From an optimization exercise on the open Yosys and OpenROAD flow, aimed at small area and a short achievable clock period; shortcuts taken in it are not production practice.
Only simulation tests tie the RTL to the original design; equivalence was not proved.
Not every run is shown, and edits may drop behaviour that the tests do not exercise.

**design.v**
```verilog
module fir_lpf (
    input         clk,
    input         reset,
    input         enable,
    input  [31:0] out_ecg,
    output [31:0] q
);
    reg  signed [31:2] d0;
    reg         [31:1] r3, r2;
    reg         [31:0] qr;
    assign q = qr;
    wire signed [31:0] x  = out_ecg;
    wire signed [31:0] y  = {d0, 2'b00};
    wire        [31:0] y2 = y >>> 2;
    wire        [31:0] y3 = y >>> 3;
    wire        [31:0] y4 = y >>> 4;
    wire        [31:0] y6 = y >>> 6;
    wire [30:0] r3n, r2n;
    rca #(31) a3 (.a(y2[30:0]), .b(y6[30:0]), .ci(1'b0), .s(r3n), .co());
    wire [30:0] c2s = r3 ^ y3[30:0] ^ y6[30:0];
    wire [30:0] c2c = (r3 & y3[30:0]) | (r3 & y6[30:0]) | (y3[30:0] & y6[30:0]);
    rca #(31) a2 (.a(c2s), .b({c2c[29:0], 1'b0}), .ci(1'b0), .s(r2n), .co());
    wire [31:0] r2w = {r2, 1'b0};
    wire [31:0] c1s = r2w ^ y4 ^ y6;
    wire [31:0] c1c = (r2w & y4) | (r2w & y6) | (y4 & y6);
    wire [31:0] r1;
    rca #(32) a1 (.a(c1s), .b({c1c[30:0], 1'b0}), .ci(1'b0), .s(r1), .co());
    wire [31:0] x5 = x >>> 5;
    wire [31:0] qn = r1 + x5;
    always @(posedge clk or posedge reset) begin
        if (reset) begin
            d0 <= 30'd0;
            r3 <= 31'd0;
            r2 <= 31'd0;
            qr <= 32'd0;
        end else if (enable) begin
            d0 <= out_ecg[31:2];
            r3 <= r3n;
            r2 <= r2n;
            qr <= qn;
        end
    end
endmodule
module rca #(parameter N = 8) (
    input  [N-1:0] a,
    input  [N-1:0] b,
    input          ci,
    output [N-1:0] s,
    output         co
);
    wire [N:0] c;
    assign c[0] = ci;
    genvar i;
    generate
        for (i = 0; i < N; i = i + 1) begin : bit_
            assign s[i]   = a[i] ^ b[i] ^ c[i];
            assign c[i+1] = (a[i] & b[i]) | (c[i] & (a[i] ^ b[i]));
        end
    endgenerate
    assign co = c[N];
endmodule
module wavelet_decomposer (
    input             clk,
    input             rst,
    input             enable,
    input      [31:0] q,
    output reg [15:0] D1,
    output reg [15:0] D2,
    output     [15:0] D3,
    output     [15:0] D4
);
    wire [15:0] a = q[31:16];
    wire [15:0] b = q[15:0];
    wire [16:0] s0 = a + b;
    wire [23:0] u1 = {s0, 6'd0} + {s0, 3'd0} + {s0, 1'b0} + s0;
    wire [16:0] s1 = u1[23:13] + {u1[12:0], 3'b000};
    wire [16:0] e0;
    rca #(16) ae0 (.a(b), .b(~a), .ci(1'b1), .s(e0[15:0]), .co(e0[16]));
    wire [23:0] e0x = {{8{~e0[16]}}, e0[15:0]};     
    wire [23:0] e05, e75;
    rca #(24) a05 (.a({e0x[21:0], 2'b00}), .b(e0x), .ci(1'b0), .s(e05), .co());
    rca #(24) a75 (.a({e05[19:0], 4'b0000}), .b(~e05), .ci(1'b1), .s(e75), .co());
    wire [15:0] d1n;
    rca #(16) ad1 (.a({a[14:0], 1'b0}), .b({{5{e75[23]}}, e75[23:13]}), .ci(1'b0), .s(d1n), .co());
    wire [16:0] s2;
    wire [10:0] d2n;
    wavelet_level l2 (.s(s1), .s_next(s2), .d(d2n));
    reg [15:0] d1q;
    reg [10:0] d2q;
    reg [16:0] s2q;
    wire [16:0] s3, s4_unused;
    wire [10:0] d3n, d4n;
    wavelet_level l3 (.s(s2q), .s_next(s3),        .d(d3n));
    wavelet_level l4 (.s(s3),  .s_next(s4_unused), .d(d4n));
    reg [10:0] d2r, d3r, d4r;
    assign D3 = {5'd0, d3r};
    assign D4 = {5'd0, d4r};
    always @(posedge clk or posedge rst) begin
        if (rst) begin
            d1q <= 16'd0;
            d2q <= 11'd0;
            s2q <= 17'd0;
        end else if (enable) begin
            d1q <= d1n;
            d2q <= d2n;
            s2q <= s2;
        end
    end
    always @(posedge clk or posedge rst) begin
        if (rst) begin
            D1  <= 16'd0;
            D2  <= 16'd0;
            d3r <= 11'd0;
            d4r <= 11'd0;
        end else begin
            D1  <= d1q;
            D2  <= {5'd0, d2q};
            d3r <= d3n;
            d4r <= d4n;
        end
    end
endmodule
module wavelet_level (
    input  [16:0] s,
    output [16:0] s_next,
    output [10:0] d
);
    wire        [22:0] u  = {s, 6'd0} + {s, 3'd0} + {s, 1'b0} + s;
    wire        [9:0]  hi = u[22:13];
    wire        [12:0] lo = u[12:0];
    assign s_next = hi + {lo, 3'b000};
    wire [16:0] e;
    rca #(17) ae (.a({1'b0, lo, 3'b000}), .b(~{7'd0, hi}), .ci(1'b1), .s(e), .co());
    wire [23:0] ex = {{7{e[16]}}, e};
    wire [23:0] e5, e75;
    rca #(24) a5 (.a({ex[21:0], 2'b00}), .b(ex), .ci(1'b0), .s(e5), .co());
    rca #(24) a75 (.a({e5[19:0], 4'b0000}), .b(~e5), .ci(1'b1), .s(e75), .co());
    rca #(11) ad (.a({hi, 1'b0}), .b(e75[23:13]), .ci(1'b0), .s(d), .co());
endmodule
module noise_detector (
    input             clk,
    input             reset,
    input      [15:0] D1,
    input      [15:0] Tn,
    output reg        Select
);
    reg [1:0] acc;
    reg [3:0] count;
    reg       cmp;
    always @(posedge clk or posedge reset) begin
        if (reset) begin
            acc    <= 2'd0;
            count  <= 4'd0;
            cmp    <= 1'b0;
            Select <= 1'b0;
        end else begin
            cmp <= (D1 > Tn);
            if (acc == 2'd3) begin
                acc   <= 2'd0;
                count <= count + 4'd1;
            end else if (cmp) begin
                acc <= acc + 2'd1;
            end
            Select <= (count >= 4'd9);
        end
    end
endmodule
module SignalMultiplier (
    input  [15:0] D1,
    input  [15:0] D2,
    input  [15:0] D3,
    input  [15:0] D4,
    input         Select,
    output [31:0] MPavg
);
    wire [15:0] m1 = Select ? D3 : D1;
    wire [10:0] m2 = Select ? D4[10:0] : D2[10:0];
    wire [26:0] px, py;
    mul16x11 mul (.a(m1), .b(m2), .x(px), .y(py));
    wire [26:0] p  = px + py;
    wire [30:0] q  = {4'd0, p} + (Select ? {3'd0, p, 1'b0} : {1'b0, p, 3'b000});
    assign MPavg = {4'd0, q[30:3]};
endmodule
module mul16x11 (
    input  [15:0] a,
    input  [10:0] b,
    output [26:0] x,
    output [26:0] y
);
    wire t1 = (a[9] & b[0]) ^ (a[8] & b[1]);
    wire t2 = (a[9] & b[0]) & (a[8] & b[1]);
    wire t3 = (a[10] & b[0]) ^ (a[9] & b[1]) ^ (a[8] & b[2]);
    wire t4 = ((a[10] & b[0]) & (a[9] & b[1])) | ((a[10] & b[0]) & (a[8] & b[2])) | ((a[9] & b[1]) & (a[8] & b[2]));
    wire t5 = (a[7] & b[3]) ^ (a[6] & b[4]);
    wire t6 = (a[7] & b[3]) & (a[6] & b[4]);
    wire t7 = (a[11] & b[0]) ^ (a[10] & b[1]) ^ (a[9] & b[2]);
    wire t8 = ((a[11] & b[0]) & (a[10] & b[1])) | ((a[11] & b[0]) & (a[9] & b[2])) | ((a[10] & b[1]) & (a[9] & b[2]));
    wire t9 = (a[8] & b[3]) ^ (a[7] & b[4]) ^ (a[6] & b[5]);
    wire t10 = ((a[8] & b[3]) & (a[7] & b[4])) | ((a[8] & b[3]) & (a[6] & b[5])) | ((a[7] & b[4]) & (a[6] & b[5]));
    wire t11 = (a[12] & b[0]) ^ (a[11] & b[1]) ^ (a[10] & b[2]);
    wire t12 = ((a[12] & b[0]) & (a[11] & b[1])) | ((a[12] & b[0]) & (a[10] & b[2])) | ((a[11] & b[1]) & (a[10] & b[2]));
    wire t13 = (a[9] & b[3]) ^ (a[8] & b[4]) ^ (a[7] & b[5]);
    wire t14 = ((a[9] & b[3]) & (a[8] & b[4])) | ((a[9] & b[3]) & (a[7] & b[5])) | ((a[8] & b[4]) & (a[7] & b[5]));
    wire t15 = (a[13] & b[0]) ^ (a[12] & b[1]) ^ (a[11] & b[2]);
    wire t16 = ((a[13] & b[0]) & (a[12] & b[1])) | ((a[13] & b[0]) & (a[11] & b[2])) | ((a[12] & b[1]) & (a[11] & b[2]));
    wire t17 = (a[10] & b[3]) ^ (a[9] & b[4]) ^ (a[8] & b[5]);
    wire t18 = ((a[10] & b[3]) & (a[9] & b[4])) | ((a[10] & b[3]) & (a[8] & b[5])) | ((a[9] & b[4]) & (a[8] & b[5]));
    wire t19 = (a[14] & b[0]) ^ (a[13] & b[1]) ^ (a[12] & b[2]);
    wire t20 = ((a[14] & b[0]) & (a[13] & b[1])) | ((a[14] & b[0]) & (a[12] & b[2])) | ((a[13] & b[1]) & (a[12] & b[2]));
    wire t21 = (a[11] & b[3]) ^ (a[10] & b[4]) ^ (a[9] & b[5]);
    wire t22 = ((a[11] & b[3]) & (a[10] & b[4])) | ((a[11] & b[3]) & (a[9] & b[5])) | ((a[10] & b[4]) & (a[9] & b[5]));
    wire t23 = (a[15] & b[0]) ^ (a[14] & b[1]) ^ (a[13] & b[2]);
    wire t24 = ((a[15] & b[0]) & (a[14] & b[1])) | ((a[15] & b[0]) & (a[13] & b[2])) | ((a[14] & b[1]) & (a[13] & b[2]));
    wire t25 = (a[12] & b[3]) ^ (a[11] & b[4]) ^ (a[10] & b[5]);
    wire t26 = ((a[12] & b[3]) & (a[11] & b[4])) | ((a[12] & b[3]) & (a[10] & b[5])) | ((a[11] & b[4]) & (a[10] & b[5]));
    wire t27 = (a[15] & b[1]) ^ (a[14] & b[2]) ^ (a[13] & b[3]);
    wire t28 = ((a[15] & b[1]) & (a[14] & b[2])) | ((a[15] & b[1]) & (a[13] & b[3])) | ((a[14] & b[2]) & (a[13] & b[3]));
    wire t29 = (a[12] & b[4]) ^ (a[11] & b[5]);
    wire t30 = (a[12] & b[4]) & (a[11] & b[5]);
    wire t31 = (a[15] & b[2]) ^ (a[14] & b[3]) ^ (a[13] & b[4]);
    wire t32 = ((a[15] & b[2]) & (a[14] & b[3])) | ((a[15] & b[2]) & (a[13] & b[4])) | ((a[14] & b[3]) & (a[13] & b[4]));
    wire t33 = (a[6] & b[0]) ^ (a[5] & b[1]);
    wire t34 = (a[6] & b[0]) & (a[5] & b[1]);
    wire t35 = (a[7] & b[0]) ^ (a[6] & b[1]) ^ (a[5] & b[2]);
    wire t36 = ((a[7] & b[0]) & (a[6] & b[1])) | ((a[7] & b[0]) & (a[5] & b[2])) | ((a[6] & b[1]) & (a[5] & b[2]));
    wire t37 = (a[4] & b[3]) ^ (a[3] & b[4]);
    wire t38 = (a[4] & b[3]) & (a[3] & b[4]);
    wire t39 = (a[8] & b[0]) ^ (a[7] & b[1]) ^ (a[6] & b[2]);
    wire t40 = ((a[8] & b[0]) & (a[7] & b[1])) | ((a[8] & b[0]) & (a[6] & b[2])) | ((a[7] & b[1]) & (a[6] & b[2]));
    wire t41 = (a[5] & b[3]) ^ (a[4] & b[4]) ^ (a[3] & b[5]);
    wire t42 = ((a[5] & b[3]) & (a[4] & b[4])) | ((a[5] & b[3]) & (a[3] & b[5])) | ((a[4] & b[4]) & (a[3] & b[5]));
    wire t43 = (a[2] & b[6]) ^ (a[1] & b[7]);
    wire t44 = (a[2] & b[6]) & (a[1] & b[7]);
    wire t45 = (a[7] & b[2]) ^ (a[6] & b[3]) ^ (a[5] & b[4]);
    wire t46 = ((a[7] & b[2]) & (a[6] & b[3])) | ((a[7] & b[2]) & (a[5] & b[4])) | ((a[6] & b[3]) & (a[5] & b[4]));
    wire t47 = (a[4] & b[5]) ^ (a[3] & b[6]) ^ (a[2] & b[7]);
    wire t48 = ((a[4] & b[5]) & (a[3] & b[6])) | ((a[4] & b[5]) & (a[2] & b[7])) | ((a[3] & b[6]) & (a[2] & b[7]));
    wire t49 = (a[1] & b[8]) ^ (a[0] & b[9]) ^ t1;
    wire t50 = ((a[1] & b[8]) & (a[0] & b[9])) | ((a[1] & b[8]) & t1) | ((a[0] & b[9]) & t1);
    wire t51 = (a[5] & b[5]) ^ (a[4] & b[6]) ^ (a[3] & b[7]);
    wire t52 = ((a[5] & b[5]) & (a[4] & b[6])) | ((a[5] & b[5]) & (a[3] & b[7])) | ((a[4] & b[6]) & (a[3] & b[7]));
    wire t53 = (a[2] & b[8]) ^ (a[1] & b[9]) ^ (a[0] & b[10]);
    wire t54 = ((a[2] & b[8]) & (a[1] & b[9])) | ((a[2] & b[8]) & (a[0] & b[10])) | ((a[1] & b[9]) & (a[0] & b[10]));
    wire t55 = t2 ^ t3 ^ t5;
    wire t56 = (t2 & t3) | (t2 & t5) | (t3 & t5);
    wire t57 = (a[5] & b[6]) ^ (a[4] & b[7]) ^ (a[3] & b[8]);
    wire t58 = ((a[5] & b[6]) & (a[4] & b[7])) | ((a[5] & b[6]) & (a[3] & b[8])) | ((a[4] & b[7]) & (a[3] & b[8]));
    wire t59 = (a[2] & b[9]) ^ (a[1] & b[10]) ^ t4;
    wire t60 = ((a[2] & b[9]) & (a[1] & b[10])) | ((a[2] & b[9]) & t4) | ((a[1] & b[10]) & t4);
    wire t61 = t6 ^ t7 ^ t9;
    wire t62 = (t6 & t7) | (t6 & t9) | (t7 & t9);
    wire t63 = (a[6] & b[6]) ^ (a[5] & b[7]) ^ (a[4] & b[8]);
    wire t64 = ((a[6] & b[6]) & (a[5] & b[7])) | ((a[6] & b[6]) & (a[4] & b[8])) | ((a[5] & b[7]) & (a[4] & b[8]));
    wire t65 = (a[3] & b[9]) ^ (a[2] & b[10]) ^ t8;
    wire t66 = ((a[3] & b[9]) & (a[2] & b[10])) | ((a[3] & b[9]) & t8) | ((a[2] & b[10]) & t8);
    wire t67 = t10 ^ t11 ^ t13;
    wire t68 = (t10 & t11) | (t10 & t13) | (t11 & t13);
    wire t69 = (a[7] & b[6]) ^ (a[6] & b[7]) ^ (a[5] & b[8]);
    wire t70 = ((a[7] & b[6]) & (a[6] & b[7])) | ((a[7] & b[6]) & (a[5] & b[8])) | ((a[6] & b[7]) & (a[5] & b[8]));
    wire t71 = (a[4] & b[9]) ^ (a[3] & b[10]) ^ t12;
    wire t72 = ((a[4] & b[9]) & (a[3] & b[10])) | ((a[4] & b[9]) & t12) | ((a[3] & b[10]) & t12);
    wire t73 = t14 ^ t15 ^ t17;
    wire t74 = (t14 & t15) | (t14 & t17) | (t15 & t17);
    wire t75 = (a[8] & b[6]) ^ (a[7] & b[7]) ^ (a[6] & b[8]);
    wire t76 = ((a[8] & b[6]) & (a[7] & b[7])) | ((a[8] & b[6]) & (a[6] & b[8])) | ((a[7] & b[7]) & (a[6] & b[8]));
    wire t77 = (a[5] & b[9]) ^ (a[4] & b[10]) ^ t16;
    wire t78 = ((a[5] & b[9]) & (a[4] & b[10])) | ((a[5] & b[9]) & t16) | ((a[4] & b[10]) & t16);
    wire t79 = t18 ^ t19 ^ t21;
    wire t80 = (t18 & t19) | (t18 & t21) | (t19 & t21);
    wire t81 = (a[9] & b[6]) ^ (a[8] & b[7]) ^ (a[7] & b[8]);
    wire t82 = ((a[9] & b[6]) & (a[8] & b[7])) | ((a[9] & b[6]) & (a[7] & b[8])) | ((a[8] & b[7]) & (a[7] & b[8]));
    wire t83 = (a[6] & b[9]) ^ (a[5] & b[10]) ^ t20;
    wire t84 = ((a[6] & b[9]) & (a[5] & b[10])) | ((a[6] & b[9]) & t20) | ((a[5] & b[10]) & t20);
    wire t85 = t22 ^ t23 ^ t25;
    wire t86 = (t22 & t23) | (t22 & t25) | (t23 & t25);
    wire t87 = (a[10] & b[6]) ^ (a[9] & b[7]) ^ (a[8] & b[8]);
    wire t88 = ((a[10] & b[6]) & (a[9] & b[7])) | ((a[10] & b[6]) & (a[8] & b[8])) | ((a[9] & b[7]) & (a[8] & b[8]));
    wire t89 = (a[7] & b[9]) ^ (a[6] & b[10]) ^ t24;
    wire t90 = ((a[7] & b[9]) & (a[6] & b[10])) | ((a[7] & b[9]) & t24) | ((a[6] & b[10]) & t24);
    wire t91 = t26 ^ t27 ^ t29;
    wire t92 = (t26 & t27) | (t26 & t29) | (t27 & t29);
    wire t93 = (a[12] & b[5]) ^ (a[11] & b[6]) ^ (a[10] & b[7]);
    wire t94 = ((a[12] & b[5]) & (a[11] & b[6])) | ((a[12] & b[5]) & (a[10] & b[7])) | ((a[11] & b[6]) & (a[10] & b[7]));
    wire t95 = (a[9] & b[8]) ^ (a[8] & b[9]) ^ (a[7] & b[10]);
    wire t96 = ((a[9] & b[8]) & (a[8] & b[9])) | ((a[9] & b[8]) & (a[7] & b[10])) | ((a[8] & b[9]) & (a[7] & b[10]));
    wire t97 = t28 ^ t30 ^ t31;
    wire t98 = (t28 & t30) | (t28 & t31) | (t30 & t31);
    wire t99 = (a[15] & b[3]) ^ (a[14] & b[4]) ^ (a[13] & b[5]);
    wire t100 = ((a[15] & b[3]) & (a[14] & b[4])) | ((a[15] & b[3]) & (a[13] & b[5])) | ((a[14] & b[4]) & (a[13] & b[5]));
    wire t101 = (a[12] & b[6]) ^ (a[11] & b[7]) ^ (a[10] & b[8]);
    wire t102 = ((a[12] & b[6]) & (a[11] & b[7])) | ((a[12] & b[6]) & (a[10] & b[8])) | ((a[11] & b[7]) & (a[10] & b[8]));
    wire t103 = (a[9] & b[9]) ^ (a[8] & b[10]) ^ t32;
    wire t104 = ((a[9] & b[9]) & (a[8] & b[10])) | ((a[9] & b[9]) & t32) | ((a[8] & b[10]) & t32);
    wire t105 = (a[15] & b[4]) ^ (a[14] & b[5]) ^ (a[13] & b[6]);
    wire t106 = ((a[15] & b[4]) & (a[14] & b[5])) | ((a[15] & b[4]) & (a[13] & b[6])) | ((a[14] & b[5]) & (a[13] & b[6]));
    wire t107 = (a[12] & b[7]) ^ (a[11] & b[8]) ^ (a[10] & b[9]);
    wire t108 = ((a[12] & b[7]) & (a[11] & b[8])) | ((a[12] & b[7]) & (a[10] & b[9])) | ((a[11] & b[8]) & (a[10] & b[9]));
    wire t109 = (a[15] & b[5]) ^ (a[14] & b[6]) ^ (a[13] & b[7]);
    wire t110 = ((a[15] & b[5]) & (a[14] & b[6])) | ((a[15] & b[5]) & (a[13] & b[7])) | ((a[14] & b[6]) & (a[13] & b[7]));
    wire t111 = (a[4] & b[0]) ^ (a[3] & b[1]);
    wire t112 = (a[4] & b[0]) & (a[3] & b[1]);
    wire t113 = (a[5] & b[0]) ^ (a[4] & b[1]) ^ (a[3] & b[2]);
    wire t114 = ((a[5] & b[0]) & (a[4] & b[1])) | ((a[5] & b[0]) & (a[3] & b[2])) | ((a[4] & b[1]) & (a[3] & b[2]));
    wire t115 = (a[2] & b[3]) ^ (a[1] & b[4]);
    wire t116 = (a[2] & b[3]) & (a[1] & b[4]);
    wire t117 = (a[4] & b[2]) ^ (a[3] & b[3]) ^ (a[2] & b[4]);
    wire t118 = ((a[4] & b[2]) & (a[3] & b[3])) | ((a[4] & b[2]) & (a[2] & b[4])) | ((a[3] & b[3]) & (a[2] & b[4]));
    wire t119 = (a[1] & b[5]) ^ (a[0] & b[6]) ^ t33;
    wire t120 = ((a[1] & b[5]) & (a[0] & b[6])) | ((a[1] & b[5]) & t33) | ((a[0] & b[6]) & t33);
    wire t121 = (a[2] & b[5]) ^ (a[1] & b[6]) ^ (a[0] & b[7]);
    wire t122 = ((a[2] & b[5]) & (a[1] & b[6])) | ((a[2] & b[5]) & (a[0] & b[7])) | ((a[1] & b[6]) & (a[0] & b[7]));
    wire t123 = t34 ^ t35 ^ t37;
    wire t124 = (t34 & t35) | (t34 & t37) | (t35 & t37);
    wire t125 = (a[0] & b[8]) ^ t36 ^ t38;
    wire t126 = ((a[0] & b[8]) & t36) | ((a[0] & b[8]) & t38) | (t36 & t38);
    wire t127 = t39 ^ t41 ^ t43;
    wire t128 = (t39 & t41) | (t39 & t43) | (t41 & t43);
    wire t129 = t40 ^ t42 ^ t44;
    wire t130 = (t40 & t42) | (t40 & t44) | (t42 & t44);
    wire t131 = t45 ^ t47 ^ t49;
    wire t132 = (t45 & t47) | (t45 & t49) | (t47 & t49);
    wire t133 = t46 ^ t48 ^ t50;
    wire t134 = (t46 & t48) | (t46 & t50) | (t48 & t50);
    wire t135 = t51 ^ t53 ^ t55;
    wire t136 = (t51 & t53) | (t51 & t55) | (t53 & t55);
    wire t137 = t52 ^ t54 ^ t56;
    wire t138 = (t52 & t54) | (t52 & t56) | (t54 & t56);
    wire t139 = t57 ^ t59 ^ t61;
    wire t140 = (t57 & t59) | (t57 & t61) | (t59 & t61);
    wire t141 = t58 ^ t60 ^ t62;
    wire t142 = (t58 & t60) | (t58 & t62) | (t60 & t62);
    wire t143 = t63 ^ t65 ^ t67;
    wire t144 = (t63 & t65) | (t63 & t67) | (t65 & t67);
    wire t145 = t64 ^ t66 ^ t68;
    wire t146 = (t64 & t66) | (t64 & t68) | (t66 & t68);
    wire t147 = t69 ^ t71 ^ t73;
    wire t148 = (t69 & t71) | (t69 & t73) | (t71 & t73);
    wire t149 = t70 ^ t72 ^ t74;
    wire t150 = (t70 & t72) | (t70 & t74) | (t72 & t74);
    wire t151 = t75 ^ t77 ^ t79;
    wire t152 = (t75 & t77) | (t75 & t79) | (t77 & t79);
    wire t153 = t76 ^ t78 ^ t80;
    wire t154 = (t76 & t78) | (t76 & t80) | (t78 & t80);
    wire t155 = t81 ^ t83 ^ t85;
    wire t156 = (t81 & t83) | (t81 & t85) | (t83 & t85);
    wire t157 = t82 ^ t84 ^ t86;
    wire t158 = (t82 & t84) | (t82 & t86) | (t84 & t86);
    wire t159 = t87 ^ t89 ^ t91;
    wire t160 = (t87 & t89) | (t87 & t91) | (t89 & t91);
    wire t161 = t88 ^ t90 ^ t92;
    wire t162 = (t88 & t90) | (t88 & t92) | (t90 & t92);
    wire t163 = t93 ^ t95 ^ t97;
    wire t164 = (t93 & t95) | (t93 & t97) | (t95 & t97);
    wire t165 = t94 ^ t96 ^ t98;
    wire t166 = (t94 & t96) | (t94 & t98) | (t96 & t98);
    wire t167 = t99 ^ t101 ^ t103;
    wire t168 = (t99 & t101) | (t99 & t103) | (t101 & t103);
    wire t169 = (a[9] & b[10]) ^ t100 ^ t102;
    wire t170 = ((a[9] & b[10]) & t100) | ((a[9] & b[10]) & t102) | (t100 & t102);
    wire t171 = t104 ^ t105 ^ t107;
    wire t172 = (t104 & t105) | (t104 & t107) | (t105 & t107);
    wire t173 = (a[12] & b[8]) ^ (a[11] & b[9]) ^ (a[10] & b[10]);
    wire t174 = ((a[12] & b[8]) & (a[11] & b[9])) | ((a[12] & b[8]) & (a[10] & b[10])) | ((a[11] & b[9]) & (a[10] & b[10]));
    wire t175 = t106 ^ t108 ^ t109;
    wire t176 = (t106 & t108) | (t106 & t109) | (t108 & t109);
    wire t177 = (a[15] & b[6]) ^ (a[14] & b[7]) ^ (a[13] & b[8]);
    wire t178 = ((a[15] & b[6]) & (a[14] & b[7])) | ((a[15] & b[6]) & (a[13] & b[8])) | ((a[14] & b[7]) & (a[13] & b[8]));
    wire t179 = (a[12] & b[9]) ^ (a[11] & b[10]) ^ t110;
    wire t180 = ((a[12] & b[9]) & (a[11] & b[10])) | ((a[12] & b[9]) & t110) | ((a[11] & b[10]) & t110);
    wire t181 = (a[15] & b[7]) ^ (a[14] & b[8]) ^ (a[13] & b[9]);
    wire t182 = ((a[15] & b[7]) & (a[14] & b[8])) | ((a[15] & b[7]) & (a[13] & b[9])) | ((a[14] & b[8]) & (a[13] & b[9]));
    wire t183 = (a[3] & b[0]) ^ (a[2] & b[1]);
    wire t184 = (a[3] & b[0]) & (a[2] & b[1]);
    wire t185 = (a[2] & b[2]) ^ (a[1] & b[3]) ^ (a[0] & b[4]);
    wire t186 = ((a[2] & b[2]) & (a[1] & b[3])) | ((a[2] & b[2]) & (a[0] & b[4])) | ((a[1] & b[3]) & (a[0] & b[4]));
    wire t187 = (a[0] & b[5]) ^ t112 ^ t113;
    wire t188 = ((a[0] & b[5]) & t112) | ((a[0] & b[5]) & t113) | (t112 & t113);
    wire t189 = t114 ^ t116 ^ t117;
    wire t190 = (t114 & t116) | (t114 & t117) | (t116 & t117);
    wire t191 = t118 ^ t120 ^ t121;
    wire t192 = (t118 & t120) | (t118 & t121) | (t120 & t121);
    wire t193 = t122 ^ t124 ^ t125;
    wire t194 = (t122 & t124) | (t122 & t125) | (t124 & t125);
    wire t195 = t126 ^ t128 ^ t129;
    wire t196 = (t126 & t128) | (t126 & t129) | (t128 & t129);
    wire t197 = t130 ^ t132 ^ t133;
    wire t198 = (t130 & t132) | (t130 & t133) | (t132 & t133);
    wire t199 = t134 ^ t136 ^ t137;
    wire t200 = (t134 & t136) | (t134 & t137) | (t136 & t137);
    wire t201 = t138 ^ t140 ^ t141;
    wire t202 = (t138 & t140) | (t138 & t141) | (t140 & t141);
    wire t203 = t142 ^ t144 ^ t145;
    wire t204 = (t142 & t144) | (t142 & t145) | (t144 & t145);
    wire t205 = t146 ^ t148 ^ t149;
    wire t206 = (t146 & t148) | (t146 & t149) | (t148 & t149);
    wire t207 = t150 ^ t152 ^ t153;
    wire t208 = (t150 & t152) | (t150 & t153) | (t152 & t153);
    wire t209 = t154 ^ t156 ^ t157;
    wire t210 = (t154 & t156) | (t154 & t157) | (t156 & t157);
    wire t211 = t158 ^ t160 ^ t161;
    wire t212 = (t158 & t160) | (t158 & t161) | (t160 & t161);
    wire t213 = t162 ^ t164 ^ t165;
    wire t214 = (t162 & t164) | (t162 & t165) | (t164 & t165);
    wire t215 = t166 ^ t168 ^ t169;
    wire t216 = (t166 & t168) | (t166 & t169) | (t168 & t169);
    wire t217 = t170 ^ t172 ^ t173;
    wire t218 = (t170 & t172) | (t170 & t173) | (t172 & t173);
    wire t219 = t174 ^ t176 ^ t177;
    wire t220 = (t174 & t176) | (t174 & t177) | (t176 & t177);
    wire t221 = (a[12] & b[10]) ^ t178 ^ t180;
    wire t222 = ((a[12] & b[10]) & t178) | ((a[12] & b[10]) & t180) | (t178 & t180);
    wire t223 = (a[15] & b[8]) ^ (a[14] & b[9]) ^ (a[13] & b[10]);
    wire t224 = ((a[15] & b[8]) & (a[14] & b[9])) | ((a[15] & b[8]) & (a[13] & b[10])) | ((a[14] & b[9]) & (a[13] & b[10]));
    wire t225 = (a[2] & b[0]) ^ (a[1] & b[1]);
    wire t226 = (a[2] & b[0]) & (a[1] & b[1]);
    wire t227 = (a[1] & b[2]) ^ (a[0] & b[3]) ^ t183;
    wire t228 = ((a[1] & b[2]) & (a[0] & b[3])) | ((a[1] & b[2]) & t183) | ((a[0] & b[3]) & t183);
    wire t229 = t111 ^ t184 ^ t185;
    wire t230 = (t111 & t184) | (t111 & t185) | (t184 & t185);
    wire t231 = t115 ^ t186 ^ t187;
    wire t232 = (t115 & t186) | (t115 & t187) | (t186 & t187);
    wire t233 = t119 ^ t188 ^ t189;
    wire t234 = (t119 & t188) | (t119 & t189) | (t188 & t189);
    wire t235 = t123 ^ t190 ^ t191;
    wire t236 = (t123 & t190) | (t123 & t191) | (t190 & t191);
    wire t237 = t127 ^ t192 ^ t193;
    wire t238 = (t127 & t192) | (t127 & t193) | (t192 & t193);
    wire t239 = t131 ^ t194 ^ t195;
    wire t240 = (t131 & t194) | (t131 & t195) | (t194 & t195);
    wire t241 = t135 ^ t196 ^ t197;
    wire t242 = (t135 & t196) | (t135 & t197) | (t196 & t197);
    wire t243 = t139 ^ t198 ^ t199;
    wire t244 = (t139 & t198) | (t139 & t199) | (t198 & t199);
    wire t245 = t143 ^ t200 ^ t201;
    wire t246 = (t143 & t200) | (t143 & t201) | (t200 & t201);
    wire t247 = t147 ^ t202 ^ t203;
    wire t248 = (t147 & t202) | (t147 & t203) | (t202 & t203);
    wire t249 = t151 ^ t204 ^ t205;
    wire t250 = (t151 & t204) | (t151 & t205) | (t204 & t205);
    wire t251 = t155 ^ t206 ^ t207;
    wire t252 = (t155 & t206) | (t155 & t207) | (t206 & t207);
    wire t253 = t159 ^ t208 ^ t209;
    wire t254 = (t159 & t208) | (t159 & t209) | (t208 & t209);
    wire t255 = t163 ^ t210 ^ t211;
    wire t256 = (t163 & t210) | (t163 & t211) | (t210 & t211);
    wire t257 = t167 ^ t212 ^ t213;
    wire t258 = (t167 & t212) | (t167 & t213) | (t212 & t213);
    wire t259 = t171 ^ t214 ^ t215;
    wire t260 = (t171 & t214) | (t171 & t215) | (t214 & t215);
    wire t261 = t175 ^ t216 ^ t217;
    wire t262 = (t175 & t216) | (t175 & t217) | (t216 & t217);
    wire t263 = t179 ^ t218 ^ t219;
    wire t264 = (t179 & t218) | (t179 & t219) | (t218 & t219);
    wire t265 = t181 ^ t220 ^ t221;
    wire t266 = (t181 & t220) | (t181 & t221) | (t220 & t221);
    wire t267 = t182 ^ t222 ^ t223;
    wire t268 = (t182 & t222) | (t182 & t223) | (t222 & t223);
    wire t269 = (a[15] & b[9]) ^ (a[14] & b[10]) ^ t224;
    wire t270 = ((a[15] & b[9]) & (a[14] & b[10])) | ((a[15] & b[9]) & t224) | ((a[14] & b[10]) & t224);
    assign x = {1'b0, (a[15] & b[10]), t268, t266, t264, t262, t260, t258, t256, t254, t252, t250, t248, t246, t244, t242, t240, t238, t236, t234, t232, t230, t228, t226, (a[0] & b[2]), (a[1] & b[0]), (a[0] & b[0])};
    assign y = {1'b0, t270, t269, t267, t265, t263, t261, t259, t257, t255, t253, t251, t249, t247, t245, t243, t241, t239, t237, t235, t233, t231, t229, t227, t225, (a[0] & b[1]), 1'b0};
endmodule
module AdaptiveThreshold (
    input  [15:0] Vt1, Vt2, Vt3, Vt4,
    input  [31:0] MPavg,
    output        Out
);
    wire [15:0] sum     = Vt1 + Vt2 + Vt3 + Vt4;
    wire [15:0] lambda1 = {2'b00, sum[15:2]} + 16'd8;
    wire [15:0] l3a     = lambda1 + {1'b0, lambda1[15:1]};
    wire [15:0] l3b     = {Vt1[14:0], 1'b0} - lambda1;
    wire        found   = (MPavg > 32'd500);
    wire [15:0] lambda3 = found ? l3a : l3b;
    assign Out = (MPavg > {16'd0, lambda3});
endmodule
module qrs_top (
    input         clk,
    input         rst,
    input         enable,
    input  [31:0] ecg_in,
    input  [15:0] Tn,
    input  [15:0] Vt1,
    input  [15:0] Vt2,
    input  [15:0] Vt3,
    input  [15:0] Vt4,
    output [15:0] D1,
    output [15:0] D2,
    output [15:0] D3,
    output [15:0] D4,
    output        Select,
    output [31:0] MPavg,
    output        FinalOut
);
    wire [31:0] fq;
    fir_lpf lpf (
        .clk(clk),
        .reset(rst),
        .enable(enable),
        .out_ecg(ecg_in),
        .q(fq)
    );
    wavelet_decomposer wavelet (
        .clk(clk),
        .rst(rst),
        .enable(enable),
        .q(fq),
        .D1(D1),
        .D2(D2),
        .D3(D3),
        .D4(D4)
    );
    noise_detector noise (
        .clk(clk),
        .reset(rst),
        .D1(D1),
        .Tn(Tn),
        .Select(Select)
    );
    SignalMultiplier signal (
        .D1(D1),
        .D2(D2),
        .D3(D3),
        .D4(D4),
        .Select(Select),
        .MPavg(MPavg)
    );
    AdaptiveThreshold adaptive (
        .Vt1(Vt1),
        .Vt2(Vt2),
        .Vt3(Vt3),
        .Vt4(Vt4),
        .MPavg(MPavg),
        .Out(FinalOut)
    );
endmodule
```
**flow/run.sh**
```bash
#!/bin/bash
# The standard layout, with plain buffers (instead of the flow's default
# choice) on the input and output ports, and timing repair asked to leave
# more setup slack than the clock period needs.
set -euo pipefail
export BUFFER_PORTS_ARGS="-buffer_cell sky130_fd_sc_hd__buf_2"
export SETUP_SLACK_MARGIN=16
bash standard.sh > standard.log 2>&1
```
**standard.sh**
```bash
#!/bin/bash
# synth_recipe.tcl (not shown) runs the flow's synth.tcl, then flattens the netlist and writes it again
# the make line also repeats each setting of config.mk as NAME=value (left out here)
make -C /OpenROAD-flow-scripts/flow DESIGN_CONFIG=/design/flow/config.mk WORK_HOME=/design/flow/orfs CLKGATE_MAP_FILE= SYNTH_SCRIPT=/design/flow/synth_recipe.tcl "${@:-finish}"
```
**config.mk**
```make
export PLATFORM = sky130hd
export DESIGN_NAME = qrs_top
export DESIGN_NICKNAME = qrs_top
export VERILOG_FILES = /design/flow/design.v
export SDC_FILE = /design/flow/constraint.sdc
export NUM_CORES = 4
export LEC_CHECK = 0
export CAP_MARGIN = 20
export CORE_MARGIN = 2
export CORE_UTILIZATION = 40
export CTS_BUF_LIST = sky130_fd_sc_hd__clkbuf_4 sky130_fd_sc_hd__clkbuf_8
export SLEW_MARGIN = 20
```
**constraint.sdc**
```tcl
create_clock -name core_clock -period 36.0 [get_ports {clk}]
set_input_delay 7.2000 -clock core_clock [delete_from_list [all_inputs] [get_ports {clk}]]
set_output_delay 7.2000 -clock core_clock [all_outputs]
set_load 0.01 [all_outputs]
```
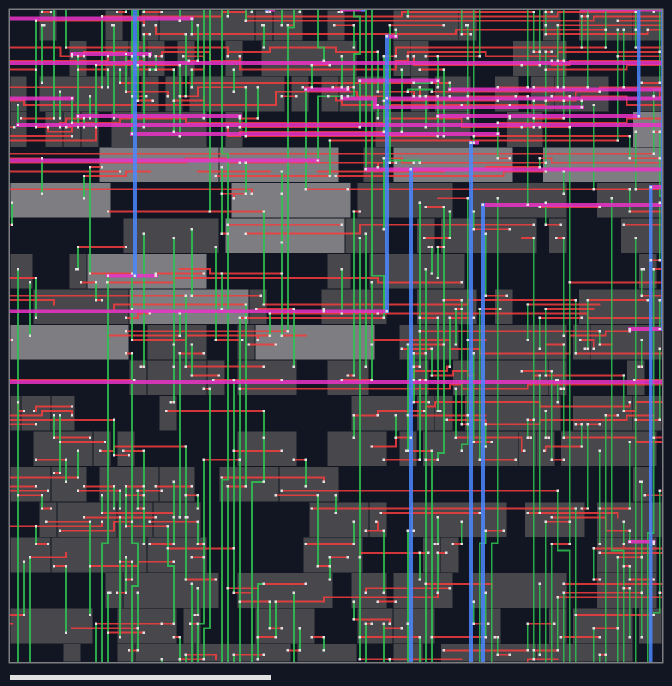
*Close-up of the layout, run 1*
The bar under the picture is 20 microns long. Region (208, 53) to (258, 103) microns. Cells in gray, sequential cells in the stronger gray; small squares are vias.
| color | layer |
|---|---|
| magenta | met3 |
| blue | met4 |
| green | met2 |
| red | met1 |
cells with their middle in the window: 153
most frequent: inv_1 (41), fa_1 (30), ha_1 (27)
netlist names of flops here include: `wavelet.d3r` (7), `wavelet.d4r` (4)
sequential cells in the window: 11

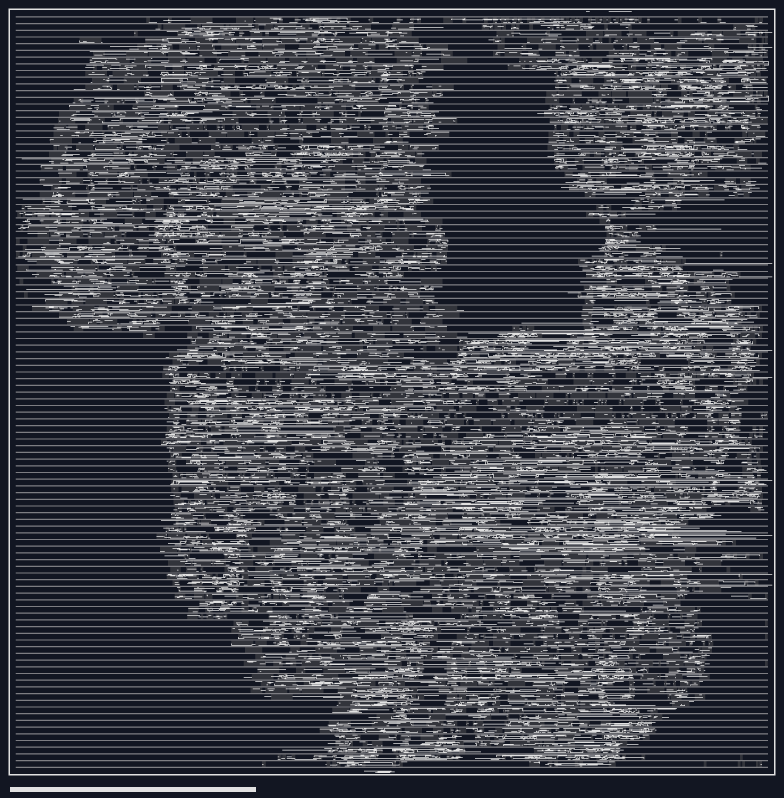
*Met1 routing, run 1*
The bar under the picture is 100 microns long. Supply wires on this layer in gray. Cells faint in the background.
share of all routed wire: 44%
main direction: horizontal
longest straight run: 77.7 microns
wire length on this layer: 39.0 mm
nets with wire on the layer: 4,866

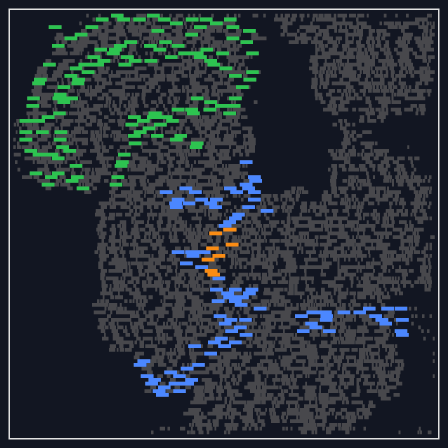
*Hierarchy map of the flops, run 1*
Other cells in gray.
| color | scope | placed flops |
|---|---|---|
| orange | `noise` | 8 |
| blue | `wavelet` | 93 |
| green | `lpf` | 124 |

==> out/qor.csv, run 1 <==
metric;value;unit
DR vias;26783;
critical path capture point type;output port;
overall routing resource usage;0.186;
Final min period;20.40;ns
Main synth FF type;dfrtp_1;
Die Ht;310;microns
crit-path most repeated cell;a21o_1;
status;no timing/DRC/antenna violations;
final hold vios;0;
worst path bufs/invs;3;
top post-synthesis cells by count;inv_1 (771), fa_1 (568), ha_1 (445);
drt total wl;87.9;mm
Worst-Margin Slew;1.17;ns
CTS buffer count;44;
footprint of the multi-input gates;29200;sq um
clock net sink count;225;
clk_skew;0.117;ns
Worst-Skew Late Latency;0.66;ns
post-cts hold buffer count;0;
DR WL/cell;16.2;microns
top cells by area, synth;fa_1 (30%), dfrtp_1 (15%), ha_1 (15%), inv_1 (7.7%), xnor2_1 (4.3%);
first-pass GRT wire length;142;mm
# port buffers;191;
design area;41600;sq um
leading cell type by number of instances after synthesis;inv_1;
fin nets;5262;
Cell Rows;112;
Yosys reg bits;225;
final worst-path cycle share;0.567;
gpl congestion;0.913;
# setup viols final;0;
Clock Path Buffers;3;
clock slew seen by the registers of the worst setup and hold paths;0.05;ns
post-synth top area cell;fa_1;
unrepaired setup endpoints after global routing;yes;
via/cell ratio;4.94;
WP data arrival;13.20;ns
worst min-delay path category;flop to flop;
Netlist cell types;82;
CTS H-Tree Depth;2;
share of Yosys cell area claimed by the top area cell type;0.303;
fraction of layout cells with a size suffix above 1;0.128;
CTS tree;built;
Synth Area per Inst;9.56;sq um
Core Footprint;93000;sq um
Total Die Area;96200;sq um
post-route ant nets;0;
Crit path largest cell delay;0.55;ns
post-route insts no fill;5421;
drc violations;0;
register area;5630;sq um
Die W;310;microns
DP Cell Count;5316;
setup TNS;0;ns
largest net degree at the start of global routing;101;
synthesized netlist cell count;3924;
==> run 1: routing by layer <==
layer,vias to the layer above,part of all wire,routed length (microns),GRT usage
met5,-,0,0,0
met4,0,0.024,2090,0.0475
met3,94,0.045,3930,0.0295
met2,381,0.49,42900,0.320
met1,13254,0.44,39000,0.245
li1,13054,-,-,-
==> run 1: repair_timing <==
action	in CTS	in global routing
endpoints found under the setup margin	3	4
setup buffers	8	18
pin swaps	18	20
hold endpoints to repair	0	0
gates resized for setup	58	54
==> run 1: through the flow <==
stage          utilization  hold WS (ns)
2_1_floorplan            -         0.350
3_3_place_gp         0.427         0.355
3_5_place_dp         0.427         0.359
5_1_grt              0.447         0.379
4_1_cts              0.442         0.371
6_report             0.447         0.367
==> run 1: final timing paths <==
path / from / to / slack [ns] / cells past startpoint
setup / recovery: Vt1[1] / FinalOut / 15.60 / 29
hold / removal: wavelet.d1q[1] / wavelet.D1[1] / 0.37 / 0
setup reg to reg: lpf.qr[16] / wavelet.d2q[10] / 16.76 / 75
hold reg to reg: wavelet.d1q[1] / wavelet.D1[1] / 0.37 / 0
max in group asynchronous: rst / noise.Select / 27.34 / 4
min in group asynchronous: rst / lpf.r3[9] / 6.63 / 2
==> run 1: area by class of cell <==
type / instances / area share
diodes: 1 / 0.0000602
clock buffers: 63 / 0.0198
clock inverters: 15 / 0.00433
inverters: 771 / 0.0698
multi-input cells: 2868 / 0.703
flip-flops and latches: 225 / 0.136
well taps: 1254 / 0.0378
repair buffers: 224 / 0.0294
==> run 1: state kept, by name, indices dropped and copies added (netlist names), 2 cells and up <==
register,count
lpf.qr,32
lpf.r2,31
lpf.r3,31
lpf.d0,30
wavelet.s2q,17
wavelet.D1,16
wavelet.d1q,16
wavelet.D2,11
wavelet.d2q,11
wavelet.d3r,11
wavelet.d4r,11
noise.count,4
noise.acc,2
==> run 1: placed cells by master (no fill, tap or decap), types with 32 or more instances in the layout <==
master	netlist	routed
ha_1	445	436
and2_1	54	53
mux2_2	99	99
o21bai_1	34	34
buf_4	20	32
buf_2	1	189
a21o_1	90	90
dfrtp_1	225	223
o21a_1	33	33
nor2_1	194	192
a21oi_1	220	203
clkbuf_8	0	57
fa_1	568	566
nor3_1	44	43
xor2_1	84	75
inv_1	771	767
nand2_1	251	251
o21ai_0	156	147
nand3_1	47	46
xnor2_1	184	167
nor2b_1	41	41
==> run 1: logic make-up after synthesis <==
group	synth area share
mux	0.0367
other cells	0.000100
xor+xnor	0.0626
buf+inv	0.0877
simple gates	0.0974
flops	0.150
fa+ha+maj	0.452
compound gates	0.114
## Run 2: what changed since run 1
--- a/flow/run.sh
+++ b/flow/run.sh
@@ -6,3 +6,3 @@
 export BUFFER_PORTS_ARGS="-buffer_cell sky130_fd_sc_hd__buf_2"
-export SETUP_SLACK_MARGIN=16
+export SETUP_SLACK_MARGIN=18
 bash standard.sh > standard.log 2>&1
--- a/config.mk
+++ b/config.mk
@@ -10,3 +10,2 @@
 export CORE_UTILIZATION = 40
-export CTS_BUF_LIST = sky130_fd_sc_hd__clkbuf_4 sky130_fd_sc_hd__clkbuf_8
 export SLEW_MARGIN = 20
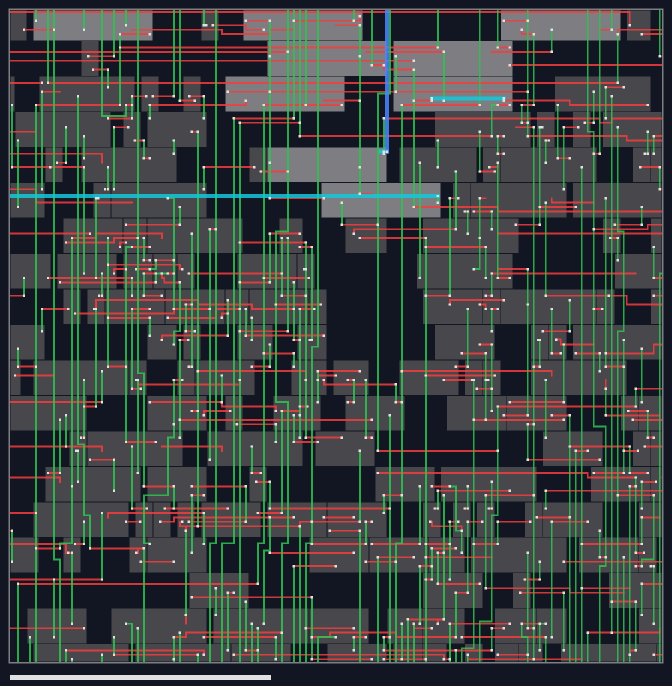
*Close-up of the layout, run 2*
The bar under the picture is 20 microns long. Region (208, 53) to (258, 103) microns. Cells in gray, sequential cells in the stronger gray; small squares are vias.
| color | layer |
|---|---|
| blue | met4 |
| green | met2 |
| cyan | met3 |
| red | met1 |
most frequent: inv_1 (46), ha_1 (34), fa_1 (30)
sequential cells in the window: 9
netlist names of flops here include: `wavelet.d3r` (6), `wavelet.d4r` (3)
cells with their middle in the window: 143

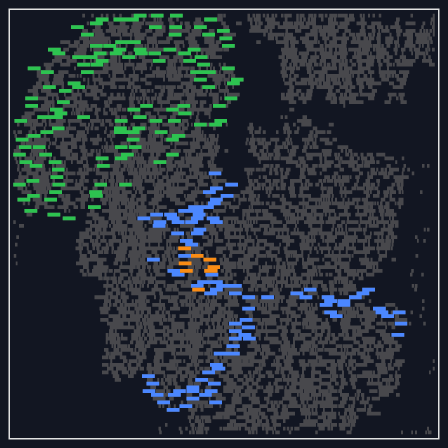
*Hierarchy map of the flops, run 2*
Other cells in gray.
| color | scope | placed flops |
|---|---|---|
| blue | `wavelet` | 93 |
| green | `lpf` | 124 |
| orange | `noise` | 8 |

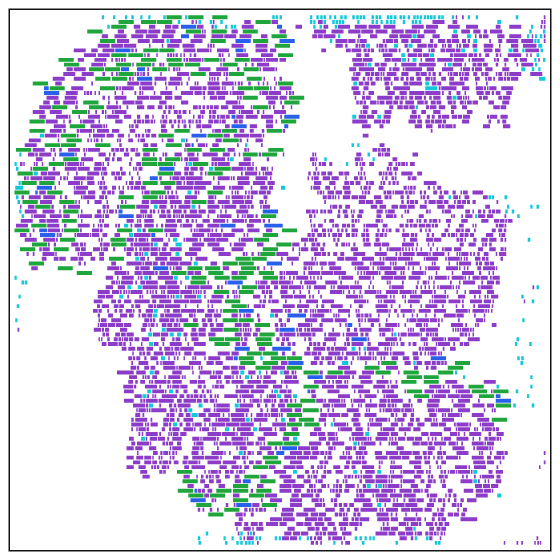
*Placement by cell class, run 2*
| color | class | cells | share of their area |
|---|---|---|---|
| green | flops | 225 | 14% |
| cyan | other buffers and delay cells | 286 | 4.1% |
| blue | clock drivers and dummy loads | 55 | 2.5% |
| purple | all other logic | 3,639 | 80% |
sequential cell area share: 0.131
Final Core Density: 0.464
Cell Rows: 112

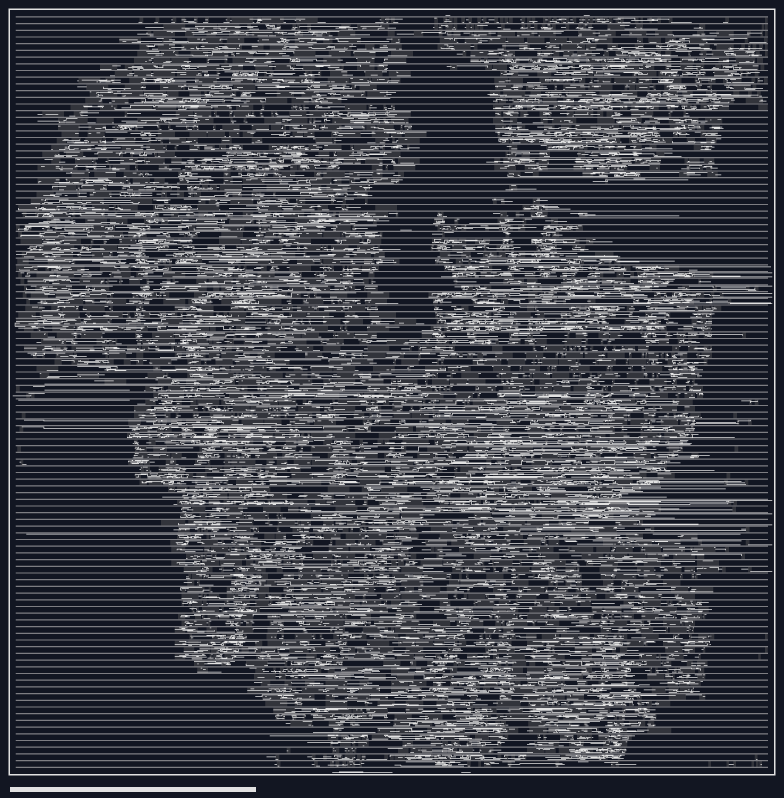
*Met1 routing, run 2*
The bar under the picture is 100 microns long. Supply wires on this layer in gray. Cells faint in the background.
main direction: horizontal
wire length on this layer: 39.5 mm
met1 Use GR: 0.252
DR vias: 26,962

==> run 2 against run 1 <==
  * Still clean on timing, DRC and antenna
  * Fmax down 0.26%
  * Design area up 3.8%
  * Non-clock buffer count up 62
  * Flip-flop and latch count unchanged
  * Setup slack worse by 0.054 ns
  * Final cell count up 0.70%
  * Synthesized cell count unchanged
  * Via count up 0.67%
  * First-iteration DRC count up 16%
  * Worst hold slack better by 0.0026 ns
  * Critical path type unchanged
==> out/qor.csv, run 2 <==
metric;value;unit
Crit path largest cell delay;0.55;ns
synthesized netlist cell count;3924;
drc violations;0;
unrepaired setup endpoints after global routing;yes;
Main synth FF type;dfrtp_1;
overall routing resource usage;0.191;
clock net sink count;225;
ANT cells;0;
status;no timing/DRC/antenna violations;
hold path depth;0;
top cells by area, synth;fa_1 (30%), dfrtp_1 (15%), ha_1 (15%), inv_1 (7.7%), xnor2_1 (4.3%);
final worst-path cycle share;0.568;
Worst-Margin Slew;0.966;ns
WP data arrival;13.26;ns
critical path capture point type;output port;
Core Footprint;93000;sq um
post-synth top area cell;fa_1;
first-pass GRT wire length;146;mm
# port buffers;191;
max FFs per register;32;
post-route ant nets;0;
CTS H-Tree Depth;1;
largest net degree at the start of global routing;97;
Yosys reg bits;225;
Worst-Skew Late Latency;0.62;ns
Reg2Reg Depth;75;
drt total wl;90.4;mm
post-route insts no fill;5459;
crit-path most repeated cell;a21o_1;
CTS tree;built;
most frequent cells in the layout;inv_1 (753), fa_1 (533), ha_1 (417);
Final min period;20.46;ns
fin nets;5310;
setup TNS;0;ns
Worst R2R Setup Slack;18.29;ns
share of Yosys cell area claimed by the top area cell type;0.303;
[run 2: cells by family after synthesis]
family / share of synthesized area
AO/OA/AOI/OAI: 0.114
XOR/XNOR: 0.0626
adder cells (fa/ha/maj): 0.452
buffers and inverters: 0.0877
flip-flops: 0.150
multiplexers: 0.0367
other: 0.000100
AND/OR/NAND/NOR: 0.0974
[run 2: layout make-up]
cell class | count | area, sq um | share of cell area
clock buffers | 39 | 865 | 0.0200
clock inverters | 16 | 183 | 0.00424
inverters | 771 | 2900 | 0.0673
multi-input cells | 2868 | 30300 | 0.702
flip-flops and latches | 225 | 5640 | 0.131
well taps | 1254 | 1570 | 0.0364
repair buffers | 286 | 1710 | 0.0397
[run 2: worst reg2reg max path, delay by kind of cell (launching register included)]
family	cells	cell delay [ns]
fa+ha+maj	33	11.18
simple gates	5	0.88
compound gates	17	2.98
xor+xnor	5	0.80
flops	1	0.42
buf+inv	14	1.01
mux	1	0.28
[run 2: path summary, 6_finish.rpt]
path | start | endpoint
setup / recovery | Vt3[1] | FinalOut
hold / removal | wavelet.d2q[9] | wavelet.D2[9]
setup reg to reg | lpf.qr[17] | wavelet.d2q[10]
hold reg to reg | wavelet.d2q[9] | wavelet.D2[9]
max in group asynchronous | rst | wavelet.s2q[5]
min in group asynchronous | rst | lpf.r3[4]
[run 2: repair_timing]
| item | in CTS | in global routing |
|---|---|---|
| endpoints found under the setup margin | 8 | 12 |
| gates resized for setup | 151 | 147 |
| pin swaps | 71 | 95 |
| setup buffers | 43 | 44 |
| endpoints found under the hold margin | 0 | 0 |
[run 2: layer usage]
metal	share of wire	routed length, microns	global-route usage	vias up
met5	0.00018	16	0	-
met4	0.019	1750	0.0366	2
met3	0.034	3070	0.0197	82
met2	0.51	46000	0.341	346
met1	0.44	39500	0.252	13406
li1	-	-	-	13126
[run 2: per-stage QoR]
step | cell area, sq um | utilization | hold WS (ns)
5_1_grt | 43100 | 0.464 | 0.386
2_1_floorplan | 37700 | - | 0.350
3_3_place_gp | 39900 | 0.428 | 0.355
3_5_place_dp | 39900 | 0.428 | 0.358
4_1_cts | 42000 | 0.451 | 0.370
6_report | 43100 | 0.464 | 0.370
## Run 3: what changed since run 2
--- a/flow/run.sh
+++ b/flow/run.sh
@@ -5,4 +5,4 @@
 set -euo pipefail
-export BUFFER_PORTS_ARGS="-buffer_cell sky130_fd_sc_hd__buf_2"
-export SETUP_SLACK_MARGIN=18
+export BUFFER_PORTS_ARGS="-buffer_cell sky130_fd_sc_hd__buf_1"
+export SETUP_SLACK_MARGIN=16
 bash standard.sh > standard.log 2>&1
--- a/config.mk
+++ b/config.mk
@@ -9,3 +9,3 @@
 export CORE_MARGIN = 2
-export CORE_UTILIZATION = 40
+export CORE_UTILIZATION = 60
 export SLEW_MARGIN = 20
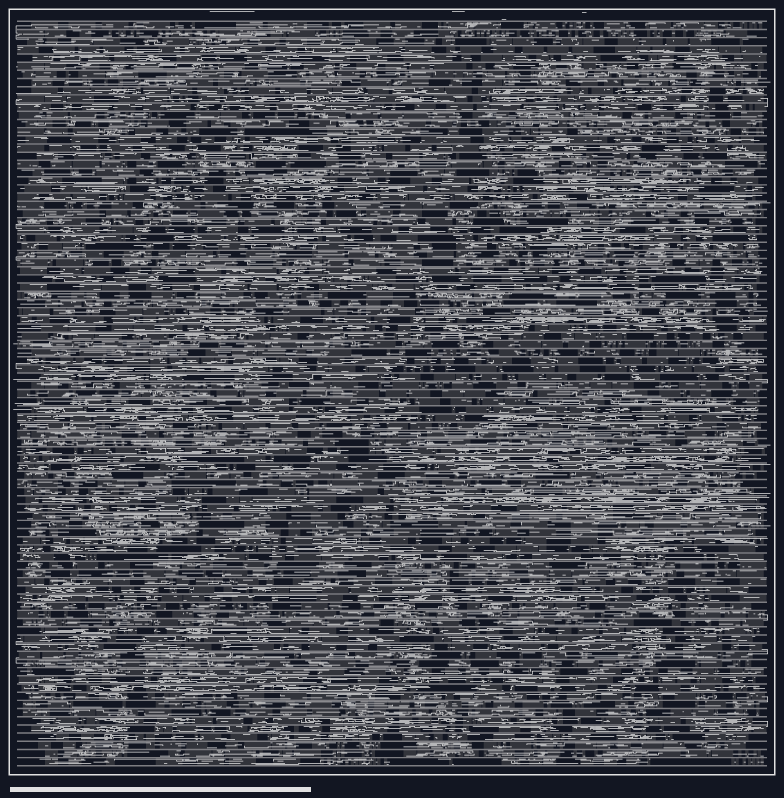
*Met1 routing, run 3*
The bar under the picture is 100 microns long. Supply wires on this layer in gray. Cells faint in the background.
share of all routed wire: 44%
longest straight run: 61.2 microns
wire length on this layer: 37.3 mm

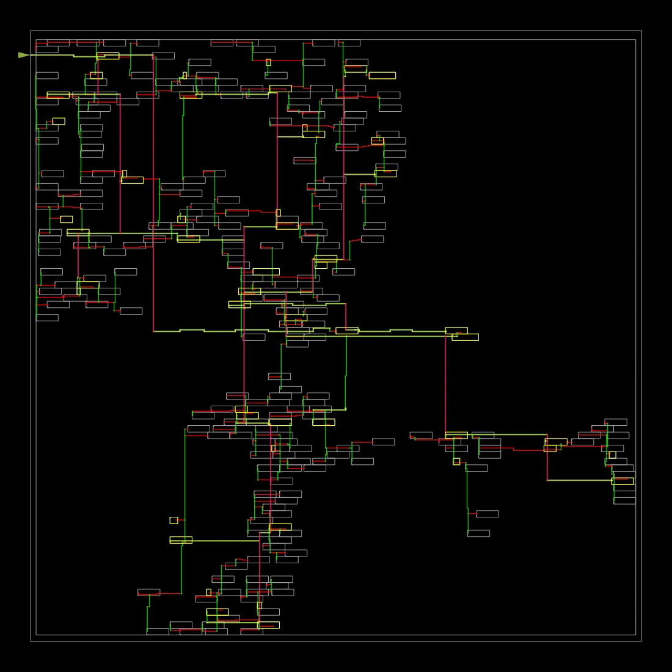
*Clock routing, run 3*
CTS buffer count: 28
CLK BUF: 38
layout sequential cell count: 225

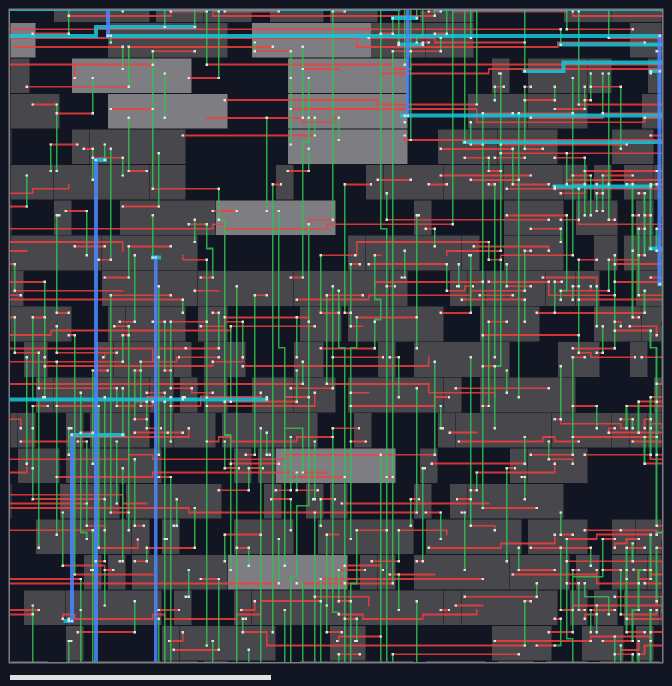
*Close-up of the layout, run 3*
The bar under the picture is 20 microns long. Region (165, 38) to (215, 88) microns. Cells in gray, sequential cells in the stronger gray; small squares are vias.
| color | layer |
|---|---|
| green | met2 |
| blue | met4 |
| red | met1 |
| cyan | met3 |
most frequent: inv_1 (45), fa_1 (31), ha_1 (22)
netlist names of flops here include: `wavelet.d3r` (9)
cells with their middle in the window: 152
sequential cells in the window: 9

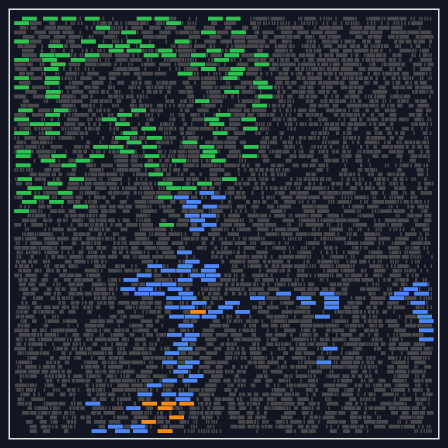
*Hierarchy map of the flops, run 3*
Other cells in gray.
| color | scope | placed flops |
|---|---|---|
| orange | `noise` | 8 |
| blue | `wavelet` | 93 |
| green | `lpf` | 124 |

==> run 3 against run 2 <==
  * Design area decreased by 5.3%
  * Worst hold slack better by 0.0014 ns
  * Critical path type unchanged
  * Critical endpoint unchanged
  * Critical path depth decreased by 3
  * Final cell count is 8.7% lower
==> out/qor.csv, run 3 <==
metric;value;unit
status;no timing/DRC/antenna violations;
largest register by flop count;lpf.qr;
Worst-Margin Slew;1.03;ns
Yosys reg bits;225;
Die Ht;254;microns
DR vias;26739;
Worst-Skew Late Latency;0.60;ns
fraction of layout cells with a size suffix above 1;0.0779;
setup TNS;0;ns
Synth Area in Compound Gates;0.114;
CTS tree;built;
largest net degree at the start of global routing;104;
via/cell ratio;5.37;
clk_skew;0.0487;ns
top post-synthesis cells by count;inv_1 (771), fa_1 (568), ha_1 (445);
first-pass GRT wire length;140;mm
worst hold slack;0.371;ns
Die W;254;microns
unrepaired setup endpoints after global routing;yes;
worst min-delay path category;flop to flop;
critical path capture point type;output port;
# port buffers;191;
Core Footprint;61700;sq um
Synth Area per Inst;9.56;sq um
fin nets;5251;
Main synth FF type;dfrtp_1;
synthesized netlist cell count;3924;
adder-cell share of the synthesized area;0.452;
max FFs per register;32;
clock slew seen by the registers of the worst setup and hold paths;0.06;ns
Final min period;20.47;ns
share of Yosys cell area claimed by the top area cell type;0.303;
most frequent cells in the layout;inv_1 (768), fa_1 (567), ha_1 (435);
post-synth top area cell;fa_1;
Largest regs;lpf.qr (32), lpf.r2 (31), lpf.r3 (31);
clock net sink count;225;
largest family of logic cells by synthesized area;adder cells;
CTS H-Tree Depth;1;
WP data arrival;13.27;ns
post-synthesis mux area share;0.0367;
run 3: critical path: stages:
cell and delay, ns:
buf_1 0.13, fa_1 0.58, fa_1 0.43, ha_1 0.39
o21ai_4 0.24, a22oi_1 0.12, a211o_1 0.35, and2_1 0.21
ha_1 0.28, xor2_2 0.20, buf_4 0.15, ha_1 0.32
inv_1 0.09, o31ai_1 0.38, a31oi_2 0.19, nor2b_2 0.19
o2111ai_2 0.16, a31o_2 0.27, xnor2_1 0.12, mux2i_1 0.09
ha_1 0.33, nand4_1 0.18, nor2_1 0.12, and3_1 0.20
o2111ai_2 0.15, buf_2 0.19
run 3: area by class of cell:
cell class | instances | area [sq um]
multi-input cells | 2868 | 29300
fillers | 5257 | 20800
flip-flops and latches | 225 | 5630
inverters | 771 | 2900
well taps | 837 | 1050
repair buffers | 229 | 1030
clock buffers | 38 | 808
clock inverters | 13 | 153
diodes | 1 | 2.50
run 3: repair_timing:
action | in CTS | in global routing
pin swaps | 45 | 24
gates resized for setup | 82 | 42
endpoints found under the setup margin | 3 | 4
setup buffers | 18 | 8
run 3: through the flow:
stage          worst slack (ns)  cell area, sq um  utilization  std cells
6_report                  15.53             40900        0.662       4982
5_1_grt                   15.28             40900        0.662       4981
4_1_cts                   15.62             40600        0.658       4973
3_5_place_dp              14.84             39000        0.633       4904
3_3_place_gp              14.92             39000        0.633       4904
2_1_floorplan             16.01             37600            -       3942
run 3: final timing paths:
| path | from | to | slack, ns | cells after the start |
|---|---|---|---|---|
| min in group asynchronous | rst | lpf.r3[18] | 6.74 | 2 |
| max reg2reg | lpf.qr[16] | wavelet.d2q[10] | 16.61 | 72 |
| max in group asynchronous | rst | wavelet.d4r[2] | 27.13 | 4 |
| min reg2reg | wavelet.d1q[15] | wavelet.D1[15] | 0.37 | 0 |
| min | wavelet.d1q[15] | wavelet.D1[15] | 0.37 | 0 |
| max | Vt1[3] | FinalOut | 15.53 | 26 |
run 3: cells by family after synthesis:
family                     Yosys count
AOI/OAI and AO/OA                  676
xor gates and xnor gates           268
adders and majority gates         1013
buffers and inverters              849
DFF                                225
muxes                              125
other                                1
and+or+nand+nor                    767
run 3: routing by layer:
metal  part of all wire  up-vias  global-route usage  routed length [microns]
li1                   -    13043                   -                        -
met1               0.44    13130               0.365                    37300
met2               0.48      458               0.464                    41100
met3              0.051      106              0.0505                     4350
met4              0.025        2              0.0612                     2130
met5            0.00014        -                   0                       12
## Run 4: what changed since run 3
--- a/flow/run.sh
+++ b/flow/run.sh
@@ -6,3 +6,3 @@
 export BUFFER_PORTS_ARGS="-buffer_cell sky130_fd_sc_hd__buf_1"
-export SETUP_SLACK_MARGIN=16
+export SETUP_SLACK_MARGIN=15
 bash standard.sh > standard.log 2>&1
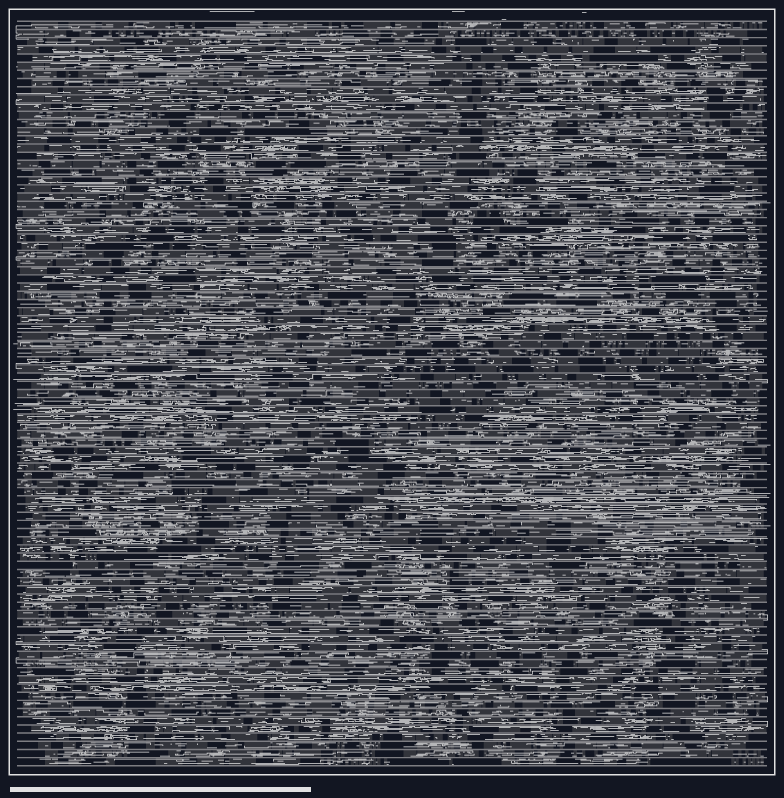
*Met1 routing, run 4*
The bar under the picture is 100 microns long. Supply wires on this layer in gray. Cells faint in the background.
share of all routed wire: 44%
wire length on this layer: 37.2 mm
nets with wire on the layer: 4,865
longest straight run: 50.6 microns
met1 Use GR: 0.363
DR vias: 26,661

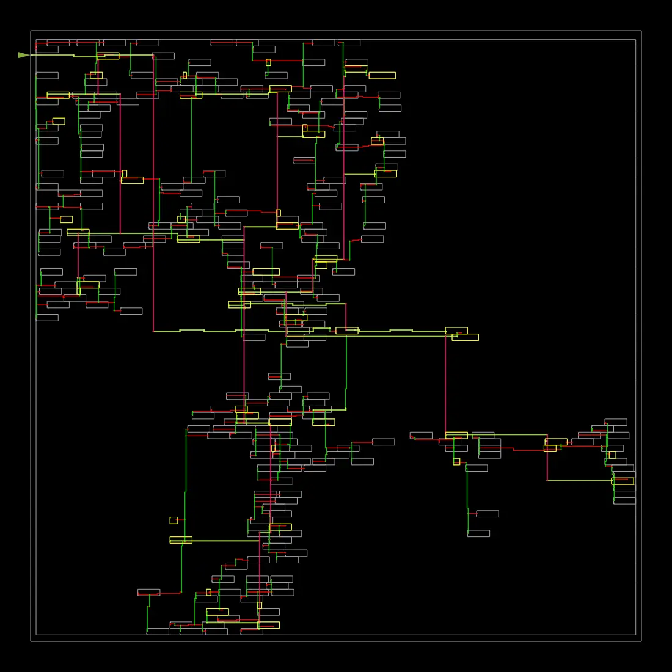
*Clock routing, run 4*
clock net sink count: 225

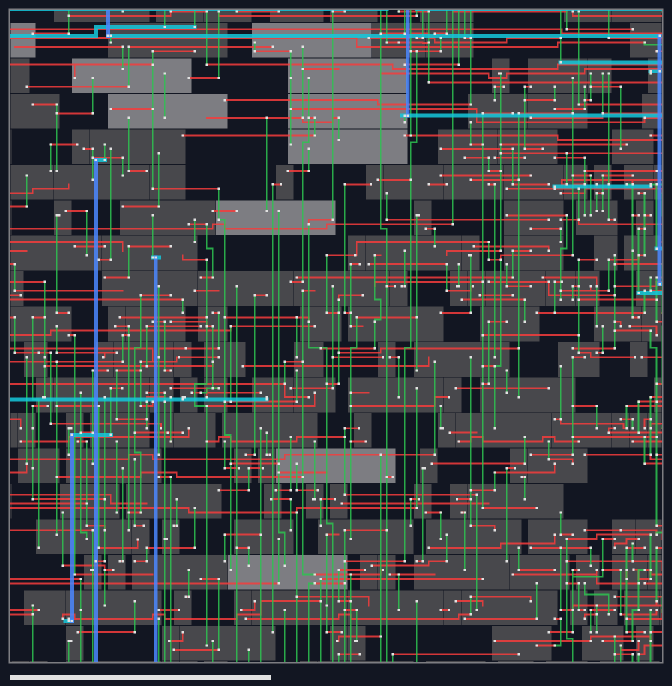
*Close-up of the layout, run 4*
The bar under the picture is 20 microns long. Region (165, 38) to (215, 88) microns. Cells in gray, sequential cells in the stronger gray; small squares are vias.
| color | layer |
|---|---|
| cyan | met3 |
| blue | met4 |
| green | met2 |
| red | met1 |
most frequent: inv_1 (45), fa_1 (31), ha_1 (22)
netlist names of flops here include: `wavelet.d3r` (9)
sequential cells in the window: 9
cells with their middle in the window: 152

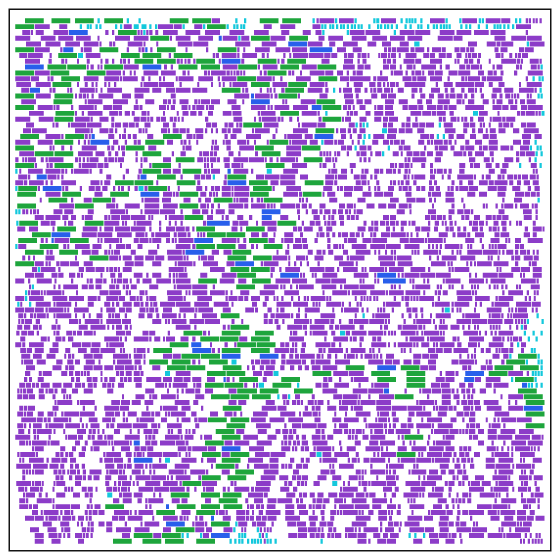
*Placement by cell class, run 4*
| color | class | cells | share of their area |
|---|---|---|---|
| blue | clock drivers and dummy loads | 51 | 2.4% |
| cyan | other buffers and delay cells | 208 | 2.2% |
| green | flops | 225 | 14% |
| purple | all other logic | 3,639 | 81% |
design area: 40,300 sq um
sequential cell area share: 0.140

==> run 4 against run 3 <==
  * Synthesized cell count unchanged
  * Flip-flop and latch count is the same
  * Register-to-register slack got worse by 0.59 ns
  * Utilization down 0.94 points
  * Clock skew hardly changed
  * Setup slack got worse by 0.29 ns
  * Via count fell by 0.29%
  * Critical path depth rose by 4
  * Worst hold slack about the same
==> out/qor.csv, run 4 <==
metric;value;unit
post-route ant nets;0;
unrepaired setup endpoints after global routing;yes;
post-synth top area cell;fa_1;
DP Cell Count;4904;
crit-path most repeated cell;fa_1;
Netlist cell types;82;
Crit-path slowest cell;fa_1;
# port buffers;191;
Largest regs;lpf.qr (32), lpf.r2 (31), lpf.r3 (31);
Synth Area per Inst;9.56;sq um
# setup viols final;0;
final worst-path cycle share;0.577;
synthesized netlist cell count;3924;
first-pass GRT wire length;138;mm
met2 WL;40.6;mm
fraction of layout cells with a size suffix above 1;0.0582;
Core Footprint;61700;sq um
Cell Rows;91;
overall routing resource usage;0.271;
critical path capture point type;output port;
drc violations;0;
Yosys reg bits;225;
Worst-Skew Late Latency;0.60;ns
share of Yosys cell area claimed by the top area cell type;0.303;
Clock Path Buffers;3;
setup TNS;0;ns
leading cell type in the layout, fill and taps excluded;inv_1;
DR WL/cell;16.9;microns
fin nets;5230;
hold path depth;0;
final hold vios;0;
WP data arrival;13.56;ns
fin worst setup slack;15.24;ns
Detail Route met3 WL;4.33;mm
via/cell ratio;5.37;
Main synth FF type;dfrtp_1;
highest metal used;met5;
gpl congestion;0.924;
max FFs per register;32;
Worst-Margin Slew;1.03;ns
Crit path largest cell delay;0.57;ns
largest register by flop count;lpf.qr;
met1 WL;37.2;mm
worst min-delay path category;flop to flop;
CTS tree;built;
largest net degree at the start of global routing;104;
post-route insts no fill;4961;
worst hold slack;0.371;ns
status;no timing/DRC/antenna violations;
[run 4: metal layers]
| layer | vias up | global-route usage |
|---|---|---|
| met3 | 100 | 0.0504 |
| met1 | 13066 | 0.363 |
| met4 | 2 | 0.0560 |
| met2 | 481 | 0.459 |
| met5 | - | 0 |
| li1 | 13012 | - |
[run 4: worst max-delay path: cells and delay by family]
| kind | cells | cell delay (ns) |
|---|---|---|
| compound gates | 9 | 1.79 |
| xor+xnor | 3 | 0.62 |
| fa+ha+maj | 5 | 2.04 |
| buf+inv | 3 | 0.36 |
| mux | 1 | 0.13 |
| simple gates | 9 | 1.41 |
[run 4: area by class of cell]
type                       count  area, sq um  share of cell area
multi-input combinational   2868        28900               0.717
sequential                   225         5630               0.140
inverter                     771         2900              0.0720
tap                          837         1050              0.0260
timing repair buffer         208          851              0.0211
clock buffer                  38          808              0.0201
clock inverter                13          153             0.00379
antenna                        1         2.50           0.0000621
[run 4: kinds of logic after synthesis]
group	synth area share
simple gates	0.0974
other cells	0.000100
flops	0.150
xor+xnor	0.0626
compound gates	0.114
fa+ha+maj	0.452
mux	0.0367
buf+inv	0.0877
[run 4: path summary, 6_finish.rpt]
| kind | end | start |
|---|---|---|
| worst max-delay path | FinalOut | Vt1[1] |
| worst min register to register | wavelet.D1[15] | wavelet.d1q[15] |
| max in group asynchronous | wavelet.d4r[2] | rst |
| min in group asynchronous | lpf.r3[18] | rst |
| worst min-delay path | wavelet.D1[15] | wavelet.d1q[15] |
| worst max register to register | wavelet.d2q[10] | lpf.qr[16] |
[run 4: what timing repair did]
item,4_1_cts,5_1_grt
setup buffers,0,5
endpoints found under the setup margin,1,3
resized for setup,2,42
hold buffers,0,0
pin swaps,0,11
hold endpoints to repair,0,0
[run 4: through the flow]
step                      cell area [sq um]  utilization
after floorplan                       37600            -
after global placement                39000        0.633
after detailed placement              39000        0.633
after CTS                             40000        0.648
after global routing                  40300        0.653
final                                 40300        0.653
## Run 5: what changed since run 4
--- a/config.mk
+++ b/config.mk
@@ -9,3 +9,4 @@
 export CORE_MARGIN = 2
-export CORE_UTILIZATION = 60
+export CORE_UTILIZATION = 70
+export CTS_BUF_LIST = sky130_fd_sc_hd__clkbuf_4 sky130_fd_sc_hd__clkbuf_8
 export SLEW_MARGIN = 20
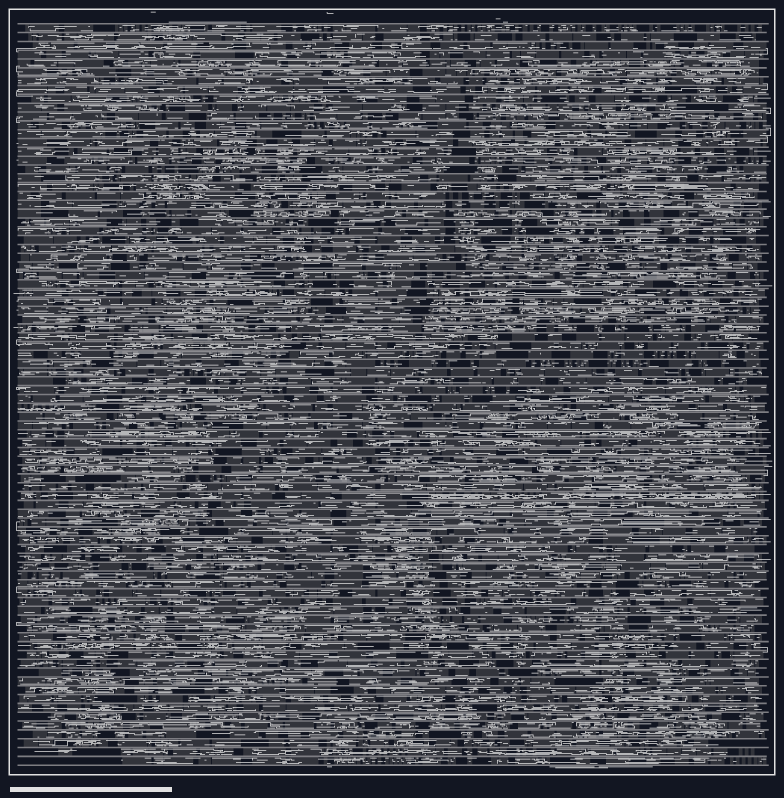
*Met1 routing, run 5*
The bar under the picture is 50 microns long. Supply wires on this layer in gray. Cells faint in the background.
nets with wire on the layer: 4,895
share of all routed wire: 43%

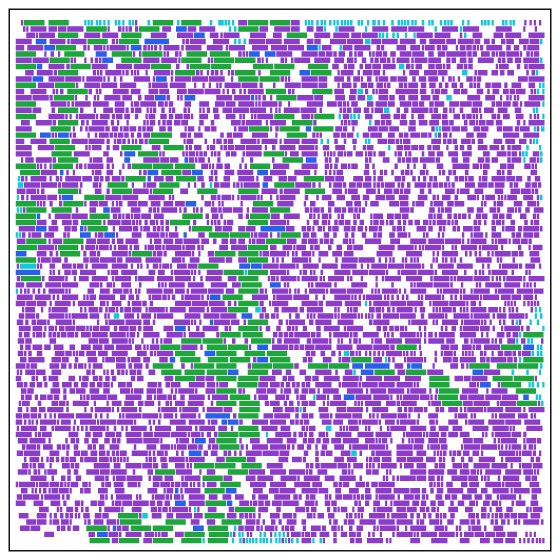
*Placement by cell class, run 5*
| color | class | cells | share of their area |
|---|---|---|---|
| green | flops | 225 | 14% |
| blue | clock drivers and dummy loads | 77 | 2.5% |
| purple | all other logic | 3,639 | 81% |
| cyan | other buffers and delay cells | 206 | 2.2% |
Cell Rows: 84
Final Core Density: 0.761
sequential cell area share: 0.140
Core Footprint: 52,800 sq um
design area: 40,100 sq um

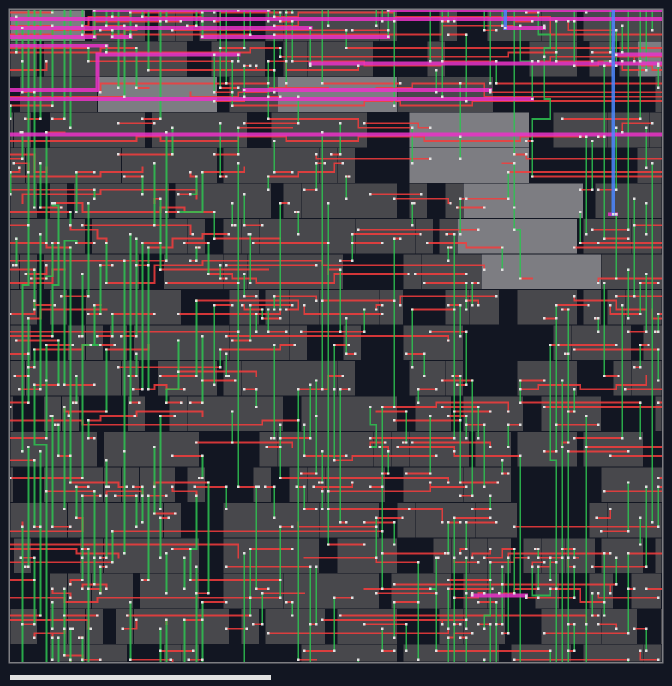
*Close-up of the layout, run 5*
The bar under the picture is 20 microns long. Region (152, 34) to (202, 84) microns. Cells in gray, sequential cells in the stronger gray; small squares are vias.
| color | layer |
|---|---|
| green | met2 |
| red | met1 |
| blue | met4 |
| magenta | met3 |
netlist names of flops here include: `wavelet.d3r` (8)
most frequent: inv_1 (58), fa_1 (37), ha_1 (31)
sequential cells in the window: 8
cells with their middle in the window: 191

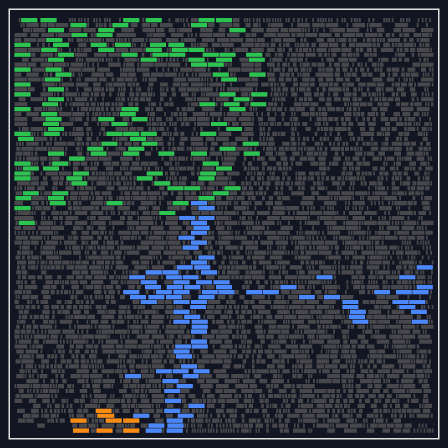
*Hierarchy map of the flops, run 5*
Other cells in gray.
| color | scope | placed flops |
|---|---|---|
| blue | `wavelet` | 93 |
| green | `lpf` | 124 |
| orange | `noise` | 8 |

==> run 5 against run 4 <==
  * Largest cell class unchanged
  * Fmax up 0.27%
  * Via count up 1.8%
  * Sequential share of layout area up 0.051 points
  * Setup slack better by 0.056 ns
  * Register-to-register slack worse by 0.18 ns
  * Die area down 14%
  * Clock-buffer cell count up 19
  * First-iteration DRC count up 9.1%
==> out/qor.csv, run 5 <==
metric;value;unit
largest register by flop count;lpf.qr;
worst reg2reg path endpoint;wavelet.d2q[10];
max FFs per register;32;
Synth Area per Inst;9.56;sq um
adder-cell share of the synthesized area;0.452;
Worst R2R Start;lpf.qr[16];
# setup viols final;0;
DR vias;27130;
Die W;235;microns
status;no timing/DRC/antenna violations;
Total Die Area;55400;sq um
leading cell type by number of instances after synthesis;inv_1;
Worst-Margin Slew;1.04;ns
top post-synthesis cells by count;inv_1 (771), fa_1 (568), ha_1 (445);
first-pass GRT wire length;138;mm
post-synth top area cell;fa_1;
setup TNS;0;ns
post-synthesis mux area share;0.0367;
Clock Path Buffers;3;
share of Yosys cell area claimed by the top area cell type;0.303;
top cells by area, synth;fa_1 (30%), dfrtp_1 (15%), ha_1 (15%), inv_1 (7.7%), xnor2_1 (4.3%);
DP Cell Count;4750;
WP data arrival;13.51;ns
fin nets;5242;
Main synth FF type;dfrtp_1;
CTS buffer count;42;
largest net degree at the start of global routing;229;
critical path startpoint;Vt1[3];
clk_skew;0.0514;ns
# port buffers;191;
gpl congestion;0.945;
post-route ant nets;0;
leading cell type in the layout, fill and taps excluded;inv_1;
Netlist cell types;82;
worst setup path endpoint;FinalOut;
Reg2Reg Depth;75;
drc violations;0;
largest family of logic cells by synthesized area;adder cells;
post-route insts no fill;4837;
Largest regs;lpf.qr (32), lpf.r2 (31), lpf.r3 (31);
xor/xnor share of the synthesized area;0.0626;
Worst R2R Setup Slack;15.84;ns
Yosys reg bits;225;
Synth Area in Compound Gates;0.114;
CTS H-Tree Depth;2;
clock net sink count;225;
most frequent cells in the layout;inv_1 (770), fa_1 (568), ha_1 (442);
via/cell ratio;5.61;
critical path capture point type;output port;
CTS root buf;clkbuf_8;
worst min-delay path category;flop to flop;
final hold vios;0;
Final min period;20.71;ns
-- run 5: changes by cell type in the layout (fill, tap and decap cells not counted), sizes merged, moves of 2 or more --
cell | before | now
bufinv | 2 | 5
clkinv | 8 | 12
buf | 206 | 204
clkbuf | 40 | 59
-- run 5: worst min-delay path by stage --
stage / start / slack (ns) / to / cells after the start
detailed placement: wavelet.d2q[7] / 0.36 / wavelet.D2[7] / 0
CTS: wavelet.d1q[2] / 0.37 / wavelet.D1[2] / 0
finish: wavelet.d2q[4] / 0.37 / wavelet.D2[4] / 0
global route: wavelet.d2q[3] / 0.38 / wavelet.D2[3] / 0
global placement: wavelet.d1q[10] / 0.35 / wavelet.D1[10] / 0
floorplan: wavelet.d1q[10] / 0.35 / wavelet.D1[10] / 0
-- run 5: stage by stage --
step                area [sq um]  utilization  worst slack [ns]  hold slack, ns
finish                     40100        0.761             15.29           0.366
global route               40100        0.761             14.94           0.381
CTS                        39800        0.755             15.08           0.375
detailed placement         38800        0.736             14.94           0.361
global placement           38800        0.736             14.99           0.354
floorplan                  37600            -             16.01           0.350
-- run 5: cells by family (layout without fill, tap and decap cells) --
group / after synthesis / count (layout)
simple gates: 767 / 767
mux: 125 / 125
fa+ha+maj: 1013 / 1013
flops: 225 / 225
buf+inv: 849 / 1054
other cells: 1 / 21
compound gates: 676 / 676
xor+xnor: 268 / 268
-- run 5: final cells by class --
type / instances / area, sq um
Multi-Input combinational cell: 2868 / 28900
Antenna cell: 2 / 5.00
Timing Repair Buffer: 206 / 848
Inverter: 771 / 2900
Tap cell: 688 / 861
Clock inverter: 20 / 254
Sequential cell: 225 / 5630
Clock buffer: 57 / 741
Fill cell: 3900 / 12600
-- run 5: worst max-delay path: stages --
cell and delay (ns):
buf_1 0.12, fa_1 0.57, fa_1 0.42, ha_1 0.35, o21ai_0 0.36, a22oi_1 0.17
a211o_1 0.36, and2_1 0.21, ha_1 0.28, xor2_2 0.24, inv_1 0.06, ha_1 0.31
a21oi_1 0.23, o21bai_1 0.12, a211o_1 0.32, a2111oi_4 0.40, buf_4 0.17, nor2_1 0.04
xnor2_1 0.13, mux2_2 0.27, ha_1 0.27, nand4_1 0.18, nor2_1 0.13, and3_1 0.22
o2111ai_2 0.18, buf_2 0.20
-- run 5: metal layers --
layer,up-vias,track usage,share of wire
li1,13011,-,-
met1,13393,0.411,0.43
met2,612,0.529,0.49
met3,114,0.0542,0.055
met4,0,0.0803,0.025
met5,-,0,0
-- run 5: what timing repair did --
action | in CTS | in global routing
gates resized for setup | 3 | 47
endpoints found under the setup margin | 1 | 3
hold buffers | 0 | 0
hold endpoints to repair | 0 | 0
pin swaps | 0 | 13
setup buffers | 0 | 8
## Run 6: what changed since run 5
--- a/config.mk
+++ b/config.mk
@@ -7,2 +7,3 @@
 export LEC_CHECK = 0
+export ABC_AREA = 1
 export CAP_MARGIN = 20
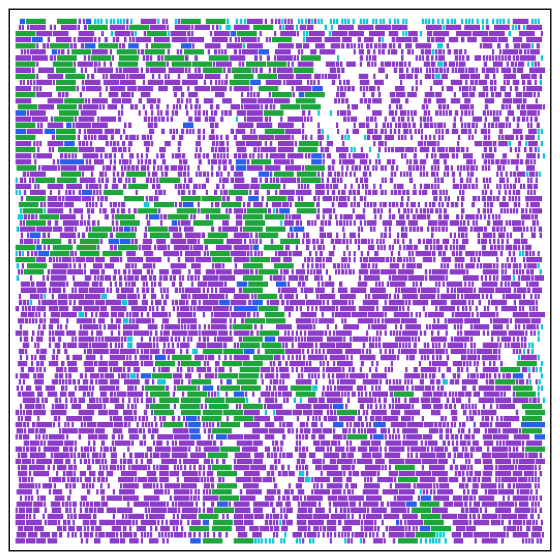
*Placement by cell class, run 6*
| color | class | cells | share of their area |
|---|---|---|---|
| green | flops | 225 | 14% |
| purple | all other logic | 4,559 | 82% |
| cyan | other buffers and delay cells | 209 | 2.1% |
| blue | clock drivers and dummy loads | 70 | 2.3% |

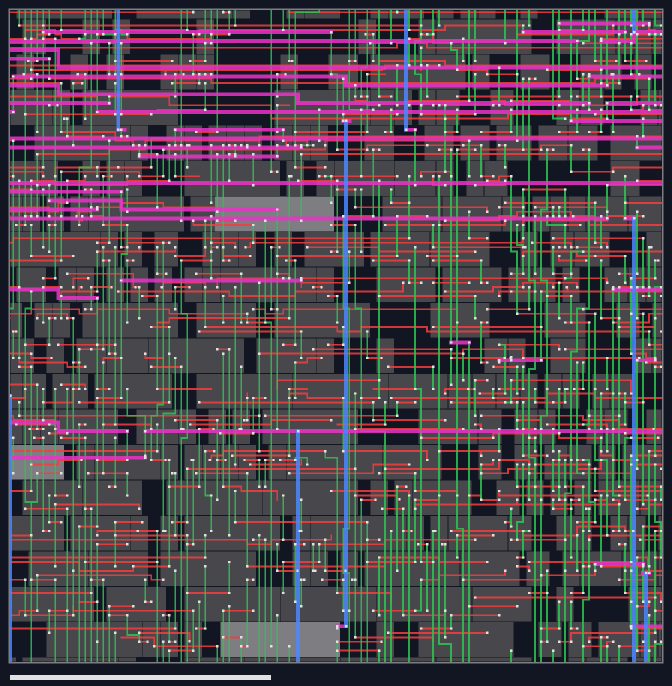
*Close-up of the layout, run 6*
The bar under the picture is 20 microns long. Region (155, 35) to (205, 85) microns. Cells in gray, sequential cells in the stronger gray; small squares are vias.
| color | layer |
|---|---|
| red | met1 |
| magenta | met3 |
| green | met2 |
| blue | met4 |
netlist names of flops here include: `wavelet.d3r` (1), `wavelet.d4r` (1)
cells with their middle in the window: 243
most frequent: inv_1 (59), nand2_1 (33), fa_1 (29)
sequential cells in the window: 2

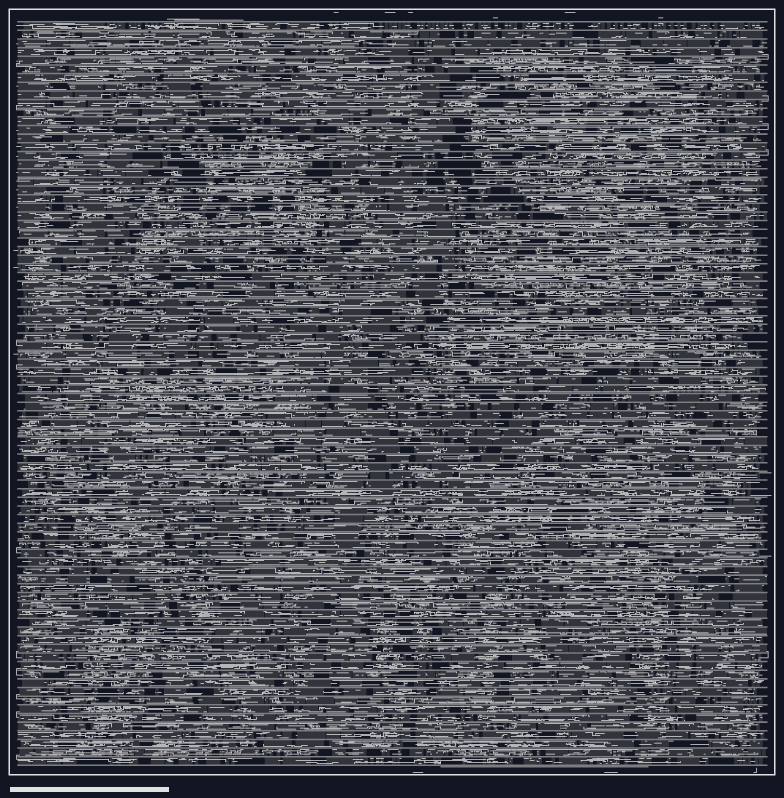
*Met1 routing, run 6*
The bar under the picture is 50 microns long. Supply wires on this layer in gray. Cells faint in the background.
nets with wire on the layer: 5,794
wire length on this layer: 39.7 mm
longest straight run: 65.3 microns
DR vias: 31,465
met1 Use GR: 0.448

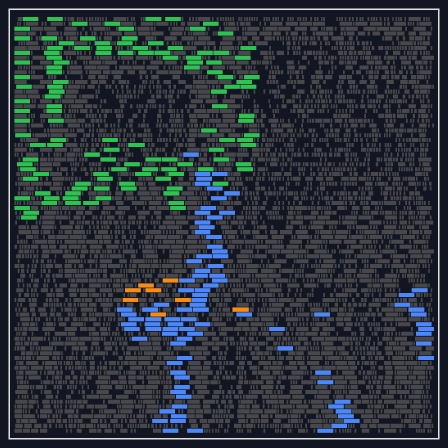
*Hierarchy map of the flops, run 6*
Other cells in gray.
| color | scope | placed flops |
|---|---|---|
| blue | `wavelet` | 93 |
| orange | `noise` | 8 |
| green | `lpf` | 124 |
Total Die Area: 57,800 sq um
post-route insts no fill: 5,812
Final Core Density: 0.754

==> run 6 against run 5 <==
  * First-iteration DRC count rose by 22%
  * Flip-flop and latch count did not move
  * Register-to-register slack improved by 0.23 ns
  * Synthesized cell count rose by 23%
  * Clock-buffer cell count rose by 4
  * Clock skew rose by 0.0061 ns
  * Design area rose by 3.7%
  * Utilization fell by 0.68 points
  * Sequential share of layout area fell by 0.50 points
==> out/qor.csv, run 6 <==
metric;value;unit
CTS H-Tree Depth;2;
leading cell type by number of instances after synthesis;inv_1;
setup TNS;0;ns
Crit path largest cell delay;0.58;ns
via/cell ratio;5.41;
worst min-delay path category;flop to flop;
Largest regs;lpf.qr (32), lpf.r2 (31), lpf.r3 (31);
Main synth FF type;dfrtp_1;
share of Yosys cell area claimed by the top area cell type;0.291;
final hold vios;0;
top post-synthesis cells by count;inv_1 (1,061), nand2_1 (1,011), fa_1 (568);
gpl congestion;0.955;
footprint of the multi-input gates;29200;sq um
drc violations;0;
fraction of layout cells with a size suffix above 1;0.0344;
top cells by area, synth;fa_1 (29%), dfrtp_1 (14%), ha_1 (14%), inv_1 (10%), nand2_1 (9.7%);
Cell Rows;86;
post-detailed-placement cell area;40500;sq um
post-synth top area cell;fa_1;
drt total wl;92.6;mm
# setup viols final;0;
final worst-path cycle share;0.568;
fin nets;6165;
leading cell type in the layout, fill and taps excluded;inv_1;
Crit-path slowest cell;fa_1;
Core Footprint;55200;sq um
overall routing resource usage;0.335;
CP top delay family;adder cells;
CTS tree;built;
DP Cell Count;5732;
most frequent cells in the layout;inv_1 (1,060), nand2_1 (1,011), fa_1 (568);
Final min period;20.44;ns
unrepaired setup endpoints after global routing;no;
DR WL/cell;15.9;microns
FILL cells;4355;
Netlist cell types;59;
clock net sink count;225;
# port buffers;191;
CTS buffer count;42;
Clock Path Buffers;3;
worst path bufs/invs;5;
largest register by flop count;lpf.qr;
Synth Area per Inst;8.08;sq um
Die W;240;microns
crit-path most repeated cell;nand2_1;
CTS root buf;clkbuf_8;
clock slew seen by the registers of the worst setup and hold paths;0.06;ns
clk_skew;0.0575;ns
max FFs per register;32;
Worst-Margin Slew;1.01;ns
status;no timing/DRC/antenna violations;
design area;41600;sq um
Die Ht;240;microns
largest net degree at the start of global routing;127;
critical path capture point type;output port;
Yosys reg bits;225;
register area;5630;sq um
first-pass GRT wire length;154;mm
run 6: changes by cell type in the layout (fill, tap and decap cells not counted), moves of 41 or more:
cell / previous run / this run
nand2_1: 251 / 1011
inv_1: 770 / 1060
xnor2_1: 176 / 73
mux2_2: 99 / 1
o21ai_0: 153 / 248
nor2_1: 194 / 284
nand3_1: 46 / 134
a21o_1: 90 / 22
xor2_1: 78 / 141
and2_1: 54 / 4
nor2b_1: 41 / 0
run 6: cell families (layout without fill, tap and decap cells):
kind of cell,count (synthesis),in the layout,synth area share
simple gates,1573,1573,0.166
buf+inv,1141,1347,0.112
fa+ha+maj,1013,1013,0.433
compound gates,663,663,0.0946
flops,225,225,0.144
xor+xnor,222,222,0.0501
other cells,1,20,0.0000959
mux,1,1,0.000288
run 6: layout make-up:
cell class,count,area share
diodes,1,0.0000601
well taps,748,0.0225
flip-flops and latches,225,0.135
repair buffers,209,0.0207
multi-input cells,3491,0.703
inverters,1068,0.0966
clock buffers,61,0.0187
clock inverters,9,0.00361
run 6: final timing paths:
check / start / to / slack [ns] / cells past startpoint
min in group asynchronous: rst / lpf.r3[21] / 6.74 / 2
max reg2reg: lpf.qr[16] / wavelet.d2q[10] / 16.07 / 73
max: Vt1[3] / FinalOut / 15.56 / 35
max in group asynchronous: rst / lpf.d0[2] / 28.00 / 3
min: wavelet.d2q[5] / wavelet.D2[5] / 0.37 / 0
min reg2reg: wavelet.d2q[5] / wavelet.D2[5] / 0.37 / 0
run 6: through the flow:
| stage | hold slack (ns) | setup WS (ns) |
|---|---|---|
| 5_1_grt | 0.379 | 14.97 |
| 4_1_cts | 0.368 | 15.37 |
| 3_5_place_dp | 0.359 | 15.39 |
| 2_1_floorplan | 0.354 | 16.53 |
| 6_report | 0.374 | 15.56 |
| 3_3_place_gp | 0.358 | 15.48 |
run 6: timing repair:
action                     CTS  global route
resized for setup            0            21
hold buffers                 0             0
buffers inserted             0             9
setup endpoints to repair    0             4
run 6: routing by layer:
metal,track usage,share of wire
met5,0,0
met4,0.102,0.030
met3,0.0598,0.064
met2,0.560,0.48
met1,0.448,0.43

==> gallery <==
Clock routing.
shot_01.png
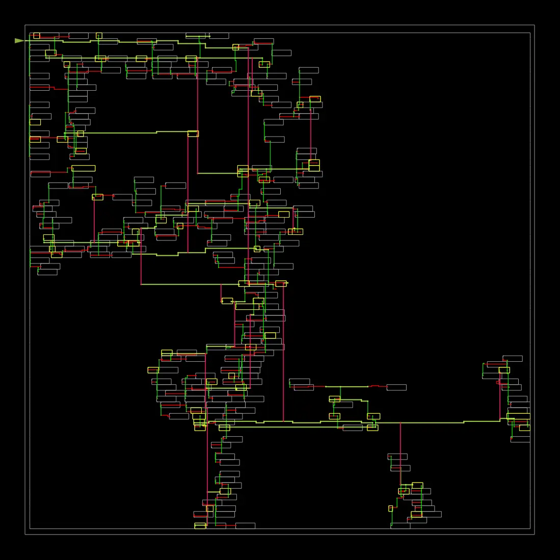
shot_02.png
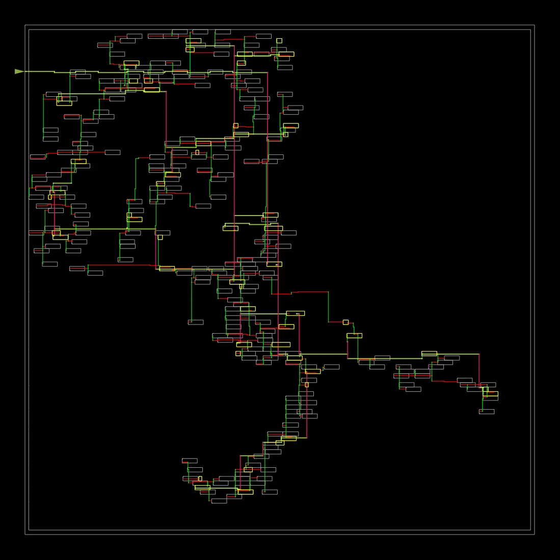
Of these, most clock buffers: shot_01.png
shot_02.png is run 2.
shot_01.png is run 6.

-- static timing again, ports no longer ideal --
No port has a modelled driver above. Below, the same layouts with a new extraction and two added sets of constraints. Step 1, drivers: a clkbuf_16 drives clk and a buf_2 each remaining input, both assumed. Step 2 also shifts input and output timing later by t, the mid clock arrival at the registers, as if the neighbouring blocks saw the same clock. a / b / c = ideal / step 1 / step 2; a / b = the first two.
run | shift t [ns] | slack for setup (ns) | hold slack, ns | clock arrival spread, ns
run 1 | 0.655 | 15.596 / 15.576 / 15.576 | 0.367 / 0.367 / 0.367 | 0.117 / 0.118
run 2 | 0.662 | 15.542 / 15.505 / 15.505 | 0.370 / 0.370 / 0.370 | 0.062 / 0.062
run 3 | 0.643 | 15.531 / 15.509 / 15.509 | 0.371 / 0.371 / 0.371 | 0.050 / 0.051
run 4 | 0.643 | 15.236 / 15.215 / 15.215 | 0.371 / 0.371 / 0.371 | 0.050 / 0.049
run 5 | 0.675 | 15.292 / 15.271 / 15.271 | 0.366 / 0.366 / 0.366 | 0.052 / 0.052
run 6 | 0.681 | 15.560 / 15.540 / 15.540 | 0.374 / 0.374 / 0.374 | 0.058 / 0.058
After both steps setup and hold are still met in every run listed. The setup slack of run 2, which loses most, moves by -0.037 ns with the drivers and by -0.037 ns with both steps.
